Context: an optimization exercise on an open-source flow, tuned for small area and a short achievable clock period. The choices shown serve that exercise and are no tape-out recipe. Where RTL was checked, it was by simulation tests only, not by an equivalence proof against the original. The series may have gaps, and a smaller design here may also do less where the tests do not look. For runs 11 and 12, only the layout was checked, not whether the RTL still works.

==> flow/design.v, too long to show whole: its modules and the start of the top module <==
// module pipelined_array_multiplier: 3542 lines
// module mul_fa: 10 lines
// module mul_bpp: 10 lines
// module mul_bpp0: 8 lines
// module mul_ha: 9 lines
// module mul_xnor: 7 lines
// module mul_inv: 6 lines
// module mul_nand2: 7 lines
// module mul_nor2: 7 lines
// module mul_xor2: 7 lines
// module mul_aoi21: 8 lines
// module mul_oai21: 8 lines
// module mul_or: 7 lines
module pipelined_array_multiplier (
    input  logic        clk_i,
    input  logic        clk_en_i,
    input  logic        rst_n_i,
    input  logic [31:0] multiplicand_i,
    input  logic [31:0] multiplier_i,
    input  logic        data_valid_i,
    output logic [63:0] product_o,
    output logic        data_valid_o
);
  // ...
==> flow/flow/run.sh <==
#!/bin/bash
# Layout flow: the standard ORFS flow (standard.sh) with the standard
# synthesis unchanged, plus
#  - after floorplan, combinational cells downsized to their smallest drive
#    strength (flow/downsize.tcl), so that area is only spent where timing
#    repair asks for it;
#  - optionally, timing repair also right after detailed placement
#    (flow/place_repair.tcl);
#  - optionally a chosen buffer cell for the port buffers.
# Settings are in flow/settings.sh. Each tool's output goes to a log here.
set -euo pipefail
cd "$(dirname "$0")/.."
W=$PWD
source flow/settings.sh
args=()
if [[ "$DOWNSIZE" != "none" ]]; then
  args+=("POST_FLOORPLAN_TCL=$W/flow/downsize.tcl" "DOWNSIZE_FAMILIES=$DOWNSIZE")
fi
args+=("SETUP_SLACK_MARGIN=$SETUP_MARGIN")
if [[ "${PLACE_REPAIR:-0}" == 1 ]]; then
  args+=("POST_DETAIL_PLACE_TCL=$W/flow/place_repair.tcl")
fi
if [[ -n "$PORT_BUFFER" ]]; then
  args+=("BUFFER_PORTS_ARGS=-buffer_cell $PORT_BUFFER")
fi
args+=($EXTRA)
bash standard.sh synth > flow_synth.log 2>&1
bash standard.sh "${args[@]}" finish > flow_layout.log 2>&1
==> flow/flow/downsize.tcl <==
# Downsize combinational cells to the smallest drive strength of their
# family (same function and footprint). Timing repair later sizes the
# critical ones back up. Registers and clock cells are left alone.
# DOWNSIZE_FAMILIES: space-separated family names (e.g. a22oi), or "all".
set families [expr {[info exists ::env(DOWNSIZE_FAMILIES)] ? $::env(DOWNSIZE_FAMILIES) : "all"}]
set skip {^(dfxtp|dfxbp|dfrtp|dfrbp|dfstp|dfbbp|dfsbp|dfrtn|dfbbn|edfxtp|edfxbp|sdf.*|sedf.*|dl.*|clk.*|conb|tap.*|fill.*|decap.*|diode.*|probe.*|lpflow.*)$}
set smallest [dict create]
set count 0
foreach inst [get_cells *] {
  set ref [get_property $inst ref_name]
  if {![regexp {^sky130_fd_sc_hd__(.+)_(\d+)$} $ref -> fam drive]} { continue }
  if {[regexp $skip $fam]} { continue }
  if {$families ne "all" && [lsearch -exact $families $fam] < 0} { continue }
  if {![dict exists $smallest $fam]} {
    set best ""
    set best_area 1e9
    foreach lc [get_lib_cells sky130_fd_sc_hd__${fam}_*] {
      set name [get_property $lc name]
      if {![regexp "^sky130_fd_sc_hd__${fam}_\\d+\$" $name]} { continue }
      if {[get_property $lc dont_use]} { continue }
      set a [get_property $lc area]
      if {$a < $best_area} { set best $name; set best_area $a }
    }
    dict set smallest $fam $best
  }
  set to [dict get $smallest $fam]
  if {$to ne "" && $to ne $ref} {
    replace_cell $inst $to
    incr count
  }
}
puts "downsize: replaced $count cells"
==> flow/flow/place_repair.tcl <==
log_cmd estimate_parasitics -placement
repair_timing_helper -setup
detailed_placement
optimize_mirroring
log_cmd estimate_parasitics -placement
==> flow/flow/settings.sh <==
SETUP_MARGIN=7.55
DOWNSIZE="all"
PORT_BUFFER=sky130_fd_sc_hd__buf_2
PLACE_REPAIR=0
EXTRA="CTS_CLUSTER_SIZE=30 CTS_CLUSTER_DIAMETER=100 CORE_UTILIZATION=55 TNS_END_PERCENT=20"
==> flow/standard.sh <==
#!/bin/bash
# synth_recipe.tcl (not shown) runs the flow's synth.tcl, then flattens the netlist and writes it again
# the make line also repeats each setting of config.mk as NAME=value (left out here)
make -C /OpenROAD-flow-scripts/flow DESIGN_CONFIG=/design/flow/config.mk WORK_HOME=/design/flow/orfs CLKGATE_MAP_FILE= SYNTH_SCRIPT=/design/flow/synth_recipe.tcl "${@:-finish}"
==> flow/config.mk <==
export PLATFORM = sky130hd
export DESIGN_NAME = pipelined_array_multiplier
export DESIGN_NICKNAME = pipelined_array_multiplier
export VERILOG_FILES = /design/flow/design.v
export SDC_FILE = /design/flow/constraint.sdc
export NUM_CORES = 4
export LEC_CHECK = 0
export CAP_MARGIN = 20
export CORE_MARGIN = 2
export CORE_UTILIZATION = 40
export SLEW_MARGIN = 20
export SYNTH_HIERARCHICAL = 1
export SYNTH_MINIMUM_KEEP_SIZE = 0
==> flow/constraint.sdc <==
create_clock -name core_clock -period 11.0 [get_ports {clk_i}]
set_input_delay 2.2000 -clock core_clock [delete_from_list [all_inputs] [get_ports {clk_i}]]
set_output_delay 2.2000 -clock core_clock [all_outputs]
set_load 0.01 [all_outputs]
Figure 1. Cells colored by class (run 1).
Scale: 2 px per um.
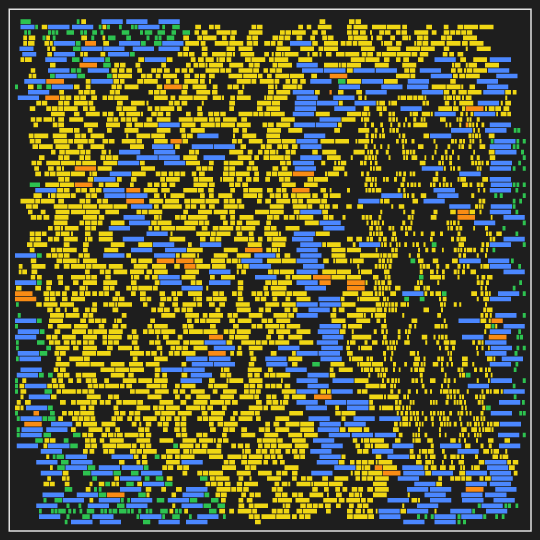
legend:
  all other logic:
    color: yellow
    cells: 2530
    share_of_their_area: 66%
  clock drivers and dummy loads:
    color: orange
    cells: 39
    share_of_their_area: 2.4%
  flip-flops:
    color: blue
    cells: 324
    share_of_their_area: 27%
  other buffers and delay cells:
    color: green
    cells: 225
    share_of_their_area: 4.4%

Figure 2. Clock network drawn from the DEF (run 1).
Scale: 1.5 px per um.
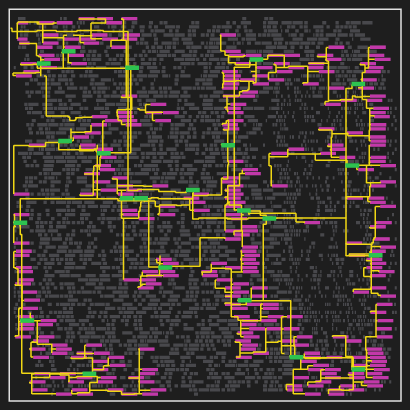
legend:
  clock wires:
    color: yellow
    length: 4530 um
  cells driving clock nets:
    color: green
    count: 22
  flip-flops:
    color: magenta
    count: 324
flops lie: all over the die
routed clock nets: 23

Figure 3. Metal layers overlaid (run 1).
Scale: 2 px per um.
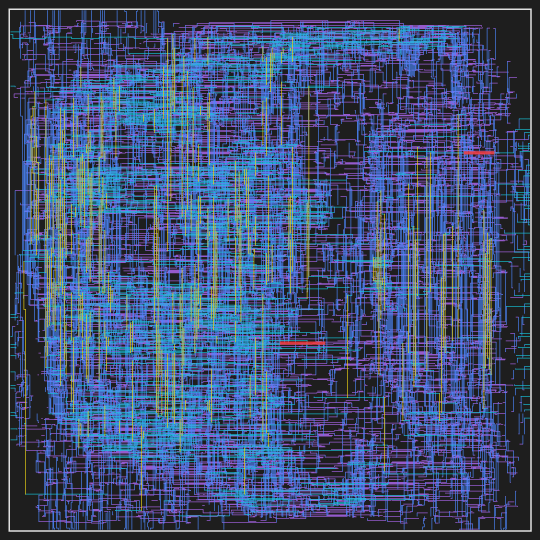
legend:
  met3:
    color: cyan
    wire_length: 15800 um
  met5:
    color: red
    wire_length: 35.0 um
  met4:
    color: yellow
    wire_length: 6660 um
  met2:
    color: blue
    wire_length: 55.4 mm
  met1:
    color: purple
    wire_length: 45.8 mm

Figure 4. Floorplan with the power grid (run 1).
Scale: 2 px per um. Pins as bars on the die edge. Tap cells in gray.
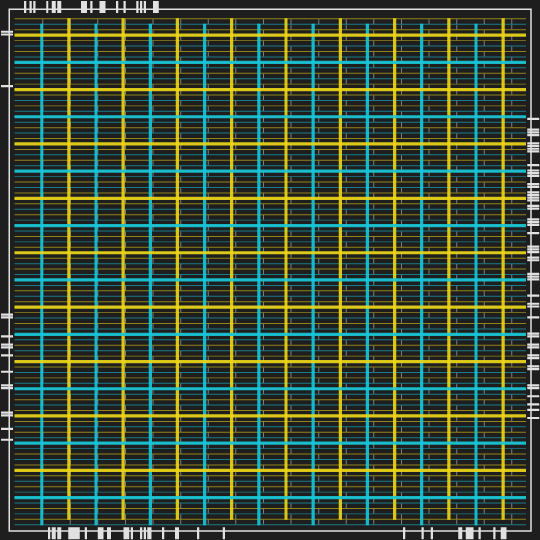
legend:
  VSS:
    color: cyan
  VDD:
    color: yellow
tap cells: 855
met5 straps: 18

==> impl_metrics.yaml, run 1 <==
clocking:
  cts_tree: "done"
  clkTransAtPathRegs_ns: 0.10
  numClockSinks: 324
  numCtsBuffers: 22
  cts.root.buffer_cell: "clkbuf_16"
  insertion_delay_ns: 0.59
  cts_max_level: 1
  clk_path_buf_depth: 3
floorplanning:
  ioPinCount: 133
  row_count: 93
  initial_core_util_pct: 55.76
  die_x_um: 260.1
  die_h_um: 260.1
  core_area_mm2: 0.06470
  dieArea_mm2: 0.06765
timing:
  period_share_pct: 32.32
  finClkSkew_ns: 0.03492
  grt_setup_unrepaired: "yes"
  worst_pin_slew_ns: 1.204
  relSlewSlack_pct: 18.87
  max_freq_ghz: 0.2813
  setup_viol: 0
  slew_viol_final: 0
  fin_hold_ws_ns: 0.5280
  finalHoldViolations: 0
  setup_tns_ns: 0
  min_period_ns: 3.555
grt:
  grt_pass1_wl_um: 182800
  antenna_found_initial: 6
  grt_usage_pct: 36.83
  grt-ovfl-total: 0
  grt_max_degree: 108
  grt_pass1_vias: 28780
final_layout:
  area_growth_pct: 2.407
  layout.area.seq_mm2: 0.009699
  final_nets: 3656
  mostFrequentLayoutCells: "xor2_1 (637), a22oi_1 (496), fa_1 (464)"
  design_area_mm2: 0.03694
  multi_input_area_mm2: 0.02347
  final_core_util_pct: 57.10
  largest_reg_flops: 177
  final_common_cell: "xor2_1"
  layout-drive-gt1-share_pct: 11.13
  n_fill_cell: 5509
route:
  dr_total_vias: 26580
  ant_nets: 0
  wl_per_cell_um: 31.12
  drc: 0
  drt-initial-drc-count: 3502
  totalWireLength_um: 123700
  vias_per_cell: 6.685
  drt_pass1_iterations: 7
logic_synthesis:
  avgSynthCellArea_um2: 12.62
  yosysWarnings: 7
  ys_seq_area_share_pct: 26.89
  synth_nets: 3411
  ys_types: 20
  ys_seq_elements: 324
  syn-instance-count: 2858
  syn_area_mm2: 0.03607
place:
  dp_hpwl_um: 79460
  dpl_cell_area_mm2: 0.03535
  gp_congestion: 1.037
  io_buffers: 132
run_status:
  outcome: "timing/DRC/antenna clean"
critical_path:
  r2r_slack_ns: 7.44
  cp.arrival_ns: 3.87
  start_kind: "flop"
  timing.critical_path.to_type: "flop"
  ff2ff_path_depth: 7
  cp.required_ns: 11.32
  timing_worst_setup_path_type: "reg -> reg"
  cp_max_fo: 33
worst_hold_path:
  worstHoldPathCells: 2
  hp-class: "reg -> reg"
job:
  cap_violations: 0
-- run 1: final cells by class --
type / count / share of cell area [%]
Multi-Input combinational cell: 2457 / 63.53
Sequential cell: 324 / 26.25
Antenna cell: 3 / 0.02032
Inverter: 73 / 0.7417
Clock buffer: 25 / 1.578
Tap cell: 855 / 2.896
Clock inverter: 14 / 0.7248
Timing Repair Buffer: 225 / 4.254
-- run 1: per-stage QoR --
step                std cells  worst slack [ns]
finish                   3976             7.445
global route             3973             7.357
CTS                      3971             7.389
detailed placement       3926             6.742
global placement         3926             6.802
floorplan                2858             7.253
-- run 1: metal layers --
metal | up-vias | GRT usage, % | share of wire (%)
met5 | - | 0 | 0.027
met4 | 4 | 16.79 | 5.4
met3 | 511 | 11.25 | 13
met2 | 2108 | 56.89 | 45
met1 | 13260 | 47.81 | 37
li1 | 10690 | - | -
-- run 1: timing repair --
item,CTS,global route
endpoints found under the setup margin,320,266
setup buffers,6,2
pin swaps,5,4
resized for setup,101,102
hold buffers,0,0
-- run 1: cell usage after synthesis (all sizes together) --
| cell | number | area share [%] |
|---|---|---|
| dfxtp | 3 | 0.17 |
| ha | 16 | 0.55 |
| nor2 | 173 | 1.8 |
| a21oi | 158 | 3.8 |
| nand3b | 15 | 0.31 |
| buf | 4 | 0.076 |
| nor2b | 4 | 0.069 |
| mux2i | 3 | 0.083 |
| nand2 | 207 | 2.2 |
| or2 | 41 | 0.71 |
| a22oi | 496 | 17 |
| o21ai | 155 | 2.2 |
| fa | 469 | 26 |
| edfxtp | 321 | 27 |
| nand2b | 15 | 0.26 |
| xor2 | 664 | 16 |
| inv | 73 | 0.76 |
| xnor2 | 41 | 1.0 |
-- run 1: critical path: stages, from the launching register on --
cell and delay, ns:
edfxtp_1 0.33, buf_4 0.53, a22oi_1 0.22, xor2_1 0.19, fa_1 0.42, fa_1 0.53, fa_1 0.56, fa_1 0.47
-- run 1: kinds of logic (layout without fill, tap and decap cells) --
kind of cell    Yosys count  after routing  share of synthesized area (%)
xor+xnor                705            705                          17.12
flops                   324            324                          26.89
buf+inv                  77            337                         0.8359
compound gates          809            809                          23.19
fa+ha+maj               485            485                          26.58
other cells               0              3                              0
mux                       3              3                        0.08324
simple gates            455            455                          5.307
Figure 5. The clock tree on the layout (run 1).
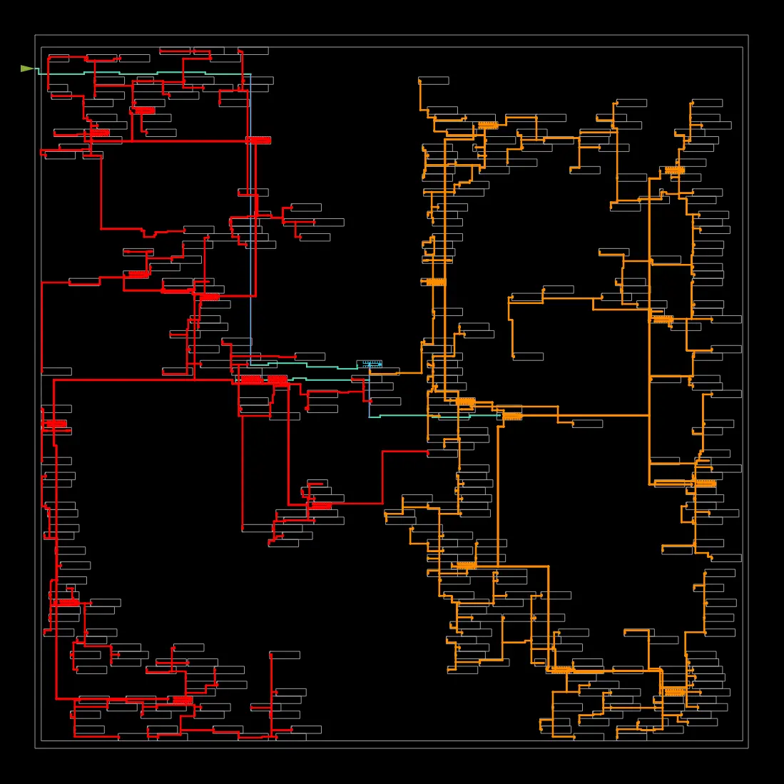

==> inputs of run 2 (changes only) <==
==> flow/flow/settings.sh (replaced) <==
SETUP_MARGIN=7.55
DOWNSIZE="all"
PORT_BUFFER=sky130_fd_sc_hd__buf_2
PLACE_REPAIR=0
EXTRA="CORE_UTILIZATION=55"
Figure 6. The clock tree on the layout (run 2).
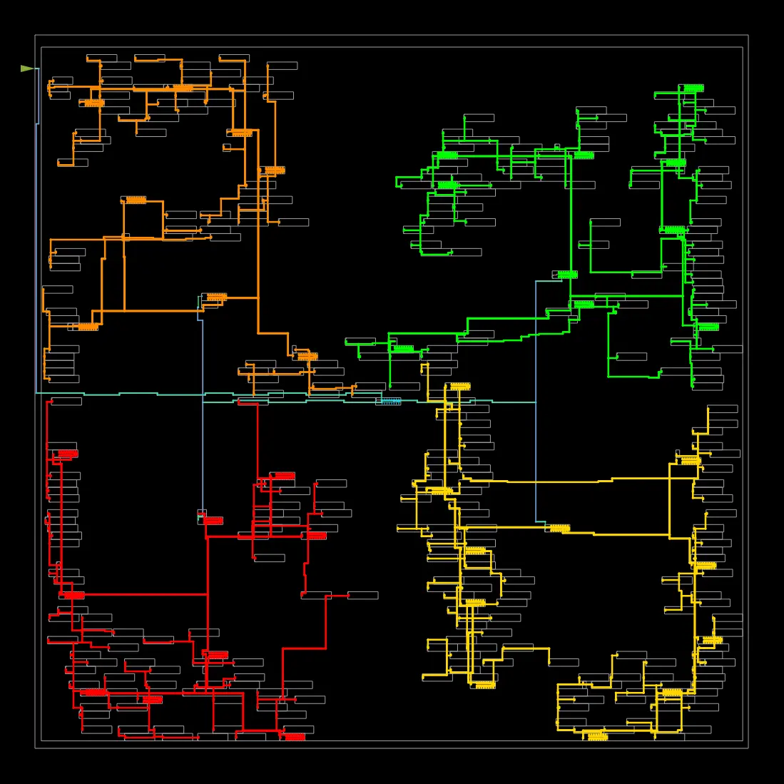
# H-tree levels: 2
CTS root buf: clkbuf_16
sequential cell count: 324

==> run 2 against run 1 <==
  * Critical path type unchanged
  * Register-to-register slack gained 0.08 ns
  * Clock-buffer cell count grew 21
  * Worst setup slack gained 0.081 ns
  * Wire length shrank 0.16%
  * Utilization grew 1.9 points
  * Critical path depth is the same
  * Cell count grew 0.80%
  * Via count grew 0.39%
  * Non-clock buffer count grew 3
  * Critical endpoint is now r0_q[53]$_DFFE_PP_
==> impl_metrics.yaml, run 2 <==
final_layout:
  largest_reg_flops: 177
  layout-drive-gt1-share_pct: 15.07
  final_core_util_pct: 58.96
  mostFrequentLayoutCells: "xor2_1 (635), a22oi_1 (492), fa_1 (454)"
  final_common_cell: "xor2_1"
  final_nets: 3676
  multi_input_area_mm2: 0.02400
  n_fill_cell: 5516
  area_growth_pct: 5.733
route:
  drt_pass1_iterations: 6
  drc: 0
  vias_per_cell: 6.658
  drt-initial-drc-count: 3514
timing:
  slew_viol_final: 0
  setup_viol: 0
  finalHoldViolations: 0
  relSlewSlack_pct: 46.50
  fin_ws_ns: 7.526
  min_period_ns: 3.474
  max_freq_ghz: 0.2878
  setup_tns_ns: 0
  fin_hold_ws_ns: 0.5313
  worst_pin_slew_ns: 0.7972
logic_synthesis:
  yosysWarnings: 7
  synth-main-ff-cell: "edfxtp_1"
  post-synth-top-count-cell: "xor2_1"
  ys_types: 20
  ys_seq_area_share_pct: 26.89
  synth_edf_count: 321
  synth_common_cells: "xor2_1 (664), a22oi_2 (496), fa_1 (469)"
  syn_area_mm2: 0.03607
  yosysTopAreaCell: "edfxtp_1"
critical_path:
  cp.arrival_ns: 3.75
  crit_family: "adder cells"
  slowest_stage: "fa_1"
  cp.depth: 7
  timing_worst_setup_path_type: "reg -> reg"
  cp_max_fo: 33
  start_kind: "flop"
  critPathMaxStageDelay_ns: 0.57
  r2r_slack_ns: 7.53
  timing.critical_path.to_type: "flop"
  crit_chain: "clkbuf_8 -> a22oi_1 -> xor2_1 -> fa_1 -> fa_1 -> fa_1 -> fa_1"
  path_buf_inv: 1
  cp.required_ns: 11.28
  ff2ff_path_depth: 7
place:
  io_buffers: 132
  pre_cts_ws_ns: 6.260
  gp_congestion: 1.010
  dp_hpwl_um: 77360
clocking:
  clkTransAtPathRegs_ns: 0.06
  insertion_delay_ns: 0.59
  numCtsBuffers: 39
  numClockSinks: 324
floorplanning:
  die_h_um: 260.1
  row_count: 93
  dieArea_mm2: 0.06765
  ioPinCount: 133
  die_x_um: 260.1
  initial_core_util_pct: 55.76
job:
  cap_violations: 0
grt:
  grt_pass1_vias: 28890
  grt-ovfl-total: 0
  grt_pass1_wl_um: 182000
worst_hold_path:
  worstHoldPathCells: 2
run_status:
  outcome: "timing/DRC/antenna clean"
Figure 7. Metal layers overlaid (run 2).
Scale: 2 px per um.
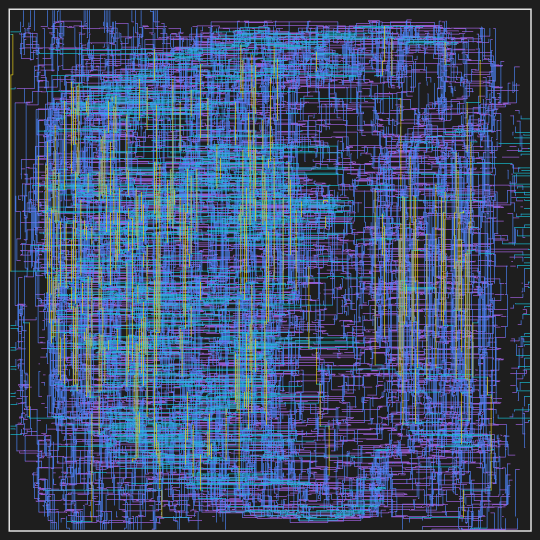
drt wl/cell: 30.82 um
drt total wl: 123500 um
vias: 26680
Global Route Usage Sum: 36.88%

==> run 2: repair_timing <==
item,CTS,global route
cloned,0,0
hold buffers,0,0
pin swaps,10,26
gates resized for setup,165,259
setup endpoints to repair,234,202
setup buffers,4,7
==> run 2: per-stage QoR <==
step           instances  area [um^2]
5_1_grt             4006        38140
3_3_place_gp        3926        35350
3_5_place_dp        3926        35350
4_1_cts             3999        37260
6_report            4008        38140
2_1_floorplan       2858        36540
==> run 2: cell type report <==
class	instances	share of cell area, %
Inverter	73	0.7184
Tap cell	855	2.805
Clock inverter	23	0.6593
Clock buffer	46	2.683
Sequential cell	324	25.43
Multi-Input combinational cell	2457	62.91
Timing Repair Buffer	228	4.783
Antenna cell	2	0.01312
==> run 2: tightest hold or removal path, delay by kind of cell, from the launching register on <==
kind | cells | cell delay (ns)
and+or+nand+nor | 1 | 0.06
muxes | 1 | 0.12
DFF | 1 | 0.31
==> run 2: cell families (layout without fill, tap and decap cells) <==
| kind of cell | Yosys count | count (layout) | share of synthesized area [%] |
|---|---|---|---|
| xor gates and xnor gates | 705 | 705 | 17.12 |
| adders and majority gates | 485 | 485 | 26.58 |
| muxes | 3 | 3 | 0.08324 |
| other | 0 | 2 | 0 |
| and+or+nand+nor | 455 | 455 | 5.307 |
| buffers and inverters | 77 | 370 | 0.8359 |
| DFF | 324 | 324 | 26.89 |
| AOI/OAI and AO/OA | 809 | 809 | 23.19 |
==> run 2: layer usage <==
layer / GRT usage (%) / part of all wire (%) / vias to the layer above
li1: - / - / 10740
met1: 47.02 / 36 / 13260
met2: 55.72 / 44 / 2130
met3: 12.90 / 13 / 551
met4: 18.95 / 5.9 / 0
met5: 0 / 0 / -
Figure 8. Cells colored by class (run 2).
Scale: 2 px per um.
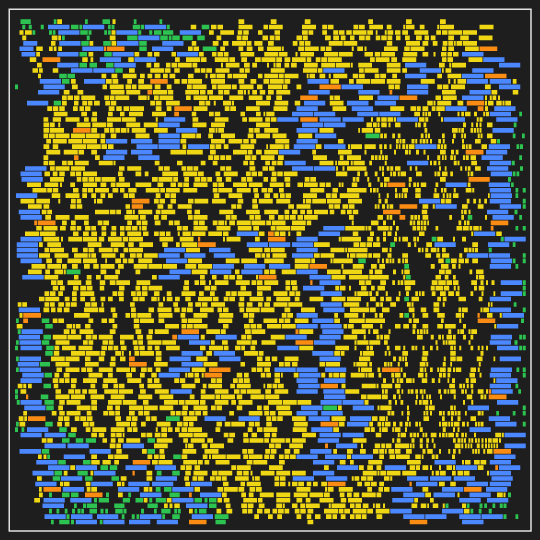

==> inputs of run 3 (changes only) <==
==> flow/flow/settings.sh (replaced) <==
SETUP_MARGIN=7.55
DOWNSIZE="all"
PORT_BUFFER=sky130_fd_sc_hd__buf_2
PLACE_REPAIR=0
EXTRA="CTS_CLUSTER_SIZE=20 CTS_CLUSTER_DIAMETER=60 CORE_UTILIZATION=55"
Figure 9. Cells colored by class (run 3).
Scale: 2 px per um.
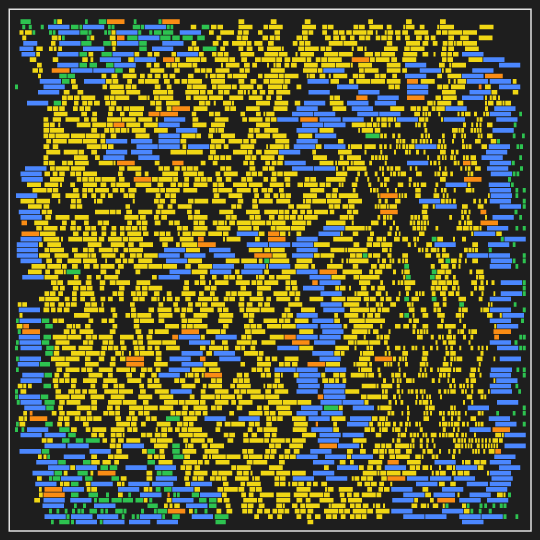
legend:
  other buffers and delay cells:
    color: green
    cells: 231
    share_of_their_area: 5.0%
  flip-flops:
    color: blue
    cells: 324
    share_of_their_area: 26%
  clock drivers and dummy loads:
    color: orange
    cells: 63
    share_of_their_area: 3.3%
  all other logic:
    color: yellow
    cells: 2530
    share_of_their_area: 65%
num rows: 93
post-layout util: 58.98%
Seq/total area: 25.42%
Core Area: 0.06470 mm^2

==> run 3 against run 2 <==
  * Still clean
  * Maximum frequency decreased by 0.41%
  * Critical path depth is 5 higher
  * Utilization barely moved
  * Wire length shrank 0.42%
  * Non-clock buffer count is 3 higher
  * Synthesized cell count did not move
  * Cell count about the same
==> impl_metrics.yaml, run 3 <==
logic_synthesis:
  post-synth-top-count-cell: "xor2_1"
  yosysWarnings: 7
  synth_edf_count: 321
  avgSynthCellArea_um2: 12.62
  yosysTopAreaCell: "edfxtp_1"
  synth_nets: 3411
  synth_top_area_share_pct: 26.72
  ys_types: 20
  ys_seq_area_share_pct: 26.89
  synth-async-reset-ratio_pct: 0
  syn-instance-count: 2858
  synth-main-ff-cell: "edfxtp_1"
  ys_seq_elements: 324
  synth_common_cells: "xor2_1 (664), a22oi_2 (496), fa_1 (469)"
  synth_area_leaders: "edfxtp_1 (27%), fa_1 (26%), a22oi_2 (17%), xor2_1 (16%), a21oi_2 (3.8%)"
  syn_area_mm2: 0.03607
timing:
  finalHoldViolations: 0
  setup_tns_ns: 0
  worst_pin_slew_ns: 0.7378
  relSlewSlack_pct: 50.30
  min_period_ns: 3.489
  grt_setup_unrepaired: "yes"
  period_share_pct: 31.71
  setup_viol: 0
  max_freq_ghz: 0.2867
  fin_ws_ns: 7.511
  slew_viol_final: 0
  finClkSkew_ns: 0.02088
clocking:
  insertion_delay_ns: 0.57
  clkTransAtPathRegs_ns: 0.08
  cts_max_level: 2
  hold_buffers: 0
  cts.root.buffer_cell: "clkbuf_16"
  numClockSinks: 324
  numCtsBuffers: 35
  clk_path_buf_depth: 3
  cts_tree: "done"
critical_path:
  cp.required_ns: 11.30
  ff2ff_path_depth: 12
  cp.arrival_ns: 3.79
  start_kind: "flop"
  cp_max_fo: 4
  r2r_slack_ns: 7.51
  timing_worst_setup_path_type: "reg -> reg"
  timing.critical_path.to_type: "flop"
route:
  totalWireLength_um: 123000
  drt_pass1_iterations: 6
  drc: 0
  ant_nets: 0
  dr_total_vias: 26770
  vias_per_cell: 6.687
  drt-initial-drc-count: 3566
  wl_per_cell_um: 30.73
place:
  io_buffers: 132
  dp_hpwl_um: 77360
  pre_cts_ws_ns: 6.260
  gp_congestion: 1.010
final_layout:
  area_growth_pct: 5.771
  largest_reg_flops: 177
  mostFrequentLayoutCells: "xor2_1 (635), a22oi_1 (490), fa_1 (452)"
  layout-drive-gt1-share_pct: 15.25
  final_common_cell: "xor2_1"
  final_nets: 3675
grt:
  grt_max_degree: 76
  grt_pass1_vias: 28890
  grt-ovfl-total: 0
  grt_usage_pct: 36.76
  grt_pass1_wl_um: 181500
  antenna_found_initial: 1
floorplanning:
  initial_core_util_pct: 55.76
  ioPinCount: 133
  die_x_um: 260.1
  dieArea_mm2: 0.06765
  die_h_um: 260.1
job:
  cap_violations: 0
run_status:
  outcome: "timing/DRC/antenna clean"
worst_hold_path:
  hp-class: "reg -> reg"
  worstHoldPathCells: 2
Figure 10. Floorplan with the power grid (run 3).
Scale: 2 px per um. Pins as bars on the die edge. Tap cells in gray.
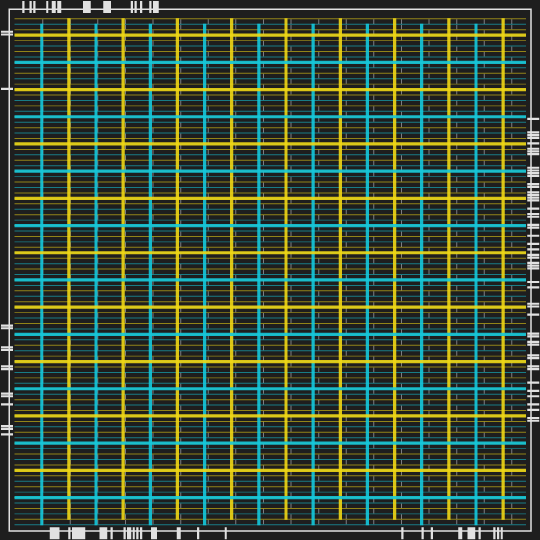
legend:
  VDD:
    color: yellow
  VSS:
    color: cyan
met1 rails: 94
met5 straps: 18
met4 straps: 18

## run 3: cell counts after synthesis
Identical to the previous run, type by type.
## run 3: worst max-delay path: stages, from the launching register on
cell,delay [ns]
edfxtp_1,0.42
xnor2_2,0.17
fa_2,0.59
fa_2,0.54
xor2_4,0.24
a21oi_2,0.28
o21ai_2,0.13
a21oi_2,0.16
buf_4,0.15
o21ai_4,0.07
a21oi_1,0.14
o21ai_1,0.12
xor2_1,0.20
## run 3: cell families after synthesis
logic type      count (synthesis)  share of synthesized area (%)
compound gates                809                          23.19
flops                         324                          26.89
simple gates                  455                          5.307
mux                             3                        0.08324
xor+xnor                      705                          17.12
buf+inv                        77                         0.8359
fa+ha+maj                     485                          26.58
## run 3: cell type report
cell class,count,area (um^2)
Clock buffer,37,925.9
Tap cell,855,1070
Antenna cell,1,2.502
Fill cell,5521,26540
Sequential cell,324,9699
Inverter,73,274.0
Timing Repair Buffer,231,1867
Multi-Input combinational cell,2457,24020
Clock inverter,26,302.8
## run 3: per-layer routing
metal	GRT usage, %	vias to the layer above	part of all wire, %
met5	0.07123	-	0
met4	19.60	0	6.1
met3	12.98	554	13
met2	55.25	2157	44
met1	46.76	13310	36
li1	-	10750	-
## run 3: repair_timing
action                                  4_1_cts  5_1_grt
hold endpoints to repair                      0        0
pin swaps                                     9       29
gates resized for setup                     159      280
endpoints found under the setup margin      232      213
buffers inserted                              2       12
## run 3: per-stage QoR
step	std cells	cell area, um^2	hold slack (ns)	util (%)
3_5_place_dp	3926	35350	0.5272	54.64
6_report	4004	38160	0.5312	58.98
3_3_place_gp	3926	35350	0.4978	54.64
2_1_floorplan	2858	36540	0.4824	-
4_1_cts	3991	37160	0.5381	57.44
5_1_grt	4003	38150	0.5801	58.97
Figure 11. Finished layout with every layer on (run 3).
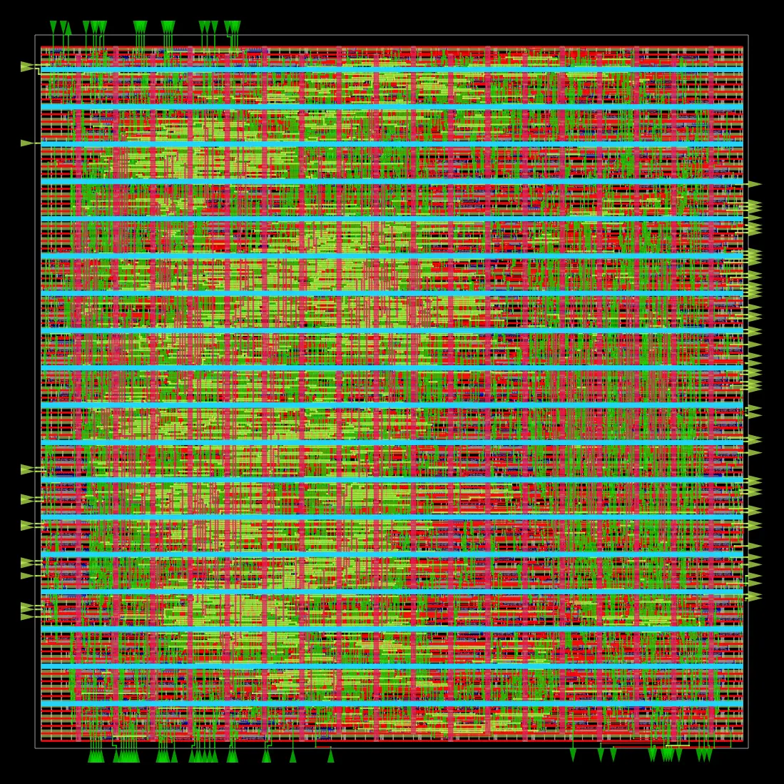

==> inputs of run 4 (changes only) <==
==> flow/flow/settings.sh (replaced) <==
SETUP_MARGIN=7.55
DOWNSIZE="all"
PORT_BUFFER=sky130_fd_sc_hd__buf_2
PLACE_REPAIR=0
EXTRA="CTS_CLUSTER_SIZE=35 CTS_CLUSTER_DIAMETER=100 CORE_UTILIZATION=55"
Figure 12. Finished layout with every layer on (run 4).
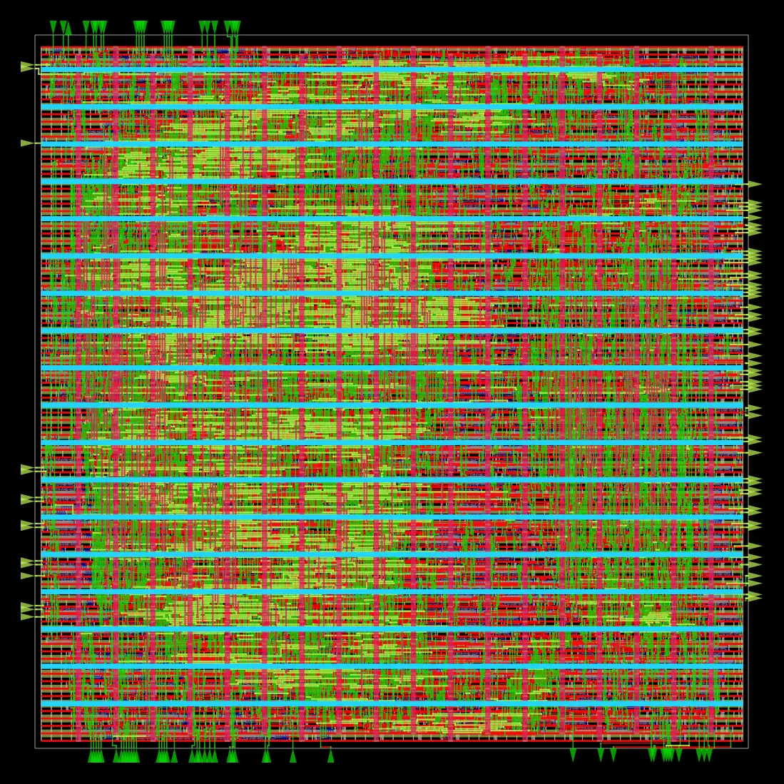
DIE HEIGHT: 260.1 um
full die area: 0.06765 mm^2

==> run 4 against run 3 <==
  * Cell area fell by 1.2%
  * Utilization decreased by 0.70 points
  * Clock skew rose by 0.016 ns
  * Critical endpoint is now p_q[45]$_DFFE_PP_
  * Highest routed layer unchanged
==> impl_metrics.yaml, run 4 <==
critical_path:
  cp.depth: 11
  cpMostUsedCell: "nand2_1"
  cp.arrival_ns: 3.81
  start_kind: "flop"
  crit_family: "simple AND/OR/NAND/NOR gates"
  timing_worst_setup_path_type: "reg -> reg"
  crit_chain: "or2_0 -> fa_1 -> fa_2 -> xor2_4 -> nand2_1 -> nor2_2 -> nand2_1 -> nor2_4 -> nand2_1 -> o21ai_2 -> xor2_1"
  cp_max_fo: 4
  timing.critical_path.to_type: "flop"
  critPathMaxStageDelay_ns: 0.62
  cp.required_ns: 11.32
  r2r_slack_ns: 7.51
  path_buf_inv: 0
grt:
  antenna_found_initial: 1
  grt_pass1_vias: 28790
  use_met3_pct: 12.50
  use_met2_pct: 55.74
  grt_max_degree: 76
  grt-ovfl-total: 0
  grt_usage_pct: 36.60
  grt.met1_usage_pct: 46.90
  gr-max-usage-layer: "met2"
final_layout:
  final_nets: 3656
  layout-drive-gt1-share_pct: 14.34
  mostFrequentLayoutCells: "xor2_1 (634), a22oi_1 (485), fa_1 (452)"
  final_core_util_pct: 58.28
  area_growth_pct: 4.519
  largest_reg_flops: 177
  final_common_cell: "xor2_1"
  design_area_mm2: 0.03770
logic_synthesis:
  synth_compound_area_share_pct: 23.19
  synth-async-reset-ratio_pct: 0
  syn-instance-count: 2858
  synth_area_leaders: "edfxtp_1 (27%), fa_1 (26%), a22oi_2 (17%), xor2_1 (16%), a21oi_2 (3.8%)"
  yosysTopAreaCell: "edfxtp_1"
  ys_types: 20
  synth-main-ff-cell: "edfxtp_1"
  synth_top_family_by_area: "adder cells"
  ys_seq_elements: 324
  syn_area_mm2: 0.03607
  synth_adder_area_share_pct: 26.58
  synth_top_area_share_pct: 26.72
  avgSynthCellArea_um2: 12.62
  ys_seq_area_share_pct: 26.89
  yosys.area_share.simple_pct: 5.307
  yosysWarnings: 7
  synth_xor_area_share_pct: 17.12
  synth_nets: 3411
  synth.area.mux_share_pct: 0.08324
  post-synth-top-count-cell: "xor2_1"
  synth_edf_count: 321
timing:
  min_period_ns: 3.487
  period_share_pct: 31.70
  fin_hold_ws_ns: 0.5364
  finClkSkew_ns: 0.03725
  setup_viol: 0
  setup_tns_ns: 0
  grt_setup_unrepaired: "yes"
  worst_pin_slew_ns: 0.7610
  slew_viol_final: 0
clocking:
  hold_buffers: 0
  cts_max_level: 1
  cts.root.buffer_cell: "clkbuf_16"
  insertion_delay_ns: 0.61
  numClockSinks: 324
  numCtsBuffers: 21
  cts_tree: "done"
  clk_path_buf_depth: 3
floorplanning:
  core_area_mm2: 0.06470
  row_count: 93
  initial_core_util_pct: 55.76
  ioPinCount: 133
place:
  io_buffers: 132
  dp_cells: 3926
  dpl_cell_area_mm2: 0.03535
route:
  drt-initial-drc-count: 3579
  vias_per_cell: 6.713
  drc: 0
  wl_per_cell_um: 30.86
  ant_nets: 0
  totalWireLength_um: 122600
worst_hold_path:
  hp-class: "reg -> reg"
  worstHoldPathCells: 2
run_status:
  outcome: "timing/DRC/antenna clean"
Figure 13. Metal layers overlaid (run 4).
Scale: 2 px per um.
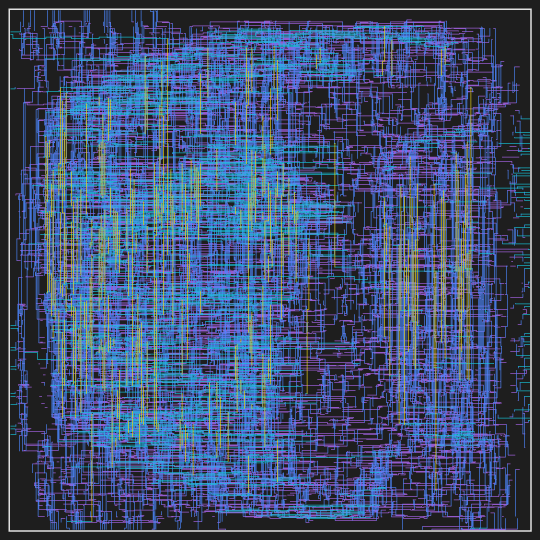
legend:
  met3:
    color: cyan
    wire_length: 16100 um
  met2:
    color: blue
    wire_length: 54.4 mm
  met1:
    color: purple
    wire_length: 45.3 mm
  met4:
    color: yellow
    wire_length: 6780 um

-- run 4: cell counts after synthesis --
Identical to the previous run, type by type.
-- run 4: area by class of cell --
| class | instances | area [um^2] |
|---|---|---|
| Clock buffer | 21 | 525.5 |
| Clock inverter | 17 | 295.3 |
| Fill cell | 5543 | 26990 |
| Inverter | 73 | 274.0 |
| Multi-Input combinational cell | 2457 | 23980 |
| Sequential cell | 324 | 9699 |
| Tap cell | 855 | 1070 |
| Timing Repair Buffer | 226 | 1862 |
-- run 4: kinds of logic after synthesis --
| kind of cell | after synthesis |
|---|---|
| XOR/XNOR | 705 |
| flip-flops | 324 |
| AO/OA/AOI/OAI | 809 |
| buffers and inverters | 77 |
| AND/OR/NAND/NOR | 455 |
| adder cells (fa/ha/maj) | 485 |
| multiplexers | 3 |
-- run 4: worst reg2reg max path, stage by stage (launching register included) --
cell and delay (ns):
edfxtp_1 0.41, or2_0 0.26, fa_1 0.49, fa_2 0.62
xor2_4 0.27, nand2_1 0.17, nor2_2 0.20, nand2_1 0.18
nor2_4 0.21, nand2_1 0.09, o21ai_2 0.21, xor2_1 0.11
-- run 4: stage by stage --
stage,worst slack [ns]
after global placement,6.370
after CTS,7.478
final,7.513
after floorplan,7.253
after global routing,7.455
after detailed placement,6.260
-- run 4: repair_timing --
action	CTS	global route
pin swaps	10	26
setup endpoints to repair	232	197
resized for setup	153	284
setup buffers	3	6
-- run 4: routing by layer --
layer / share of wire, % / routed length, um
met1: 37 / 45260
met2: 44 / 54440
met3: 13 / 16150
met4: 5.5 / 6776
met5: 0 / 0
Figure 14. Cells colored by class (run 4).
Scale: 2 px per um.
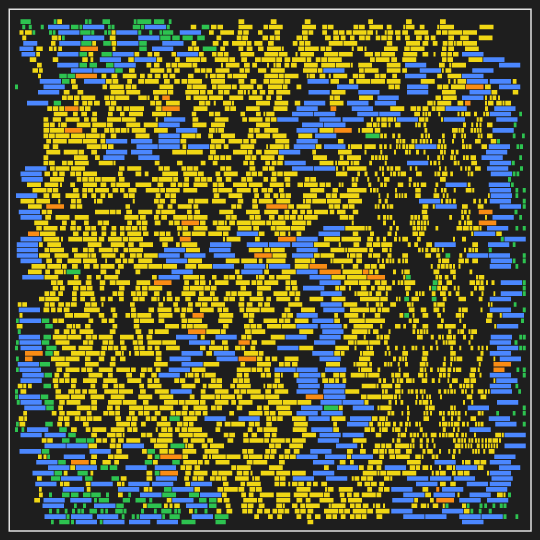

==> inputs of run 5 (changes only) <==
==> flow/flow/settings.sh (replaced) <==
SETUP_MARGIN=7.55
DOWNSIZE="all"
PORT_BUFFER=sky130_fd_sc_hd__buf_2
PLACE_REPAIR=0
EXTRA="CTS_CLUSTER_SIZE=30 CTS_CLUSTER_DIAMETER=100 CORE_UTILIZATION=55"
Figure 15. Cells colored by class (run 5).
Scale: 2 px per um.
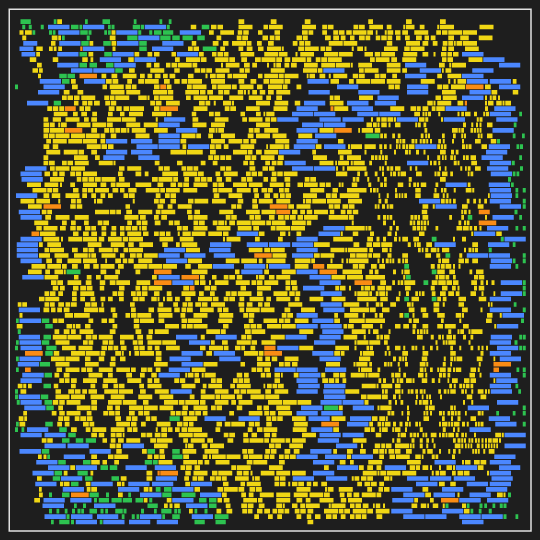
legend:
  all other logic:
    color: yellow
    cells: 2530
    share_of_their_area: 67%
  flip-flops:
    color: blue
    cells: 324
    share_of_their_area: 27%
  other buffers and delay cells:
    color: green
    cells: 229
    share_of_their_area: 5.0%
  clock drivers and dummy loads:
    color: orange
    cells: 35
    share_of_their_area: 1.8%

==> run 5 against run 4 <==
  * Wire length decreased by 0.18%
  * Maximum frequency rose by 1.7%
  * Cell area fell by 0.38%
  * Non-clock buffer count increased by 3
  * Clock-buffer cell count up 1
==> impl_metrics.yaml, run 5 <==
run_status:
  outcome: "timing/DRC/antenna clean"
grt:
  grt_pass1_wl_um: 181000
  grt_max_degree: 76
  grt-ovfl-total: 0
  antenna_found_initial: 1
  grt_pass1_vias: 28730
critical_path:
  cp.arrival_ns: 3.77
  slowest_stage: "fa_2"
  crit_chain: "buf_6 -> a22oi_1 -> xor2_1 -> fa_1 -> fa_1 -> fa_2 -> fa_1"
  start_kind: "flop"
  cp_max_fo: 32
  timing.critical_path.to_type: "flop"
  cp.required_ns: 11.34
  cpMostUsedCell: "fa_1"
  ff2ff_path_depth: 7
  timing_worst_setup_path_type: "reg -> reg"
clocking:
  numCtsBuffers: 20
  cts.root.buffer_cell: "clkbuf_16"
  cts_tree: "done"
  cts_max_level: 1
  hold_buffers: 0
  clkTransAtPathRegs_ns: 0.11
  numClockSinks: 324
  clk_path_buf_depth: 3
  insertion_delay_ns: 0.60
timing:
  fin_hold_ws_ns: 0.5361
  worst_pin_slew_ns: 0.8048
  slew_viol_final: 0
  min_period_ns: 3.428
  grt_setup_unrepaired: "yes"
  period_share_pct: 31.16
  setup_viol: 0
  finalHoldViolations: 0
  max_freq_ghz: 0.2917
  relSlewSlack_pct: 45.99
  finClkSkew_ns: 0.04477
  setup_tns_ns: 0
final_layout:
  n_fill_cell: 5569
  design_area_mm2: 0.03756
  layout-drive-gt1-share_pct: 14.30
  final_core_util_pct: 58.06
  area_growth_pct: 4.124
  diodes: 0
  largest_reg_flops: 177
  final_nets: 3658
  final_common_cell: "xor2_1"
logic_synthesis:
  yosysWarnings: 7
  syn-instance-count: 2858
  ys_types: 20
  synth_edf_count: 321
  synth-main-ff-cell: "edfxtp_1"
  synth_area_leaders: "edfxtp_1 (27%), fa_1 (26%), a22oi_2 (17%), xor2_1 (16%), a21oi_2 (3.8%)"
  syn_area_mm2: 0.03607
  post-synth-top-count-cell: "xor2_1"
  synth_nets: 3411
  ys_seq_area_share_pct: 26.89
  yosysTopAreaCell: "edfxtp_1"
  synth_common_cells: "xor2_1 (664), a22oi_2 (496), fa_1 (469)"
  avgSynthCellArea_um2: 12.62
  synth-async-reset-ratio_pct: 0
  synth_top_area_share_pct: 26.72
worst_hold_path:
  hp-class: "reg -> reg"
  worstHoldPathCells: 2
floorplanning:
  core_area_mm2: 0.06470
  die_h_um: 260.1
  die_x_um: 260.1
  row_count: 93
  initial_core_util_pct: 55.76
  ioPinCount: 133
job:
  cap_violations: 0
route:
  drt-initial-drc-count: 3458
  met2_length_um: 54410
  drc: 0
  met3_wirelength_um: 16490
  vias_per_cell: 6.668
  drt_pass1_iterations: 8
  highest_layer: "met4"
  ant_nets: 0
  wirelength_met1_um: 44620
place:
  io_buffers: 132
  dp_hpwl_um: 77360
  dpl_cell_area_mm2: 0.03535
  dp_cells: 3926
Figure 16. Metal layers overlaid (run 5).
Scale: 2 px per um.
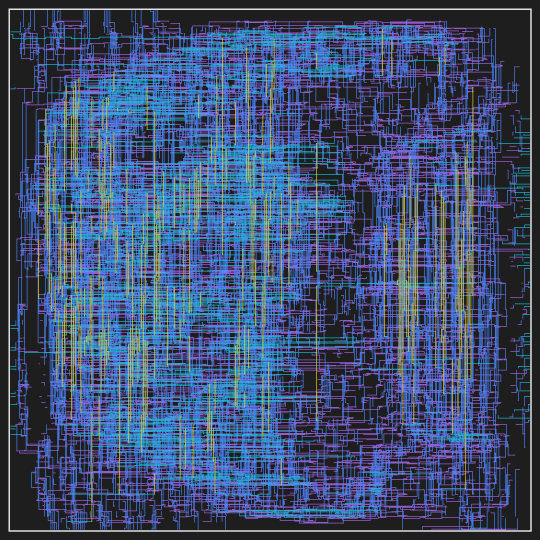
drt wl/cell: 30.81 um
Global Route Usage Sum: 36.52%
drt total wl: 122400 um
vias: 26490

## run 5: cell types whose count changed in the layout (fill, tap and decap cells not counted), sizes merged
cell	before	now
buf	223	226
clkinvlp	0	1
inv	82	80
clkbuf	24	25
clkinv	6	5
bufinv	2	0
## run 5: per-stage QoR
stage	setup WS (ns)
floorplan	7.253
finish	7.572
global placement	6.370
CTS	7.480
global route	7.453
detailed placement	6.260
## run 5: kinds of logic (layout without fill, tap and decap cells)
group,after synthesis,in the layout,share of synthesized area [%]
compound gates,809,809,23.19
mux,3,3,0.08324
simple gates,455,455,5.307
buf+inv,77,337,0.8359
xor+xnor,705,705,17.12
flops,324,324,26.89
fa+ha+maj,485,485,26.58
## run 5: layout make-up
type	instances	area (um^2)	area share [%]
clock buffer	22	529.3	1.409
tap	855	1070	2.848
inverter	73	274.0	0.7295
multi-input combinational	2457	24010	63.91
clock inverter	13	142.6	0.3797
timing repair buffer	229	1842	4.903
sequential	324	9699	25.82
## run 5: what timing repair did
| action | 4_1_cts | 5_1_grt |
|---|---|---|
| cloned | 0 | 0 |
| resized for setup | 146 | 284 |
| buffers inserted | 4 | 8 |
| pin swaps | 8 | 27 |
| endpoints found under the setup margin | 233 | 192 |
## run 5: layer usage
metal / track usage, % / vias to the layer above
met5: 0 / -
met2: 55.61 / 2105
met4: 17.46 / 0
li1: - / 10690
met3: 12.44 / 528
met1: 46.95 / 13170
## run 5: worst max-delay path, delay by kind of cell, from the launching register on
family                   cells  cell delay (ns)
adder cells (fa/ha/maj)      4             2.07
flip-flops                   1             0.35
AO/OA/AOI/OAI                1             0.19
XOR/XNOR                     1             0.19
buffers and inverters        1             0.38
Figure 17. The clock tree on the layout (run 5).
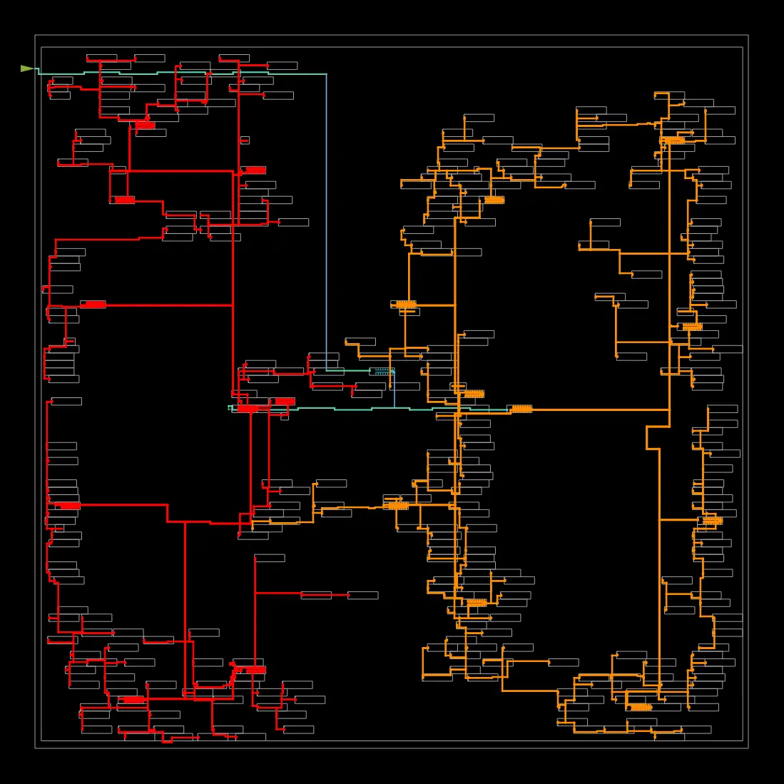

==> inputs of run 6 (changes only) <==
--- a/flow/flow/settings.sh
+++ b/flow/flow/settings.sh
@@ -1,2 +1,2 @@
-SETUP_MARGIN=7.55
+SETUP_MARGIN=7.5
 DOWNSIZE="all"
Figure 18. The clock tree on the layout (run 6).
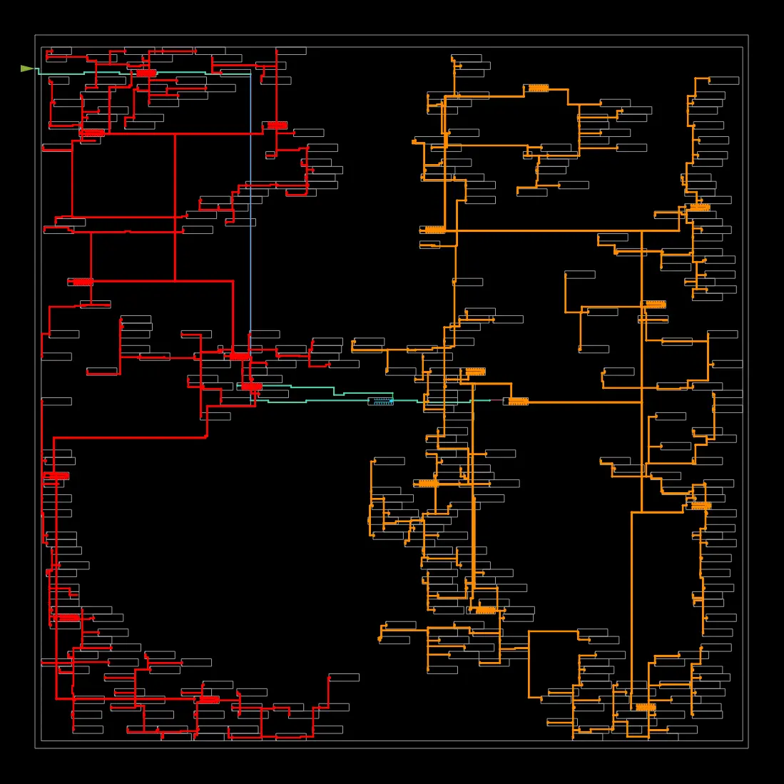
# H-tree levels: 1
CTS sink count: 324
CTS buffer count: 20

Figure 19. Floorplan with the power grid (run 6).
Scale: 2 px per um. Pins as bars on the die edge. Tap cells in gray.
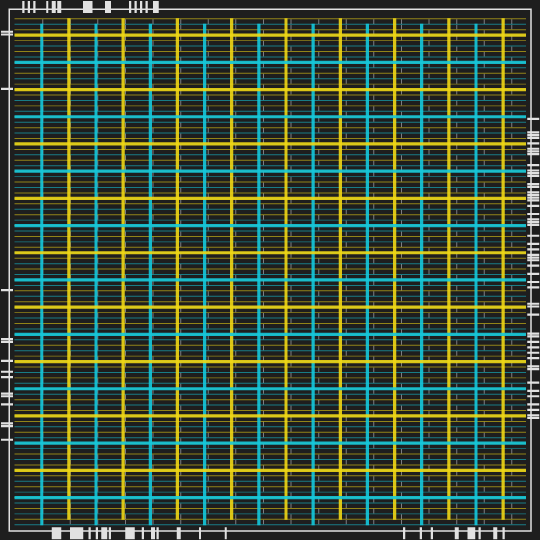
legend:
  VSS:
    color: cyan
  VDD:
    color: yellow
met5 straps: 18
met4 straps: 18
rows: 93
met1 rails: 94
Die Span X: 260.1 um

==> run 6 against run 5 <==
  * Highest routed layer is now met5
  * Global-route usage rose by 0.70 points
  * Critical endpoint is now r0_q[62]$_DFFE_PP_
  * Largest cell class unchanged
  * First-iteration DRC count rose by 9.2%
  * Critical path type unchanged
  * Die area did not move
  * Critical path depth did not move
==> impl_metrics.yaml, run 6 <==
critical_path:
  r2r_slack_ns: 7.52
  ff2ff_path_depth: 7
  crit_chain: "buf_6 -> a22oi_1 -> xor2_1 -> fa_1 -> fa_1 -> fa_1 -> fa_1"
  crit_family: "adder cells"
  cpMostUsedCell: "fa_1"
  slowest_stage: "fa_1"
  cp_max_fo: 32
  path_buf_inv: 1
  critPathMaxStageDelay_ns: 0.58
  start_kind: "flop"
  cp.required_ns: 11.31
  cp.depth: 7
  cp.arrival_ns: 3.79
  timing.critical_path.to_type: "flop"
  timing_worst_setup_path_type: "reg -> reg"
timing:
  grt_setup_unrepaired: "yes"
  finalHoldViolations: 0
  max_freq_ghz: 0.2876
  worst_pin_slew_ns: 0.9022
  min_period_ns: 3.477
  relSlewSlack_pct: 39.22
  setup_tns_ns: 0
  period_share_pct: 31.61
  slew_viol_final: 0
  finClkSkew_ns: 0.04232
  setup_viol: 0
route:
  wirelength_met1_um: 46740
  met3_wirelength_um: 16450
  vias_per_cell: 6.705
  drt-initial-drc-count: 3777
  met2_length_um: 55680
  ant_nets: 0
  dr_total_vias: 26630
  drc: 0
  highest_layer: "met5"
  drt_pass1_iterations: 6
  wl_per_cell_um: 31.50
  totalWireLength_um: 125100
logic_synthesis:
  syn_area_mm2: 0.03607
  ys_seq_area_share_pct: 26.89
  synth-main-ff-cell: "edfxtp_1"
  yosysWarnings: 7
  synth_edf_count: 321
  ys_types: 20
  synth_top_area_share_pct: 26.72
  syn-instance-count: 2858
  post-synth-top-count-cell: "xor2_1"
  synth-async-reset-ratio_pct: 0
  ys_seq_elements: 324
  yosysTopAreaCell: "edfxtp_1"
  synth_nets: 3411
  synth_area_leaders: "edfxtp_1 (27%), fa_1 (26%), a22oi_2 (17%), xor2_1 (16%), a21oi_2 (3.8%)"
  avgSynthCellArea_um2: 12.62
  synth_common_cells: "xor2_1 (664), a22oi_2 (496), fa_1 (469)"
run_status:
  outcome: "timing/DRC/antenna clean"
clocking:
  cts_tree: "done"
  clkTransAtPathRegs_ns: 0.10
  clk_path_buf_depth: 3
  cts.root.buffer_cell: "clkbuf_16"
  insertion_delay_ns: 0.60
grt:
  grt_max_degree: 89
  antenna_found_initial: 1
  grt_usage_pct: 37.23
  grt_pass1_wl_um: 184700
  grt_pass1_vias: 28610
  grt-ovfl-total: 0
final_layout:
  design_area_mm2: 0.03722
  largest_reg_flops: 177
  area_growth_pct: 3.170
  diodes: 0
  n_fill_cell: 5571
  layout-drive-gt1-share_pct: 12.38
  final_common_cell: "xor2_1"
  mostFrequentLayoutCells: "xor2_1 (633), a22oi_1 (495), fa_1 (454)"
  final_nets: 3656
  layoutNonFillerInstCount: 3972
place:
  dp_hpwl_um: 79230
  dp_cells: 3924
  io_buffers: 132
  dpl_cell_area_mm2: 0.03534
  gp_congestion: 0.9972
worst_hold_path:
  hp-class: "reg -> reg"
  worstHoldPathCells: 2
floorplanning:
  core_area_mm2: 0.06470
  ioPinCount: 133
  dieArea_mm2: 0.06765
  initial_core_util_pct: 55.76
  row_count: 93
job:
  cap_violations: 0
## run 6: cell types whose count changed in the layout (fill, tap and decap cells not counted), sizes merged
cell	previous run	this run
bufinv	0	1
clkbuf	25	23
clkinv	5	4
inv	80	81
## run 6: area by class of cell
cell class	count	area, um^2	share of cell area (%)
clock buffer	22	529.3	1.422
clock inverter	14	225.2	0.6051
inverter	73	274.0	0.7362
multi-input combinational	2457	23730	63.77
sequential	324	9699	26.06
tap	855	1070	2.874
timing repair buffer	227	1687	4.532
## run 6: metrics by stage
step	utilization [%]	hold WS (ns)	setup slack, ns
after floorplan	-	0.4824	7.253
after global placement	54.62	0.4949	6.848
after detailed placement	54.62	0.5170	6.794
after CTS	56.34	0.5348	7.378
after global routing	57.53	0.5668	7.392
final	57.53	0.5282	7.523
## run 6: kinds of logic after synthesis
group,after synthesis,synth area share [%]
and+or+nand+nor,455,5.307
muxes,3,0.08324
xor gates and xnor gates,705,17.12
AOI/OAI and AO/OA,809,23.19
adders and majority gates,485,26.58
buffers and inverters,77,0.8359
DFF,324,26.89
## run 6: timing repair
item / in CTS / in global routing
pin swaps: 3 / 15
setup endpoints to repair: 156 / 227
hold buffers: 0 / 0
resized for setup: 86 / 198
buffers inserted: 1 / 11
## run 6: layer usage
layer  vias to the layer above  track usage (%)
met5                         -           0.2137
met4                         2            16.10
met3                       430            11.45
met2                      2182            56.70
met1                     13330            49.31
li1                      10690                -
## run 6: worst reg2reg max path: stages (launching register included)
cell      delay, ns
edfxtp_1       0.36
buf_6          0.36
a22oi_1        0.21
xor2_1         0.20
fa_1           0.50
fa_1           0.52
fa_1           0.47
fa_1           0.58
Figure 20. Finished layout with every layer on (run 6).
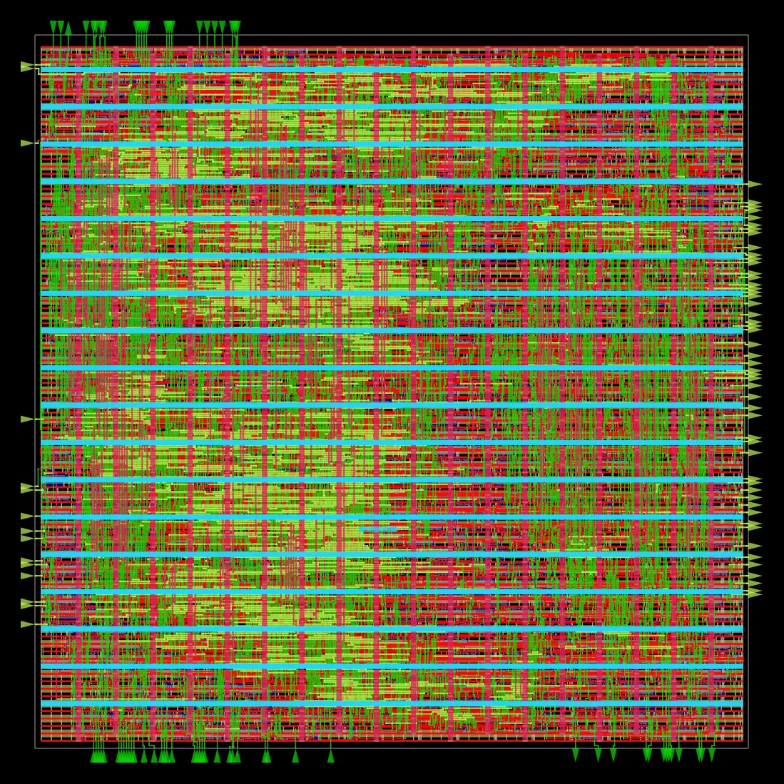

==> inputs of run 7 (changes only) <==
--- a/flow/flow/settings.sh
+++ b/flow/flow/settings.sh
@@ -1,2 +1,2 @@
-SETUP_MARGIN=7.5
+SETUP_MARGIN=7.6
 DOWNSIZE="all"
Figure 21. Finished layout with every layer on (run 7).
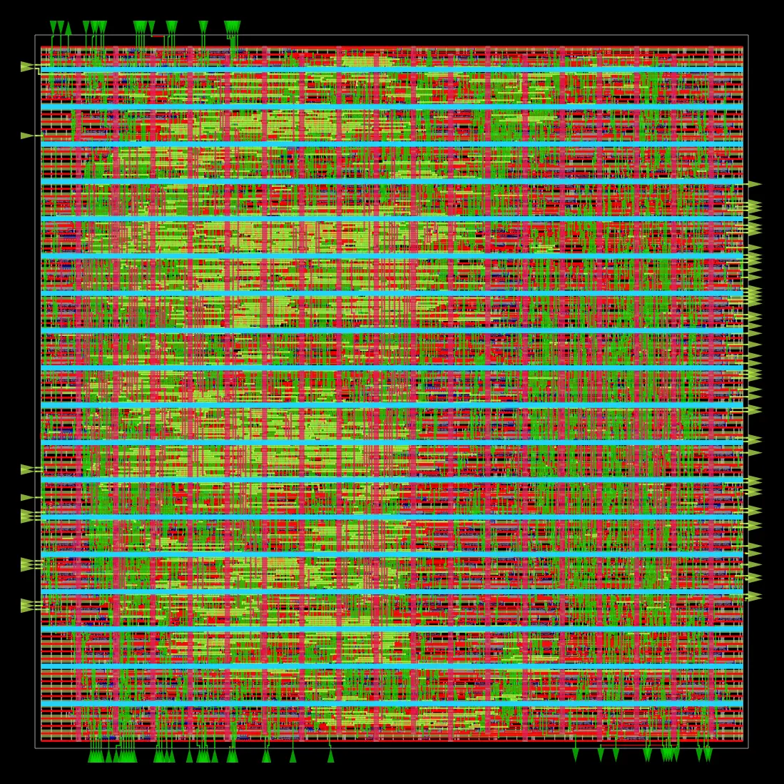
io pins: 133
drt total wl: 120600 um
design area: 0.03831 mm^2

==> run 7 against run 6 <==
  * Highest routed layer is now met4
  * Critical path type unchanged
  * Worst hold slack better by 0.0042 ns
  * Sequential share of layout area decreased by 0.74 points
  * Global-route usage decreased by 1.4 points
  * Register-to-register slack better by 0.06 ns
  * Sequential cell count did not move
  * Maximum frequency is 1.7% higher
  * Cell count grew 0.25%
==> impl_metrics.yaml, run 7 <==
run_status:
  outcome: "timing/DRC/antenna clean"
critical_path:
  slowest_stage: "fa_2"
  crit_family: "adder cells"
  start_kind: "flop"
  cp_max_fo: 3
  crit_chain: "or2_0 -> fa_1 -> fa_2 -> xor2_4 -> buf_12 -> nand2_4 -> nor2_4 -> nand2_1 -> nor2_2 -> nand2_1 -> o21ai_2 -> xor2_1"
  cp.depth: 12
  cp.arrival_ns: 3.75
  r2r_slack_ns: 7.58
  cp.required_ns: 11.33
  timing.critical_path.to_type: "flop"
  ff2ff_path_depth: 12
  critPathMaxStageDelay_ns: 0.67
  path_buf_inv: 1
  timing_worst_setup_path_type: "reg -> reg"
  cpMostUsedCell: "nand2_1"
final_layout:
  area_growth_pct: 6.201
  layoutNonFillerInstCount: 3982
  largest_reg_flops: 177
  diodes: 0
  mostFrequentLayoutCells: "xor2_1 (626), a22oi_1 (482), fa_1 (447)"
  final_nets: 3669
  final_common_cell: "xor2_1"
  layout-drive-gt1-share_pct: 17.40
timing:
  period_share_pct: 31.09
  setup_viol: 0
  min_period_ns: 3.420
  finalHoldViolations: 0
  relSlewSlack_pct: 45.39
  grt_setup_unrepaired: "yes"
  max_freq_ghz: 0.2924
  worst_pin_slew_ns: 0.8106
  slew_viol_final: 0
  setup_tns_ns: 0
  finClkSkew_ns: 0.05917
logic_synthesis:
  ys_seq_area_share_pct: 26.89
  yosysTopAreaCell: "edfxtp_1"
  synth-main-ff-cell: "edfxtp_1"
  ys_types: 20
  avgSynthCellArea_um2: 12.62
  yosysWarnings: 7
  synth_top_area_share_pct: 26.72
  synth_edf_count: 321
  syn-instance-count: 2858
  post-synth-top-count-cell: "xor2_1"
  synth_common_cells: "xor2_1 (664), a22oi_2 (496), fa_1 (469)"
  synth_nets: 3411
  synth-async-reset-ratio_pct: 0
  ys_seq_elements: 324
  synth_area_leaders: "edfxtp_1 (27%), fa_1 (26%), a22oi_2 (17%), xor2_1 (16%), a21oi_2 (3.8%)"
  syn_area_mm2: 0.03607
job:
  cap_violations: 0
clocking:
  clkTransAtPathRegs_ns: 0.11
  cts_max_level: 1
  cts.root.buffer_cell: "clkbuf_16"
  insertion_delay_ns: 0.59
  cts_tree: "done"
  numClockSinks: 324
  clk_path_buf_depth: 3
route:
  ant_nets: 0
  drc: 0
  dr_total_vias: 26370
  wl_per_cell_um: 30.29
  vias_per_cell: 6.623
  drt_pass1_iterations: 9
  drt-initial-drc-count: 3255
grt:
  grt-ovfl-total: 0
  grt_pass1_vias: 28400
  antenna_found_initial: 0
  grt_pass1_wl_um: 178600
  grt_usage_pct: 35.85
  grt_max_degree: 80
place:
  gp_congestion: 1.034
  io_buffers: 132
  dp_cells: 3926
  dp_hpwl_um: 76770
floorplanning:
  die_x_um: 260.1
  die_h_um: 260.1
  row_count: 93
  initial_core_util_pct: 55.76
  dieArea_mm2: 0.06765
  core_area_mm2: 0.06470
worst_hold_path:
  worstHoldPathCells: 2
  hp-class: "reg -> reg"
Figure 22. The clock tree on the layout (run 7).
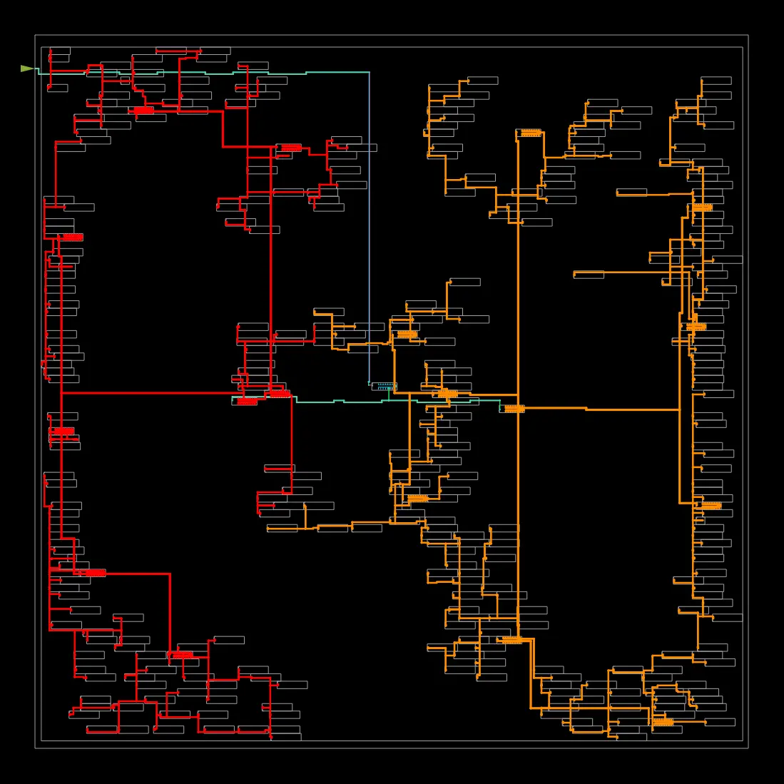
CTS buffer count: 19

==> run 7: worst register-to-register path, stage by stage, from the launching register on <==
cell and delay [ns]:
edfxtp_1 0.45, or2_0 0.26, fa_1 0.47, fa_2 0.67, xor2_4 0.25, buf_12 0.14
nand2_4 0.07, nor2_4 0.13, nand2_1 0.17, nor2_2 0.19, nand2_1 0.08, o21ai_2 0.20
xor2_1 0.12
==> run 7: repair_timing <==
item,4_1_cts,5_1_grt
gates cloned,0,0
endpoints found under the setup margin,253,176
setup buffers,9,15
resized for setup,200,397
pin swaps,13,58
hold buffers,0,0
==> run 7: cells by family after synthesis <==
family                   Yosys count  synth area share [%]
AO/OA/AOI/OAI                    809                 23.19
XOR/XNOR                         705                 17.12
adder cells (fa/ha/maj)          485                 26.58
buffers and inverters             77                0.8359
flip-flops                       324                 26.89
multiplexers                       3               0.08324
AND/OR/NAND/NOR                  455                 5.307
==> run 7: layer usage <==
| metal | vias up | track usage (%) | wire length, um |
|---|---|---|---|
| li1 | 10720 | - | - |
| met1 | 13220 | 46.56 | 45580 |
| met2 | 1955 | 54.21 | 53140 |
| met3 | 485 | 12.01 | 15130 |
| met4 | 0 | 17.14 | 6775 |
| met5 | - | 0 | 0 |
==> run 7: area by class of cell <==
| cell class | instances | area [um^2] |
|---|---|---|
| Fill cell | 5550 | 26390 |
| Sequential cell | 324 | 9699 |
| Tap cell | 855 | 1070 |
| Inverter | 73 | 274.0 |
| Clock inverter | 13 | 190.2 |
| Timing Repair Buffer | 241 | 2036 |
| Clock buffer | 19 | 475.5 |
| Multi-Input combinational cell | 2457 | 24570 |
==> run 7: stage by stage <==
stage	hold WS, ns	util [%]	setup slack [ns]	cell area, um^2
2_1_floorplan	0.4824	-	7.253	36550
3_3_place_gp	0.4968	54.64	6.433	35350
3_5_place_dp	0.5205	54.64	6.350	35350
4_1_cts	0.5420	56.81	7.534	36750
5_1_grt	0.5578	59.22	7.483	38310
6_report	0.5324	59.22	7.580	38310
Figure 23. Metal layers overlaid (run 7).
Scale: 2 px per um.
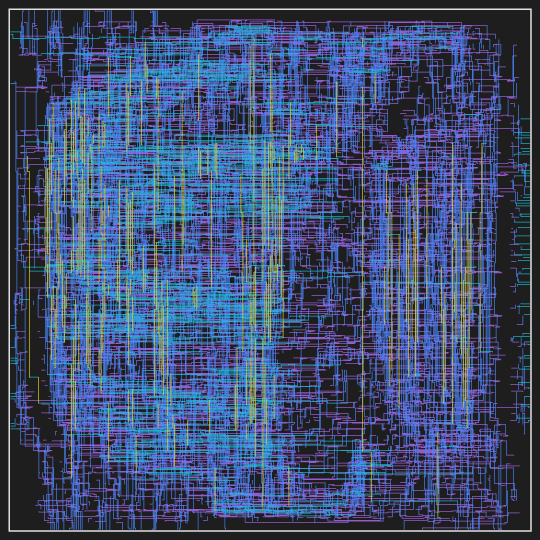

==> inputs of run 8 (changes only) <==
==> flow/flow/settings.sh (replaced) <==
SETUP_MARGIN=7.55
DOWNSIZE="all"
PORT_BUFFER=sky130_fd_sc_hd__buf_1
PLACE_REPAIR=0
EXTRA="CTS_CLUSTER_SIZE=30 CTS_CLUSTER_DIAMETER=100 CORE_UTILIZATION=55"
Figure 24. Metal layers overlaid (run 8).
Scale: 2 px per um.
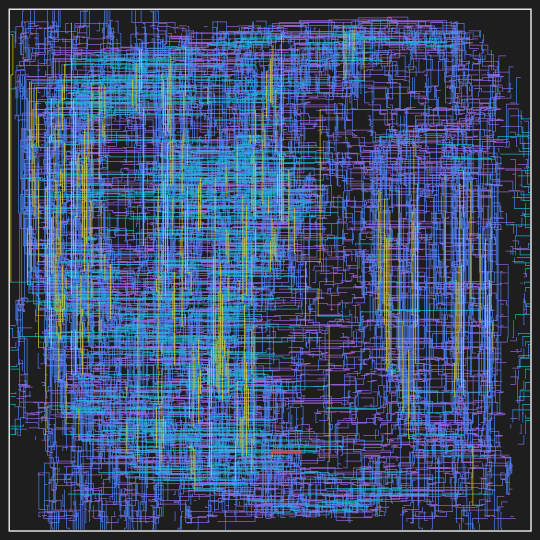
vias: 26660
Global Route Usage Sum: 36.32%
drt wl/cell: 30.65 um
drt total wl: 121800 um

Figure 25. Cells colored by class (run 8).
Scale: 2 px per um.
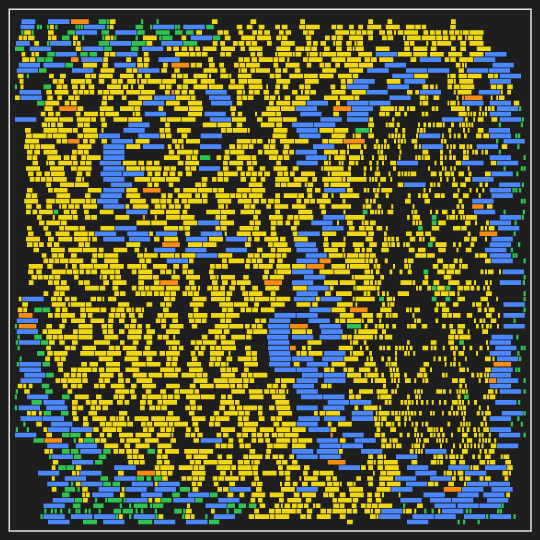
legend:
  other buffers and delay cells:
    color: green
    cells: 230
    share_of_their_area: 4.6%
  flip-flops:
    color: blue
    cells: 324
    share_of_their_area: 27%
  all other logic:
    color: yellow
    cells: 2530
    share_of_their_area: 67%
  clock drivers and dummy loads:
    color: orange
    cells: 31
    share_of_their_area: 1.7%

==> run 8 against run 7 <==
  * Clock-buffer cell count up 1
  * Still clean on timing, DRC and antenna
  * Sequential cell count is the same
  * Wire length rose by 0.96%
  * Worst hold slack gained 0.0088 ns
  * Synthesized cell count stayed put
  * Die area unchanged
  * Largest cell class unchanged
  * Via count grew 1.1%
==> impl_metrics.yaml, run 8 <==
logic_synthesis:
  synth-main-ff-cell: "edfxtp_1"
  yosysTopAreaCell: "edfxtp_1"
  ys_seq_elements: 324
  avgSynthCellArea_um2: 12.62
  synth_edf_count: 321
  synth_nets: 3411
  synth_area_leaders: "edfxtp_1 (27%), fa_1 (26%), a22oi_2 (17%), xor2_1 (16%), a21oi_2 (3.8%)"
  syn-instance-count: 2858
  yosysWarnings: 7
  post-synth-top-count-cell: "xor2_1"
  ys_types: 20
  ys_seq_area_share_pct: 26.89
  synth_top_area_share_pct: 26.72
  synth-async-reset-ratio_pct: 0
  synth_common_cells: "xor2_1 (664), a22oi_2 (496), fa_1 (469)"
  syn_area_mm2: 0.03607
final_layout:
  multi_input_area_mm2: 0.02416
  final_nets: 3657
  final_common_cell: "xor2_1"
  largest_reg_flops: 177
  mostFrequentLayoutCells: "xor2_1 (631), a22oi_1 (489), fa_1 (452)"
  n_fill_cell: 5550
  area_growth_pct: 4.016
  layout.area.seq_mm2: 0.009699
  layout-drive-gt1-share_pct: 10.63
grt:
  use_met2_pct: 56.01
  grt_max_degree: 82
  use_met3_pct: 12.27
  gr-max-usage-layer: "met2"
  grt_pass1_vias: 28960
  grt_pass1_wl_um: 181200
  antenna_found_initial: 5
  grt-ovfl-total: 0
  grt.met1_usage_pct: 45.47
clocking:
  cts_tree: "done"
  cts.root.buffer_cell: "clkbuf_16"
  clkTransAtPathRegs_ns: 0.11
  cts_max_level: 1
  hold_buffers: 0
  insertion_delay_ns: 0.58
  numClockSinks: 324
  clk_path_buf_depth: 3
  numCtsBuffers: 18
route:
  ant_nets: 0
  drc: 0
  vias_per_cell: 6.710
  drt_pass1_iterations: 6
  drt-initial-drc-count: 3342
critical_path:
  timing.critical_path.to_type: "flop"
  timing_worst_setup_path_type: "reg -> reg"
  start_kind: "flop"
  r2r_slack_ns: 7.53
  cp_max_fo: 33
  ff2ff_path_depth: 7
  cp.arrival_ns: 3.76
  cp.required_ns: 11.29
timing:
  setup_viol: 0
  worst_pin_slew_ns: 0.9544
  setup_tns_ns: 0
  max_freq_ghz: 0.2882
  grt_setup_unrepaired: "yes"
  fin_hold_ws_ns: 0.5412
  finalHoldViolations: 0
  finClkSkew_ns: 0.03228
  period_share_pct: 31.54
  relSlewSlack_pct: 35.70
  slew_viol_final: 0
job:
  cap_violations: 0
run_status:
  outcome: "timing/DRC/antenna clean"
floorplanning:
  die_x_um: 260.1
  initial_core_util_pct: 55.76
  core_area_mm2: 0.06470
  row_count: 93
  dieArea_mm2: 0.06765
  ioPinCount: 133
  die_h_um: 260.1
worst_hold_path:
  worstHoldPathCells: 2
  hp-class: "reg -> reg"
place:
  io_buffers: 132
  dp_hpwl_um: 78260
  gp_congestion: 0.9539
==> run 8: cell counts after synthesis <==
Identical to the previous run, type by type.
==> run 8: critical path, stage by stage, from the launching register on <==
cell	delay (ns)
edfxtp_1	0.35
buf_6	0.40
a22oi_2	0.17
xor2_2	0.19
fa_1	0.43
fa_1	0.51
fa_1	0.60
fa_2	0.51
==> run 8: layout make-up <==
type	instances	share of cell area (%)
multi-input combinational	2457	64.40
sequential	324	25.85
timing repair buffer	230	4.488
tap	855	2.851
clock buffer	20	1.277
inverter	73	0.7302
clock inverter	11	0.3801
antenna	4	0.02668
==> run 8: what timing repair did <==
action / CTS / global route
setup endpoints to repair: 309 / 222
buffers inserted: 4 / 9
pin swaps: 8 / 39
gates resized for setup: 157 / 309
==> run 8: cells by family after synthesis <==
| family | count (synthesis) | share of synthesized area, % |
|---|---|---|
| AOI/OAI and AO/OA | 809 | 23.19 |
| xor gates and xnor gates | 705 | 17.12 |
| adders and majority gates | 485 | 26.58 |
| buffers and inverters | 77 | 0.8359 |
| DFF | 324 | 26.89 |
| muxes | 3 | 0.08324 |
| and+or+nand+nor | 455 | 5.307 |
==> run 8: routing by layer <==
| layer | vias to the layer above | routed length (um) | share of wire, % |
|---|---|---|---|
| li1 | 10700 | - | - |
| met5 | - | 13 | 0.011 |
| met3 | 549 | 15910 | 13 |
| met2 | 2134 | 54650 | 45 |
| met1 | 13280 | 43950 | 36 |
| met4 | 2 | 7264 | 6.0 |
==> run 8: stage by stage <==
stage | utilization, % | instance area (um^2) | cells | setup WS (ns)
floorplan | - | 36540 | 2858 | 7.253
global placement | 54.37 | 35180 | 3926 | 6.083
detailed placement | 54.37 | 35180 | 3926 | 5.991
CTS | 56.25 | 36390 | 3961 | 7.550
global route | 57.98 | 37510 | 3970 | 7.441
finish | 58.00 | 37520 | 3974 | 7.530
Figure 26. Finished layout with every layer on (run 8).
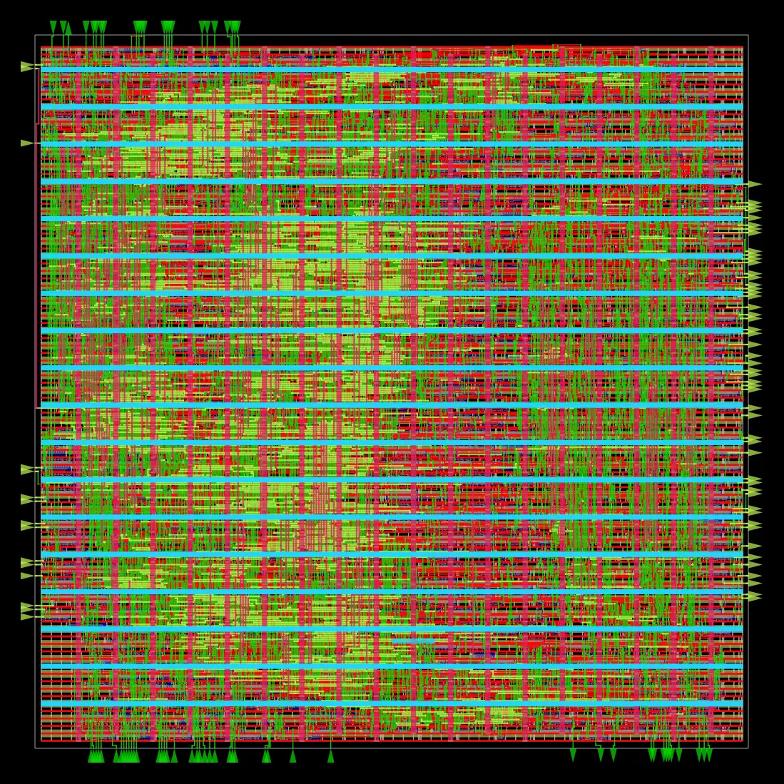

==> inputs of run 9 (changes only) <==
==> flow/flow/settings.sh (replaced) <==
SETUP_MARGIN=7.55
DOWNSIZE="all"
PORT_BUFFER=sky130_fd_sc_hd__buf_2
PLACE_REPAIR=0
EXTRA="CTS_CLUSTER_SIZE=30 CTS_CLUSTER_DIAMETER=100 CORE_UTILIZATION=55 GPL_ROUTABILITY_DRIVEN=0"
Figure 27. Finished layout with every layer on (run 9).
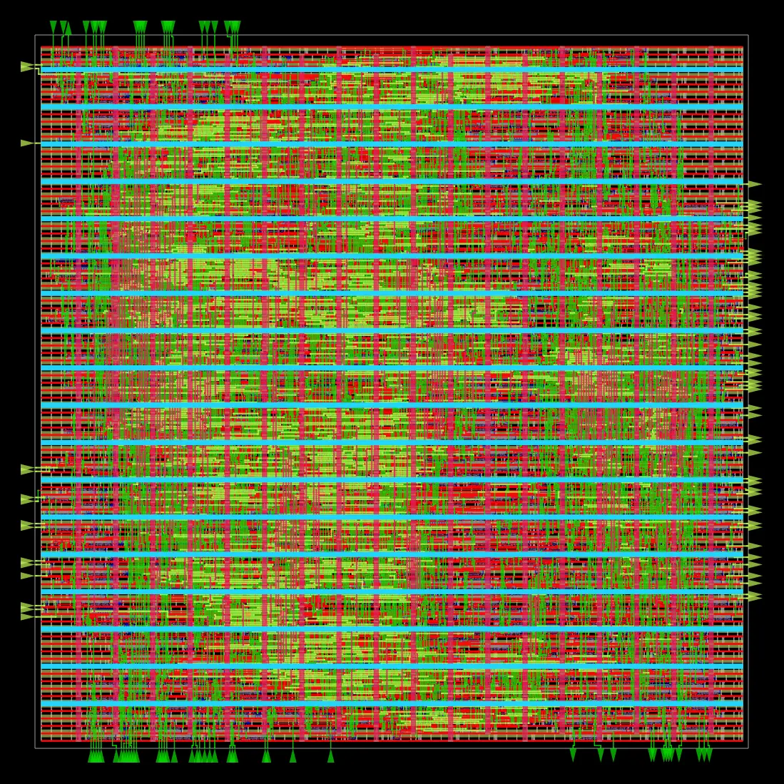
design area: 0.03709 mm^2
final std cells w/o fill: 3971
post-layout util: 57.33%
drt total wl: 121000 um

==> run 9 against run 8 <==
  * Still clean on timing, DRC and antenna
  * Die area did not move
  * Cell area fell by 1.2%
  * Maximum frequency barely moved
  * Clock-buffer cell count did not move
  * Area after synthesis did not move
  * Clock skew rose by 0.013 ns
  * Global-route usage fell by 0.35 points
  * Non-clock buffer count did not move
  * Wire length fell by 0.65%
==> impl_metrics.yaml, run 9 <==
logic_synthesis:
  synth_top_area_share_pct: 26.72
  synth_nets: 3411
  synth-async-reset-ratio_pct: 0
  post-synth-top-count-cell: "xor2_1"
  synth_common_cells: "xor2_1 (664), a22oi_2 (496), fa_1 (469)"
  syn-instance-count: 2858
  ys_seq_elements: 324
  synth_area_leaders: "edfxtp_1 (27%), fa_1 (26%), a22oi_2 (17%), xor2_1 (16%), a21oi_2 (3.8%)"
  ys_types: 20
  synth_edf_count: 321
  syn_area_mm2: 0.03607
  yosysWarnings: 7
  avgSynthCellArea_um2: 12.62
  ys_seq_area_share_pct: 26.89
  yosysTopAreaCell: "edfxtp_1"
  synth-main-ff-cell: "edfxtp_1"
final_layout:
  largest_reg_flops: 177
  layout.area.seq_mm2: 0.009699
  final_common_cell: "xor2_1"
  area_growth_pct: 2.813
  multi_input_area_mm2: 0.02364
  n_fill_cell: 5525
  mostFrequentLayoutCells: "xor2_1 (634), a22oi_1 (493), fa_1 (459)"
  layout-drive-gt1-share_pct: 12.42
  diodes: 0
  final_nets: 3658
timing:
  period_share_pct: 31.53
  slew_viol_final: 0
  setup_viol: 0
  fin_hold_ws_ns: 0.5266
  relSlewSlack_pct: 25.60
  setup_tns_ns: 0
  worst_pin_slew_ns: 1.104
  min_period_ns: 3.469
  grt_setup_unrepaired: "yes"
  fin_ws_ns: 7.531
  max_freq_ghz: 0.2883
  finalHoldViolations: 0
floorplanning:
  row_count: 93
  die_h_um: 260.1
  initial_core_util_pct: 55.76
  dieArea_mm2: 0.06765
  core_area_mm2: 0.06470
  die_x_um: 260.1
  ioPinCount: 133
place:
  dpl_cell_area_mm2: 0.03534
  io_buffers: 132
  dp_hpwl_um: 73720
  pre_cts_ws_ns: 6.783
  dp_cells: 3925
grt:
  grt_max_degree: 97
  antenna_found_initial: 0
  grt_pass1_wl_um: 179300
  grt_pass1_vias: 28170
  grt-ovfl-total: 0
  grt_usage_pct: 35.97
clocking:
  cts_max_level: 1
  cts.root.buffer_cell: "clkbuf_16"
  numClockSinks: 324
  clkTransAtPathRegs_ns: 0.11
  numCtsBuffers: 19
  cts_tree: "done"
  clk_path_buf_depth: 3
  hold_buffers: 0
critical_path:
  cp_max_fo: 4
  ff2ff_path_depth: 10
  r2r_slack_ns: 7.53
  start_kind: "flop"
  timing.critical_path.to_type: "flop"
  timing_worst_setup_path_type: "reg -> reg"
  cp.arrival_ns: 3.80
  cp.required_ns: 11.34
run_status:
  outcome: "timing/DRC/antenna clean"
route:
  wl_per_cell_um: 30.47
  met3_wirelength_um: 16470
  drc: 0
  ant_nets: 0
  dr_total_vias: 26790
  highest_layer: "met4"
  met2_length_um: 53140
  vias_per_cell: 6.746
  drt_pass1_iterations: 6
  wirelength_met1_um: 44120
  drt-initial-drc-count: 3340
worst_hold_path:
  worstHoldPathCells: 2
  hp-class: "reg -> reg"
job:
  cap_violations: 0
Figure 28. Clock network drawn from the DEF (run 9).
Scale: 1.5 px per um.
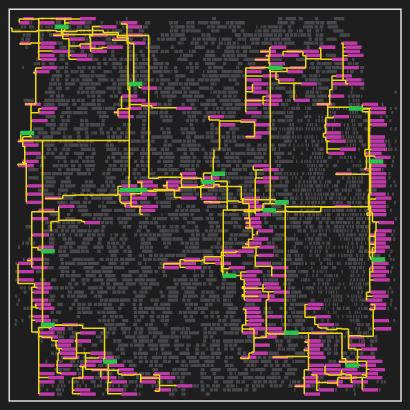
Skew-Pair Late Insertion Delay: 0.59 ns
clock skew: 0.04533 ns

-- run 9: cell counts after synthesis --
No cell type changed its count.
-- run 9: timing repair --
action	CTS	global route
endpoints found under the setup margin	222	159
pin swaps	5	18
gates resized for setup	84	218
buffers inserted	4	10
-- run 9: layout make-up --
class / count / area share [%]
multi-input combinational: 2457 / 63.74
sequential: 324 / 26.15
timing repair buffer: 230 / 4.693
tap: 855 / 2.884
clock buffer: 20 / 1.292
inverter: 73 / 0.7388
clock inverter: 12 / 0.5060
-- run 9: critical path: stages, from the launching register on --
cell and delay, ns:
edfxtp_1 0.43, fa_1 0.58, fa_1 0.48, xor2_2 0.24
a21oi_1 0.32, o21ai_0 0.25, a21oi_2 0.29, o21ai_1 0.17
a21oi_1 0.19, o21ai_2 0.11, xor2_1 0.17
-- run 9: logic make-up (layout without fill, tap and decap cells) --
family | Yosys count | in the layout | share of synthesized area (%)
compound gates | 809 | 809 | 23.19
xor+xnor | 705 | 705 | 17.12
fa+ha+maj | 485 | 485 | 26.58
buf+inv | 77 | 335 | 0.8359
flops | 324 | 324 | 26.89
mux | 3 | 3 | 0.08324
simple gates | 455 | 455 | 5.307
-- run 9: metal layers --
layer	global-route usage, %	vias to the layer above
met5	0	-
li1	-	10680
met2	54.81	2336
met4	16.40	0
met1	47.32	13200
met3	11.06	581
-- run 9: stage by stage --
| stage | util [%] |
|---|---|
| after floorplan | - |
| after global placement | 54.63 |
| after detailed placement | 54.63 |
| after CTS | 56.24 |
| after global routing | 57.33 |
| final | 57.33 |
==> inputs of run 10 (changes only) <==
==> flow/flow/settings.sh (replaced) <==
SETUP_MARGIN=7.55
DOWNSIZE="all"
PORT_BUFFER=sky130_fd_sc_hd__buf_2
PLACE_REPAIR=0
EXTRA="CTS_CLUSTER_SIZE=30 CTS_CLUSTER_DIAMETER=100 CORE_UTILIZATION=55 SLEW_MARGIN=0 CAP_MARGIN=0"
Figure 29. Clock network drawn from the DEF (run 10).
Scale: 1.5 px per um.
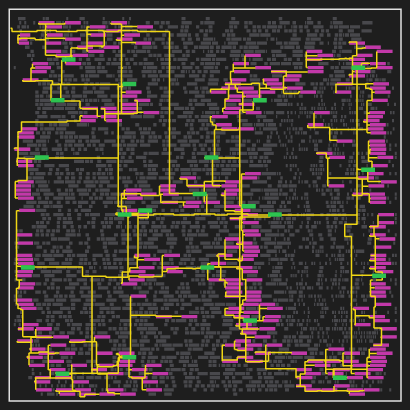
legend:
  cells driving clock nets:
    color: green
    count: 20
  flip-flops:
    color: magenta
    count: 324
  clock wires:
    color: yellow
    length: 4360 um
routed clock nets: 21
Skew-Pair Late Insertion Delay: 0.60 ns

==> run 10 against run 9 <==
  * Via count down 1.1%
  * Global-route usage up 0.55 points
  * Cell area up 1.3%
  * Worst hold slack better by 0.0095 ns
  * Utilization up 0.73 points
  * Non-clock buffer count down 1
==> impl_metrics.yaml, run 10 <==
critical_path:
  ff2ff_path_depth: 7
  timing_worst_setup_path_type: "reg -> reg"
  r2r_slack_ns: 7.57
  timing.critical_path.to_type: "flop"
  start_kind: "flop"
  cp.arrival_ns: 3.77
  cp_max_fo: 32
timing:
  finalHoldViolations: 0
  finClkSkew_ns: 0.04477
  relSlewSlack_pct: 45.99
  fin_hold_ws_ns: 0.5361
  setup_tns_ns: 0
  min_period_ns: 3.428
  setup_viol: 0
  max_freq_ghz: 0.2917
  slew_viol_final: 0
  period_share_pct: 31.16
  grt_setup_unrepaired: "yes"
  worst_pin_slew_ns: 0.8048
floorplanning:
  die_h_um: 260.1
  die_x_um: 260.1
  dieArea_mm2: 0.06765
  ioPinCount: 133
  core_area_mm2: 0.06470
  initial_core_util_pct: 55.76
  row_count: 93
clocking:
  numCtsBuffers: 20
  clk_path_buf_depth: 3
  cts_tree: "done"
  clkTransAtPathRegs_ns: 0.11
  cts_max_level: 1
  numClockSinks: 324
  cts.root.buffer_cell: "clkbuf_16"
final_layout:
  multi_input_area_mm2: 0.02401
  final_common_cell: "xor2_1"
  area_growth_pct: 4.124
  layout-drive-gt1-share_pct: 14.30
  diodes: 0
  layout.area.seq_mm2: 0.009699
  largest_reg_flops: 177
  final_nets: 3658
  n_fill_cell: 5569
worst_hold_path:
  worstHoldPathCells: 2
  hp-class: "reg -> reg"
logic_synthesis:
  synth-async-reset-ratio_pct: 0
  synth_area_leaders: "edfxtp_1 (27%), fa_1 (26%), a22oi_2 (17%), xor2_1 (16%), a21oi_2 (3.8%)"
  ys_seq_area_share_pct: 26.89
  synth-main-ff-cell: "edfxtp_1"
  avgSynthCellArea_um2: 12.62
  post-synth-top-count-cell: "xor2_1"
  synth_edf_count: 321
  syn-instance-count: 2858
  synth_common_cells: "xor2_1 (664), a22oi_2 (496), fa_1 (469)"
  yosysTopAreaCell: "edfxtp_1"
  ys_seq_elements: 324
  yosysWarnings: 7
  ys_types: 20
  synth_top_area_share_pct: 26.72
  synth_nets: 3411
route:
  highest_layer: "met4"
  met2_length_um: 54410
  wl_per_cell_um: 30.81
  wirelength_met1_um: 44620
  dr_total_vias: 26490
  vias_per_cell: 6.668
  drc: 0
  drt-initial-drc-count: 3458
  met3_wirelength_um: 16490
  drt_pass1_iterations: 8
grt:
  grt_pass1_vias: 28730
  grt-ovfl-total: 0
  grt_usage_pct: 36.52
  antenna_found_initial: 1
  grt_pass1_wl_um: 181000
  grt_max_degree: 76
job:
  cap_violations: 0
run_status:
  outcome: "timing/DRC/antenna clean"
place:
  io_buffers: 132
  gp_congestion: 1.010
  dp_hpwl_um: 77360
Figure 30. Finished layout with every layer on (run 10).
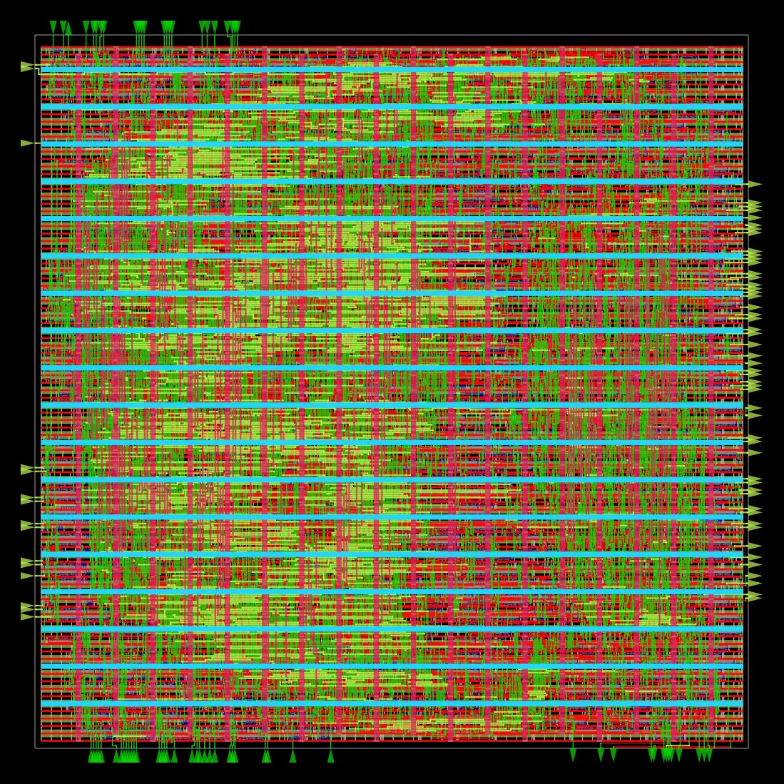
drt total wl: 122400 um
post-layout util: 58.06%
final std cells w/o fill: 3973

[run 10: what timing repair did]
action,CTS,global route
setup buffers,4,8
gates cloned,0,0
pin swaps,8,27
hold endpoints to repair,0,0
hold buffers,0,0
endpoints found under the setup margin,233,192
gates resized for setup,146,284
[run 10: metal layers]
metal  global-route usage [%]  vias up
li1                         -    10690
met1                    46.95    13170
met2                    55.61     2105
met3                    12.44      528
met4                    17.46        0
met5                        0        -
[run 10: worst max-delay path, cell delays in order (launching register included)]
cell	delay, ns
edfxtp_1	0.35
buf_6	0.38
a22oi_1	0.19
xor2_1	0.19
fa_1	0.45
fa_1	0.54
fa_2	0.63
fa_1	0.45
[run 10: cell type report]
type / count / area share [%]
clock inverters: 13 / 0.3797
multi-input cells: 2457 / 63.91
repair buffers: 229 / 4.903
well taps: 855 / 2.848
clock buffers: 22 / 1.409
flip-flops and latches: 324 / 25.82
inverters: 73 / 0.7295
[run 10: per-stage QoR]
stage | area, um^2 | util (%) | std cells | worst slack, ns
after detailed placement | 35350 | 54.64 | 3926 | 6.260
after floorplan | 36540 | - | 2858 | 7.253
after global routing | 37560 | 58.06 | 3973 | 7.453
final | 37560 | 58.06 | 3973 | 7.572
after CTS | 36570 | 56.53 | 3965 | 7.480
after global placement | 35350 | 54.64 | 3926 | 6.370
[run 10: logic make-up after synthesis]
group | count (synthesis) | share of synthesized area, %
adders and majority gates | 485 | 26.58
and+or+nand+nor | 455 | 5.307
xor gates and xnor gates | 705 | 17.12
AOI/OAI and AO/OA | 809 | 23.19
DFF | 324 | 26.89
buffers and inverters | 77 | 0.8359
muxes | 3 | 0.08324
==> inputs of run 11 (changes only) <==
--- a/flow/design.v
+++ b/flow/design.v
@@ -2091,3 +2091,3 @@
     logic ad233;
-    mul_inv u_ad234 (.a_i(ad3), .y_o(ad233));
+    mul_or u_ad234 (.a_i(r0_q[0]), .b_i(r0_q[1]), .y_o(ad233));
     logic ad235;
@@ -2103,3 +2103,3 @@
     logic ad245;
-    mul_inv u_ad246 (.a_i(ad5), .y_o(ad245));
+    mul_xnor u_ad246 (.a_i(r0_q[9]), .b_i(s947), .y_o(ad245));
     logic ad247;
@@ -2327,3 +2327,3 @@
     logic ad469;
-    mul_inv u_ad470 (.a_i(ad227), .y_o(ad469));
+    mul_or u_ad470 (.a_i(r0_q[173]), .b_i(c1052), .y_o(ad469));
     logic ad471;
@@ -2331,3 +2331,3 @@
     logic ad473;
-    mul_inv u_ad474 (.a_i(ad225), .y_o(ad473));
+    mul_xnor u_ad474 (.a_i(r0_q[173]), .b_i(c1052), .y_o(ad473));
     logic ad475;
@@ -2335,3 +2335,3 @@
     logic ad477;
-    mul_inv u_ad478 (.a_i(ad229), .y_o(ad477));
+    mul_xnor u_ad478 (.a_i(r0_q[175]), .b_i(r0_q[176]), .y_o(ad477));
     logic ad479;
@@ -2349,3 +2349,3 @@
     logic ad491;
-    mul_inv u_ad492 (.a_i(ad243), .y_o(ad491));
+    mul_or u_ad492 (.a_i(r0_q[6]), .b_i(r0_q[5]), .y_o(ad491));
     logic ad493;
@@ -2353,3 +2353,3 @@
     logic ad495;
-    mul_inv u_ad496 (.a_i(ad7), .y_o(ad495));
+    mul_or u_ad496 (.a_i(r0_q[9]), .b_i(s947), .y_o(ad495));
     logic ad497;
@@ -2357,3 +2357,3 @@
     logic ad499;
-    mul_inv u_ad500 (.a_i(ad247), .y_o(ad499));
+    mul_or u_ad500 (.a_i(ad245), .b_i(r0_q[6]), .y_o(ad499));
     logic ad501;
@@ -2573,3 +2573,3 @@
     logic ad715;
-    mul_inv u_ad716 (.a_i(ad461), .y_o(ad715));
+    mul_a21o u_ad716 (.a1_i(ad221), .a2_i(ad219), .b1_i(ad223), .y_o(ad715));
     logic ad717;
@@ -2577,3 +2577,3 @@
     logic ad719;
-    mul_inv u_ad720 (.a_i(ad475), .y_o(ad719));
+    mul_or u_ad720 (.a_i(r0_q[174]), .b_i(ad473), .y_o(ad719));
     logic ad721;
@@ -2581,3 +2581,3 @@
     logic ad723;
-    mul_inv u_ad724 (.a_i(ad465), .y_o(ad723));
+    mul_a21o u_ad724 (.a1_i(ad225), .a2_i(ad223), .b1_i(ad227), .y_o(ad723));
     logic ad725;
@@ -2585,3 +2585,3 @@
     logic ad727;
-    mul_inv u_ad728 (.a_i(ad479), .y_o(ad727));
+    mul_or u_ad728 (.a_i(ad477), .b_i(r0_q[174]), .y_o(ad727));
     logic ad729;
@@ -2591,3 +2591,3 @@
     logic ad733;
-    mul_inv u_ad734 (.a_i(ad235), .y_o(ad733));
+    mul_or u_ad734 (.a_i(r0_q[2]), .b_i(ad233), .y_o(ad733));
     logic ad735;
@@ -2597,3 +2597,3 @@
     logic ad739;
-    mul_inv u_ad740 (.a_i(ad493), .y_o(ad739));
+    mul_or u_ad740 (.a_i(ad251), .b_i(ad491), .y_o(ad739));
     logic ad741;
@@ -2601,3 +2601,3 @@
     logic ad743;
-    mul_inv u_ad744 (.a_i(ad501), .y_o(ad743));
+    mul_or u_ad744 (.a_i(ad255), .b_i(ad499), .y_o(ad743));
     logic ad745;
@@ -2605,3 +2605,3 @@
     logic ad747;
-    mul_inv u_ad748 (.a_i(ad505), .y_o(ad747));
+    mul_or u_ad748 (.a_i(ad259), .b_i(ad251), .y_o(ad747));
     logic ad749;
@@ -2611,3 +2611,3 @@
     logic ad753;
-    mul_inv u_ad754 (.a_i(ad509), .y_o(ad753));
+    mul_or u_ad754 (.a_i(ad263), .b_i(ad255), .y_o(ad753));
     logic ad755;
@@ -2615,3 +2615,3 @@
     logic ad757;
-    mul_inv u_ad758 (.a_i(ad249), .y_o(ad757));
+    mul_a21o u_ad758 (.a1_i(ad9), .a2_i(ad7), .b1_i(ad11), .y_o(ad757));
     logic ad759;
@@ -2821,3 +2821,3 @@
     logic ad963;
-    mul_inv u_ad964 (.a_i(ad717), .y_o(ad963));
+    mul_a21o u_ad964 (.a1_i(ad475), .a2_i(ad715), .b1_i(ad471), .y_o(ad963));
     logic ad965;
@@ -2827,3 +2827,3 @@
     logic ad969;
-    mul_inv u_ad970 (.a_i(ad725), .y_o(ad969));
+    mul_a21o u_ad970 (.a1_i(ad479), .a2_i(ad723), .b1_i(ad231), .y_o(ad969));
     logic ad971;
@@ -2837,3 +2837,3 @@
     logic ad979;
-    mul_inv u_ad980 (.a_i(ad755), .y_o(ad979));
+    mul_or u_ad980 (.a_i(ad753), .b_i(ad489), .y_o(ad979));
     logic ad981;
@@ -2843,3 +2843,3 @@
     logic ad985;
-    mul_inv u_ad986 (.a_i(ad731), .y_o(ad985));
+    mul_or u_ad986 (.a_i(ad485), .b_i(ad233), .y_o(ad985));
     logic ad987;
@@ -2847,3 +2847,3 @@
     logic ad989;
-    mul_inv u_ad990 (.a_i(ad735), .y_o(ad989));
+    mul_or u_ad990 (.a_i(ad487), .b_i(ad733), .y_o(ad989));
     logic ad991;
@@ -2851,3 +2851,3 @@
     logic ad993;
-    mul_inv u_ad994 (.a_i(ad737), .y_o(ad993));
+    mul_o21a u_ad994 (.a1_i(ad489), .a2_i(ad481), .b1_i(ad495), .y_o(ad993));
     logic ad995;
@@ -2855,3 +2855,3 @@
     logic ad997;
-    mul_inv u_ad998 (.a_i(ad741), .y_o(ad997));
+    mul_o21a u_ad998 (.a1_i(ad739), .a2_i(ad483), .b1_i(ad249), .y_o(ad997));
     logic ad999;
@@ -2859,3 +2859,3 @@
     logic ad1001;
-    mul_inv u_ad1002 (.a_i(ad497), .y_o(ad1001));
+    mul_o21a u_ad1002 (.a1_i(ad255), .a2_i(ad495), .b1_i(ad253), .y_o(ad1001));
     logic ad1003;
@@ -2863,3 +2863,3 @@
     logic ad1005;
-    mul_inv u_ad1006 (.a_i(ad745), .y_o(ad1005));
+    mul_or u_ad1006 (.a_i(ad743), .b_i(ad485), .y_o(ad1005));
     logic ad1007;
@@ -2867,3 +2867,3 @@
     logic ad1009;
-    mul_inv u_ad1010 (.a_i(ad503), .y_o(ad1009));
+    mul_o21a u_ad1010 (.a1_i(ad259), .a2_i(ad249), .b1_i(ad257), .y_o(ad1009));
     logic ad1011;
@@ -2871,3 +2871,3 @@
     logic ad1013;
-    mul_inv u_ad1014 (.a_i(ad749), .y_o(ad1013));
+    mul_or u_ad1014 (.a_i(ad747), .b_i(ad487), .y_o(ad1013));
     logic ad1015;
@@ -3063,3 +3063,3 @@
     logic ad1205;
-    mul_inv u_ad1206 (.a_i(ad481), .y_o(ad1205));
+    mul_and2 u_ad1206 (.a_i(ad237), .b_i(ad3), .y_o(ad1205));
     logic ad1207;
@@ -3067,3 +3067,3 @@
     logic ad1209;
-    mul_inv u_ad1210 (.a_i(ad483), .y_o(ad1209));
+    mul_and2 u_ad1210 (.a_i(ad239), .b_i(ad235), .y_o(ad1209));
     logic ad1211;
@@ -3079,3 +3079,3 @@
     logic ad1221;
-    mul_inv u_ad1222 (.a_i(ad975), .y_o(ad1221));
+    mul_a21o u_ad1222 (.a1_i(ad745), .a2_i(ad3), .b1_i(ad497), .y_o(ad1221));
     logic ad1223;
@@ -3083,3 +3083,3 @@
     logic ad1225;
-    mul_inv u_ad1226 (.a_i(ad977), .y_o(ad1225));
+    mul_a21o u_ad1226 (.a1_i(ad749), .a2_i(ad235), .b1_i(ad503), .y_o(ad1225));
     logic ad1227;
@@ -3247,3 +3247,3 @@
     logic ad1389;
-    mul_inv u_ad1390 (.a_i(ad981), .y_o(ad1389));
+    mul_o21a u_ad1390 (.a1_i(ad979), .a2_i(ad481), .b1_i(ad751), .y_o(ad1389));
     logic ad1391;
@@ -3251,3 +3251,3 @@
     logic ad1393;
-    mul_inv u_ad1394 (.a_i(ad983), .y_o(ad1393));
+    mul_o21a u_ad1394 (.a1_i(ad761), .a2_i(ad483), .b1_i(ad759), .y_o(ad1393));
     logic ad1395;
@@ -3255,3 +3255,3 @@
     logic ad1397;
-    mul_inv u_ad1398 (.a_i(ad987), .y_o(ad1397));
+    mul_o21a u_ad1398 (.a1_i(ad765), .a2_i(ad985), .b1_i(ad763), .y_o(ad1397));
     logic ad1399;
@@ -3259,3 +3259,3 @@
     logic ad1401;
-    mul_inv u_ad1402 (.a_i(ad991), .y_o(ad1401));
+    mul_o21a u_ad1402 (.a1_i(ad769), .a2_i(ad989), .b1_i(ad767), .y_o(ad1401));
     logic ad1403;
@@ -3263,3 +3263,3 @@
     logic ad1405;
-    mul_inv u_ad1406 (.a_i(ad995), .y_o(ad1405));
+    mul_o21a u_ad1406 (.a1_i(ad773), .a2_i(ad993), .b1_i(ad771), .y_o(ad1405));
     logic ad1407;
@@ -3267,3 +3267,3 @@
     logic ad1409;
-    mul_inv u_ad1410 (.a_i(ad999), .y_o(ad1409));
+    mul_o21a u_ad1410 (.a1_i(ad777), .a2_i(ad997), .b1_i(ad775), .y_o(ad1409));
     logic ad1411;
@@ -3305,3 +3305,3 @@
     logic ad1447;
-    mul_inv u_ad1448 (.a_i(ad1445), .y_o(ad1447));
+    mul_xnor u_ad1448 (.a_i(r0_q[2]), .b_i(ad3), .y_o(ad1447));
     logic ad1449;
@@ -3309,3 +3309,3 @@
     logic ad1451;
-    mul_inv u_ad1452 (.a_i(ad1449), .y_o(ad1451));
+    mul_xnor u_ad1452 (.a_i(r0_q[3]), .b_i(ad235), .y_o(ad1451));
     logic ad1453;
@@ -3317,3 +3317,3 @@
     logic ad1459;
-    mul_inv u_ad1460 (.a_i(ad1457), .y_o(ad1459));
+    mul_xnor u_ad1460 (.a_i(r0_q[6]), .b_i(ad731), .y_o(ad1459));
     logic ad1461;
@@ -3327,3 +3327,3 @@
     logic ad1469;
-    mul_inv u_ad1470 (.a_i(ad1467), .y_o(ad1469));
+    mul_xnor u_ad1470 (.a_i(ad17), .b_i(ad975), .y_o(ad1469));
     logic ad1471;
@@ -3331,3 +3331,3 @@
     logic ad1473;
-    mul_inv u_ad1474 (.a_i(ad1471), .y_o(ad1473));
+    mul_xnor u_ad1474 (.a_i(ad21), .b_i(ad977), .y_o(ad1473));
     logic ad1475;
@@ -3347,3 +3347,3 @@
     logic ad1489;
-    mul_inv u_ad1490 (.a_i(ad1487), .y_o(ad1489));
+    mul_xnor u_ad1490 (.a_i(ad49), .b_i(ad1201), .y_o(ad1489));
     logic ad1491;
@@ -3351,3 +3351,3 @@
     logic ad1493;
-    mul_inv u_ad1494 (.a_i(ad1491), .y_o(ad1493));
+    mul_xnor u_ad1494 (.a_i(ad53), .b_i(ad1203), .y_o(ad1493));
     logic ad1495;
@@ -3355,3 +3355,3 @@
     logic ad1497;
-    mul_inv u_ad1498 (.a_i(ad1495), .y_o(ad1497));
+    mul_xnor u_ad1498 (.a_i(ad57), .b_i(ad1207), .y_o(ad1497));
     logic ad1499;
@@ -3359,3 +3359,3 @@
     logic ad1501;
-    mul_inv u_ad1502 (.a_i(ad1499), .y_o(ad1501));
+    mul_xnor u_ad1502 (.a_i(ad61), .b_i(ad1211), .y_o(ad1501));
     logic ad1503;
@@ -3363,3 +3363,3 @@
     logic ad1505;
-    mul_inv u_ad1506 (.a_i(ad1503), .y_o(ad1505));
+    mul_xnor u_ad1506 (.a_i(ad65), .b_i(ad1213), .y_o(ad1505));
     logic ad1507;
@@ -3367,3 +3367,3 @@
     logic ad1509;
-    mul_inv u_ad1510 (.a_i(ad1507), .y_o(ad1509));
+    mul_xnor u_ad1510 (.a_i(ad69), .b_i(ad1215), .y_o(ad1509));
     logic ad1511;
@@ -3371,3 +3371,3 @@
     logic ad1513;
-    mul_inv u_ad1514 (.a_i(ad1511), .y_o(ad1513));
+    mul_xnor u_ad1514 (.a_i(ad73), .b_i(ad1217), .y_o(ad1513));
     logic ad1515;
@@ -3375,3 +3375,3 @@
     logic ad1517;
-    mul_inv u_ad1518 (.a_i(ad1515), .y_o(ad1517));
+    mul_xnor u_ad1518 (.a_i(ad77), .b_i(ad1219), .y_o(ad1517));
     logic ad1519;
@@ -3379,3 +3379,3 @@
     logic ad1521;
-    mul_inv u_ad1522 (.a_i(ad1519), .y_o(ad1521));
+    mul_xnor u_ad1522 (.a_i(ad81), .b_i(ad1223), .y_o(ad1521));
     logic ad1523;
@@ -3383,3 +3383,3 @@
     logic ad1525;
-    mul_inv u_ad1526 (.a_i(ad1523), .y_o(ad1525));
+    mul_xnor u_ad1526 (.a_i(ad85), .b_i(ad1227), .y_o(ad1525));
     logic ad1527;
@@ -3387,3 +3387,3 @@
     logic ad1529;
-    mul_inv u_ad1530 (.a_i(ad1527), .y_o(ad1529));
+    mul_xnor u_ad1530 (.a_i(ad89), .b_i(ad1229), .y_o(ad1529));
     logic ad1531;
@@ -3391,3 +3391,3 @@
     logic ad1533;
-    mul_inv u_ad1534 (.a_i(ad1531), .y_o(ad1533));
+    mul_xnor u_ad1534 (.a_i(ad93), .b_i(ad1231), .y_o(ad1533));
     logic ad1535;
@@ -3395,3 +3395,3 @@
     logic ad1537;
-    mul_inv u_ad1538 (.a_i(ad1535), .y_o(ad1537));
+    mul_xnor u_ad1538 (.a_i(ad97), .b_i(ad1233), .y_o(ad1537));
     logic ad1539;
@@ -3399,3 +3399,3 @@
     logic ad1541;
-    mul_inv u_ad1542 (.a_i(ad1539), .y_o(ad1541));
+    mul_xnor u_ad1542 (.a_i(ad101), .b_i(ad1235), .y_o(ad1541));
     logic ad1543;
@@ -3403,3 +3403,3 @@
     logic ad1545;
-    mul_inv u_ad1546 (.a_i(ad1543), .y_o(ad1545));
+    mul_xnor u_ad1546 (.a_i(ad105), .b_i(ad1237), .y_o(ad1545));
     logic ad1547;
@@ -3407,3 +3407,3 @@
     logic ad1549;
-    mul_inv u_ad1550 (.a_i(ad1547), .y_o(ad1549));
+    mul_xnor u_ad1550 (.a_i(ad109), .b_i(ad1239), .y_o(ad1549));
     logic ad1551;
@@ -3469,3 +3469,3 @@
     logic ad1611;
-    mul_inv u_ad1612 (.a_i(ad1609), .y_o(ad1611));
+    mul_xnor u_ad1612 (.a_i(r0_q[174]), .b_i(ad1439), .y_o(ad1611));
     logic ad1613;
@@ -3629,2 +3629,25 @@
 endmodule
+module mul_a21o (
+    input  logic a1_i,
+    input  logic a2_i,
+    input  logic b1_i,
+    output logic y_o
+);
+    assign y_o = (a1_i & a2_i) | b1_i;
+endmodule
+module mul_o21a (
+    input  logic a1_i,
+    input  logic a2_i,
+    input  logic b1_i,
+    output logic y_o
+);
+    assign y_o = (a1_i | a2_i) & b1_i;
+endmodule
+module mul_and2 (
+    input  logic a_i,
+    input  logic b_i,
+    output logic y_o
+);
+    assign y_o = a_i & b_i;
+endmodule
 module mul_or (
==> flow/flow/settings.sh (replaced) <==
SETUP_MARGIN=7.55
DOWNSIZE="all"
PORT_BUFFER=sky130_fd_sc_hd__buf_2
PLACE_REPAIR=0
EXTRA="CTS_CLUSTER_SIZE=30 CTS_CLUSTER_DIAMETER=100 CORE_UTILIZATION=55"
Figure 31. Metal layers overlaid (run 11).
Scale: 2 px per um.
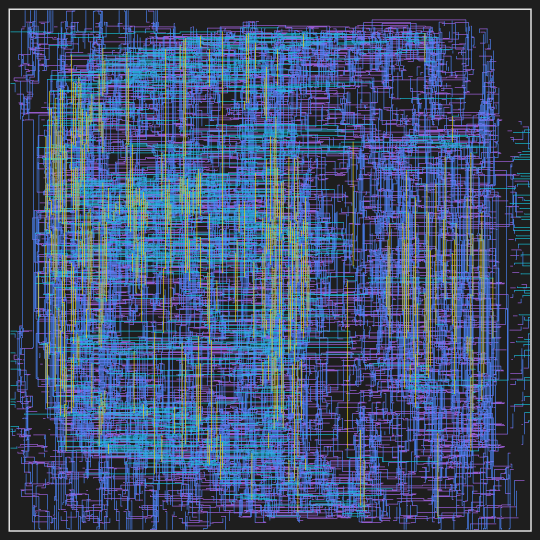
legend:
  met3:
    color: cyan
    wire_length: 15500 um
  met2:
    color: blue
    wire_length: 55.9 mm
  met1:
    color: purple
    wire_length: 45.1 mm
  met4:
    color: yellow
    wire_length: 8050 um
Global Route Usage Sum: 36.97%
vias: 26920
drt wl/cell: 31.53 um

Figure 32. Clock network drawn from the DEF (run 11).
Scale: 1.5 px per um.
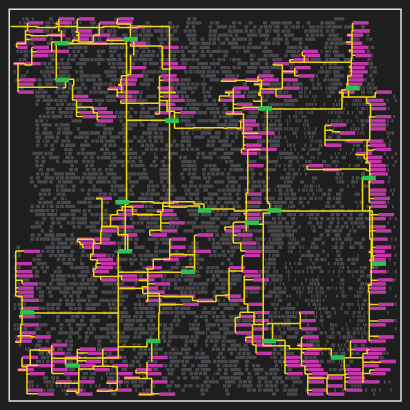
legend:
  flip-flops:
    color: magenta
    count: 324
  clock wires:
    color: yellow
    length: 4180 um
  cells driving clock nets:
    color: green
    count: 19
routed clock nets: 20
flops lie: all over the die

==> run 11 against run 10 <==
  * Worst hold slack lost 0.0052 ns
  * Clock skew grew 0.0032 ns
  * Critical endpoint is now p_q[39]$_DFFE_PP_
  * Highest routed layer unchanged
==> impl_metrics.yaml, run 11 <==
run_status:
  outcome: "timing/DRC/antenna clean"
logic_synthesis:
  ys_types: 23
  synth_top_family_by_area: "adder cells"
  synth_nets: 3387
  synth_area_leaders: "edfxtp_1 (27%), fa_1 (26%), a22oi_2 (17%), xor2_1 (16%), a21oi_2 (3.8%)"
  yosys.area_share.simple_pct: 5.606
  post-synth-top-count-cell: "xor2_1"
  synth_top_area_share_pct: 26.71
  yosysWarnings: 7
  syn_area_mm2: 0.03609
  synth-async-reset-ratio_pct: 0
  synth-main-ff-cell: "edfxtp_1"
  synth.area.mux_share_pct: 0.08320
  synth_common_cells: "xor2_1 (642), a22oi_2 (496), fa_1 (469)"
  ys_seq_area_share_pct: 26.87
  yosysTopAreaCell: "edfxtp_1"
  avgSynthCellArea_um2: 12.73
  ys_seq_elements: 324
  synth_edf_count: 321
  syn-instance-count: 2834
  synth_xor_area_share_pct: 17.16
job:
  cap_violations: 0
grt:
  antenna_found_initial: 0
  grt_pass1_wl_um: 183500
  grt_max_degree: 75
  grt-ovfl-total: 0
  grt_pass1_vias: 28900
final_layout:
  final_core_util_pct: 58.37
  diodes: 0
  final_nets: 3638
  final_common_cell: "xor2_1"
  layout-drive-gt1-share_pct: 15.21
  mostFrequentLayoutCells: "xor2_1 (610), a22oi_1 (494), fa_1 (455)"
  area_growth_pct: 4.628
place:
  io_buffers: 132
  pre_cts_ws_ns: 6.228
  dp_hpwl_um: 77420
  gp_congestion: 1.064
floorplanning:
  dieArea_mm2: 0.06769
  die_h_um: 260.2
  ioPinCount: 133
  row_count: 93
  initial_core_util_pct: 55.78
  die_x_um: 260.2
  core_area_mm2: 0.06470
route:
  drt-initial-drc-count: 3655
  totalWireLength_um: 124600
  vias_per_cell: 6.812
  drc: 0
clocking:
  numClockSinks: 324
  cts.root.buffer_cell: "clkbuf_16"
  hold_buffers: 0
  clkTransAtPathRegs_ns: 0.11
  clk_path_buf_depth: 3
  cts_tree: "done"
  cts_max_level: 1
  numCtsBuffers: 19
critical_path:
  cp.required_ns: 11.30
  cp.depth: 11
  crit_chain: "or2_0 -> fa_1 -> fa_2 -> xor2_4 -> a21oi_2 -> o21ai_2 -> a21oi_2 -> o21ai_4 -> a21oi_1 -> o21ai_2 -> xor2_1"
  slowest_stage: "fa_1"
  path_buf_inv: 0
  timing_worst_setup_path_type: "reg -> reg"
  cp_max_fo: 4
  crit_family: "compound AO/OA/AOI/OAI gates"
  r2r_slack_ns: 7.54
  critPathMaxStageDelay_ns: 0.51
  timing.critical_path.to_type: "flop"
timing:
  worst_pin_slew_ns: 0.8020
  max_freq_ghz: 0.2889
  finClkSkew_ns: 0.04793
  period_share_pct: 31.47
  min_period_ns: 3.461
  setup_tns_ns: 0
  fin_ws_ns: 7.539
  finalHoldViolations: 0
  slew_viol_final: 0
  relSlewSlack_pct: 45.97
  grt_setup_unrepaired: "yes"
worst_hold_path:
  hp-class: "reg -> reg"
  worstHoldPathCells: 2
==> run 11: cell types whose count changed in the layout (fill, tap and decap cells not counted), moves of 7 or more <==
cell / before / now
buf_8: 18 / 9
inv_1: 73 / 16
a21oi_1: 114 / 107
nor2_1: 136 / 129
o21ai_1: 40 / 33
buf_4: 12 / 22
o21a_1: 0 / 10
nor2_4: 15 / 25
xor2_1: 634 / 610
xnor2_1: 39 / 64
or2_0: 41 / 56
==> run 11: stage by stage <==
step           area, um^2  hold slack [ns]  instances
2_1_floorplan       36550           0.4824       2834
3_3_place_gp        35360           0.5009       3901
3_5_place_dp        35360           0.5096       3901
4_1_cts             36650           0.5309       3941
5_1_grt             37760           0.5754       3952
6_report            37760           0.5310       3952
==> run 11: kinds of logic after synthesis <==
| group | Yosys count |
|---|---|
| AOI/OAI and AO/OA | 823 |
| xor gates and xnor gates | 707 |
| adders and majority gates | 485 |
| and+or+nand+nor | 472 |
| DFF | 324 |
| buffers and inverters | 20 |
| muxes | 3 |
==> run 11: timing repair <==
action,4_1_cts,5_1_grt
setup buffers,7,11
pin swaps,11,25
endpoints found under the setup margin,189,160
gates resized for setup,161,284
==> run 11: per-layer routing <==
| metal | vias to the layer above | GRT usage, % | wire [um] |
|---|---|---|---|
| met5 | - | 0.4274 | 0 |
| met4 | 0 | 18.14 | 8048 |
| met3 | 605 | 11.57 | 15500 |
| met2 | 2207 | 57.73 | 55940 |
| met1 | 13410 | 46.70 | 45130 |
| li1 | 10700 | - | - |
==> run 11: layout make-up <==
class | count | area [um^2]
Timing Repair Buffer | 234 | 1805
Inverter | 16 | 60.06
Clock inverter | 13 | 188.9
Fill cell | 5493 | 26940
Sequential cell | 324 | 9699
Multi-Input combinational cell | 2490 | 24460
Tap cell | 855 | 1070
Clock buffer | 20 | 479.2
==> run 11: worst min-delay path, stage by stage (launching register included) <==
cell and delay [ns]:
dfxtp_1 0.32, mux2i_1 0.11, nor2b_1 0.06
Figure 33. Cells colored by class (run 11).
Scale: 2 px per um.
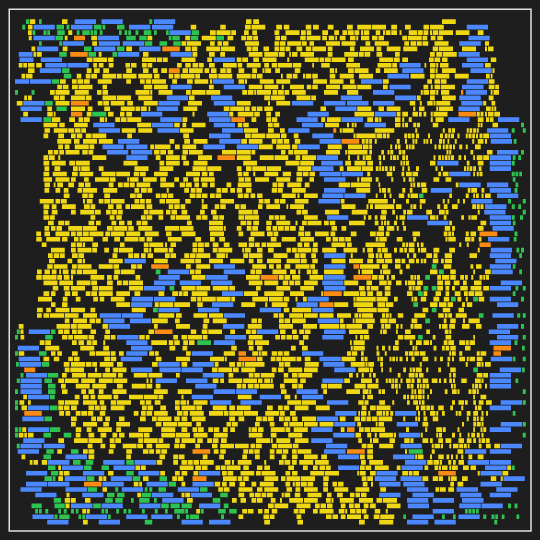

==> inputs of run 12 (changes only) <==
==> flow/flow/settings.sh (replaced) <==
SETUP_MARGIN=7.5
DOWNSIZE="all"
PORT_BUFFER=sky130_fd_sc_hd__buf_2
PLACE_REPAIR=0
EXTRA="CTS_CLUSTER_SIZE=30 CTS_CLUSTER_DIAMETER=100 CORE_UTILIZATION=60"
Figure 34. Cells colored by class (run 12).
Scale: 3 px per um.
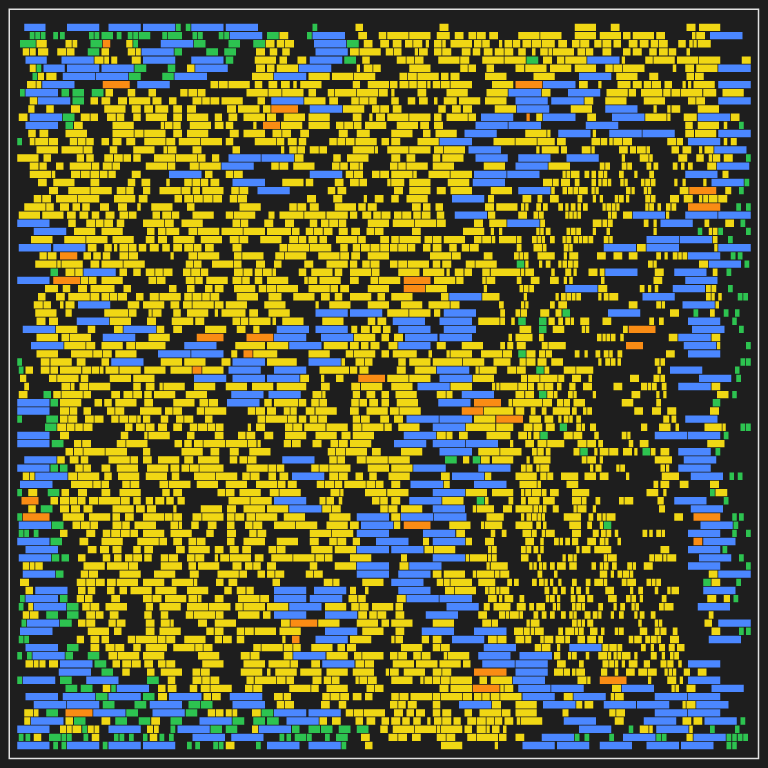
num rows: 89
design area: 0.03732 mm^2

==> run 12 against run 11 <==
  * Still clean on timing, DRC and antenna
  * Critical path depth did not move
  * First-iteration DRC count fell by 7.5%
  * Sequential cell count did not move
  * Cell count fell by 2.1%
  * Clock-buffer cell count did not move
  * Maximum frequency fell by 1.1%
==> impl_metrics.yaml, run 12 <==
timing:
  worst_pin_slew_ns: 0.8734
  setup_tns_ns: 0
  period_share_pct: 31.82
  finalHoldViolations: 0
  min_period_ns: 3.500
  setup_viol: 0
  relSlewSlack_pct: 41.77
  slew_viol_final: 0
  max_freq_ghz: 0.2857
critical_path:
  cp.depth: 11
  cp_max_fo: 4
  crit_chain: "or2_0 -> fa_1 -> fa_2 -> xor2_4 -> nand2_2 -> nor2_2 -> nand2_2 -> nor2_4 -> nand2_1 -> o21ai_2 -> xor2_2"
  cp.arrival_ns: 3.84
  ff2ff_path_depth: 11
  r2r_slack_ns: 7.50
  crit_family: "simple AND/OR/NAND/NOR gates"
  timing.critical_path.to_type: "flop"
  path_buf_inv: 0
final_layout:
  layout-drive-gt1-share_pct: 14.28
  layout.area.seq_mm2: 0.009699
  final_common_cell: "xor2_1"
  n_fill_cell: 4734
  diodes: 0
clocking:
  cts.root.buffer_cell: "clkbuf_16"
  insertion_delay_ns: 0.60
  clk_path_buf_depth: 3
  numCtsBuffers: 19
  numClockSinks: 324
grt:
  grt_pass1_wl_um: 183100
  grt_max_degree: 101
  grt-ovfl-total: 0
  grt_pass1_vias: 28850
floorplanning:
  core_area_mm2: 0.05924
  die_h_um: 249.3
  dieArea_mm2: 0.06213
  ioPinCount: 133
logic_synthesis:
  synth_top_area_share_pct: 26.71
  ys_seq_elements: 324
  syn-instance-count: 2834
  synth_edf_count: 321
  synth_area_leaders: "edfxtp_1 (27%), fa_1 (26%), a22oi_2 (17%), xor2_1 (16%), a21oi_2 (3.8%)"
  synth-async-reset-ratio_pct: 0
  synth-main-ff-cell: "edfxtp_1"
run_status:
  outcome: "timing/DRC/antenna clean"
place:
  dp_hpwl_um: 78120
  gp_congestion: 0.9954
route:
  ant_nets: 0
  totalWireLength_um: 123400
  dr_total_vias: 26900
worst_hold_path:
  hp-class: "reg -> reg"
Figure 35. Metal layers overlaid (run 12).
Scale: 2 px per um.
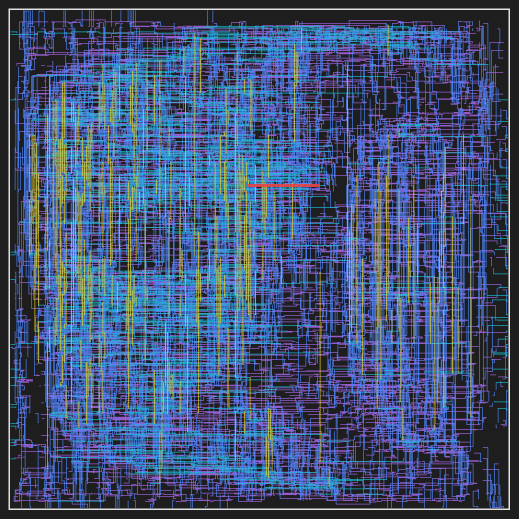
legend:
  met4:
    color: yellow
    wire_length: 7880 um
  met1:
    color: purple
    wire_length: 44.6 mm
  met2:
    color: blue
    wire_length: 54.4 mm
  met5:
    color: red
    wire_length: 35.0 um
  met3:
    color: cyan
    wire_length: 16400 um

==> run 12: cell types whose count changed in the layout (fill, tap and decap cells not counted), sizes merged <==
cell,previous run,this run
clkinvlp,0,2
bufinv,0,1
clkinv,1,2
buf,229,231
clkbuf,25,21
inv,28,24
==> run 12: worst reg2reg max path, stage by stage (launching register included) <==
cell	delay (ns)
edfxtp_1	0.43
or2_0	0.28
fa_1	0.49
fa_2	0.62
xor2_4	0.28
nand2_2	0.15
nor2_2	0.19
nand2_2	0.17
nor2_4	0.24
nand2_1	0.09
o21ai_2	0.20
xor2_2	0.11
==> run 12: stage by stage <==
step | instances | util [%] | cell area [um^2] | worst slack, ns
floorplan | 2834 | - | 36510 | 7.253
global placement | 3818 | 59.51 | 35250 | 6.706
detailed placement | 3818 | 59.51 | 35250 | 6.785
CTS | 3852 | 61.29 | 36310 | 7.416
global route | 3868 | 63.00 | 37320 | 7.380
finish | 3868 | 63.00 | 37320 | 7.500
==> run 12: cell families after synthesis <==
| logic type | count (synthesis) | synth area share, % |
|---|---|---|
| compound gates | 823 | 23.47 |
| xor+xnor | 707 | 17.16 |
| fa+ha+maj | 485 | 26.57 |
| buf+inv | 20 | 0.2427 |
| flops | 324 | 26.87 |
| mux | 3 | 0.08321 |
| simple gates | 472 | 5.606 |
==> run 12: cell type report <==
| cell class | count | area share, % |
|---|---|---|
| Clock inverter | 13 | 0.5532 |
| Multi-Input combinational cell | 2490 | 64.93 |
| Sequential cell | 324 | 25.99 |
| Timing Repair Buffer | 232 | 4.489 |
| Inverter | 16 | 0.1609 |
| Clock buffer | 20 | 1.284 |
| Tap cell | 773 | 2.592 |
==> run 12: per-layer routing <==
layer  up-vias  track usage [%]  share of wire [%]
li1      10680                -                  -
met1     13370            50.78                 36
met2      2251            59.96                 44
met3       594            13.75                 13
met4         2            20.26                6.4
met5         -                0              0.028
==> run 12: what timing repair did <==
action | 4_1_cts | 5_1_grt
endpoints found under the setup margin | 157 | 148
gates resized for setup | 109 | 238
pin swaps | 3 | 19
setup buffers | 1 | 16
hold buffers | 0 | 0

==> afterwards: timing with drivers on the ports <==
The results above use ideal ports. As a check the final layouts listed here were re-extracted and re-timed, cells and wires unchanged.
Step 1 assumes that a clkbuf_16 drives the clock port and a buf_2 every other input.
Step 2, shift: input delay + t, output delay - t, t = (earliest + latest rising clock arrival at the registers) / 2. This alone moves slack from input paths to output paths.
Slacks: ideal / step 1 / step 2; pairs: ideal / step 1.
| run | t, ns | setup slack, ns | worst register clock-pin slew, ns |
|---|---|---|---|
| run 1 | 0.638 | 7.445 / 7.445 / 6.934 | 0.11 / 0.11 |
| run 2 | 0.637 | 7.526 / 7.526 / 7.069 | 0.07 / 0.07 |
| run 3 | 0.627 | 7.511 / 7.511 / 7.093 | 0.08 / 0.08 |
| run 4 | 0.655 | 7.513 / 7.513 / 7.007 | 0.12 / 0.12 |
| run 5 | 0.645 | 7.572 / 7.536 / 7.022 | 0.12 / 0.12 |
| run 6 | 0.642 | 7.523 / 7.494 / 7.020 | 0.12 / 0.12 |
| run 7 | 0.630 | 7.580 / 7.568 / 7.176 | 0.12 / 0.12 |
| run 8 | 0.628 | 7.530 / 7.530 / 7.047 | 0.11 / 0.11 |
| run 9 | 0.633 | 7.531 / 7.527 / 7.132 | 0.11 / 0.11 |
| run 10 | 0.645 | 7.572 / 7.536 / 7.022 | 0.12 / 0.12 |
| run 11 | 0.641 | 7.539 / 7.539 / 6.996 | 0.12 / 0.12 |
| run 12 | 0.652 | 7.500 / 7.500 / 6.969 | 0.11 / 0.11 |
After both steps every run listed still meets setup and hold.
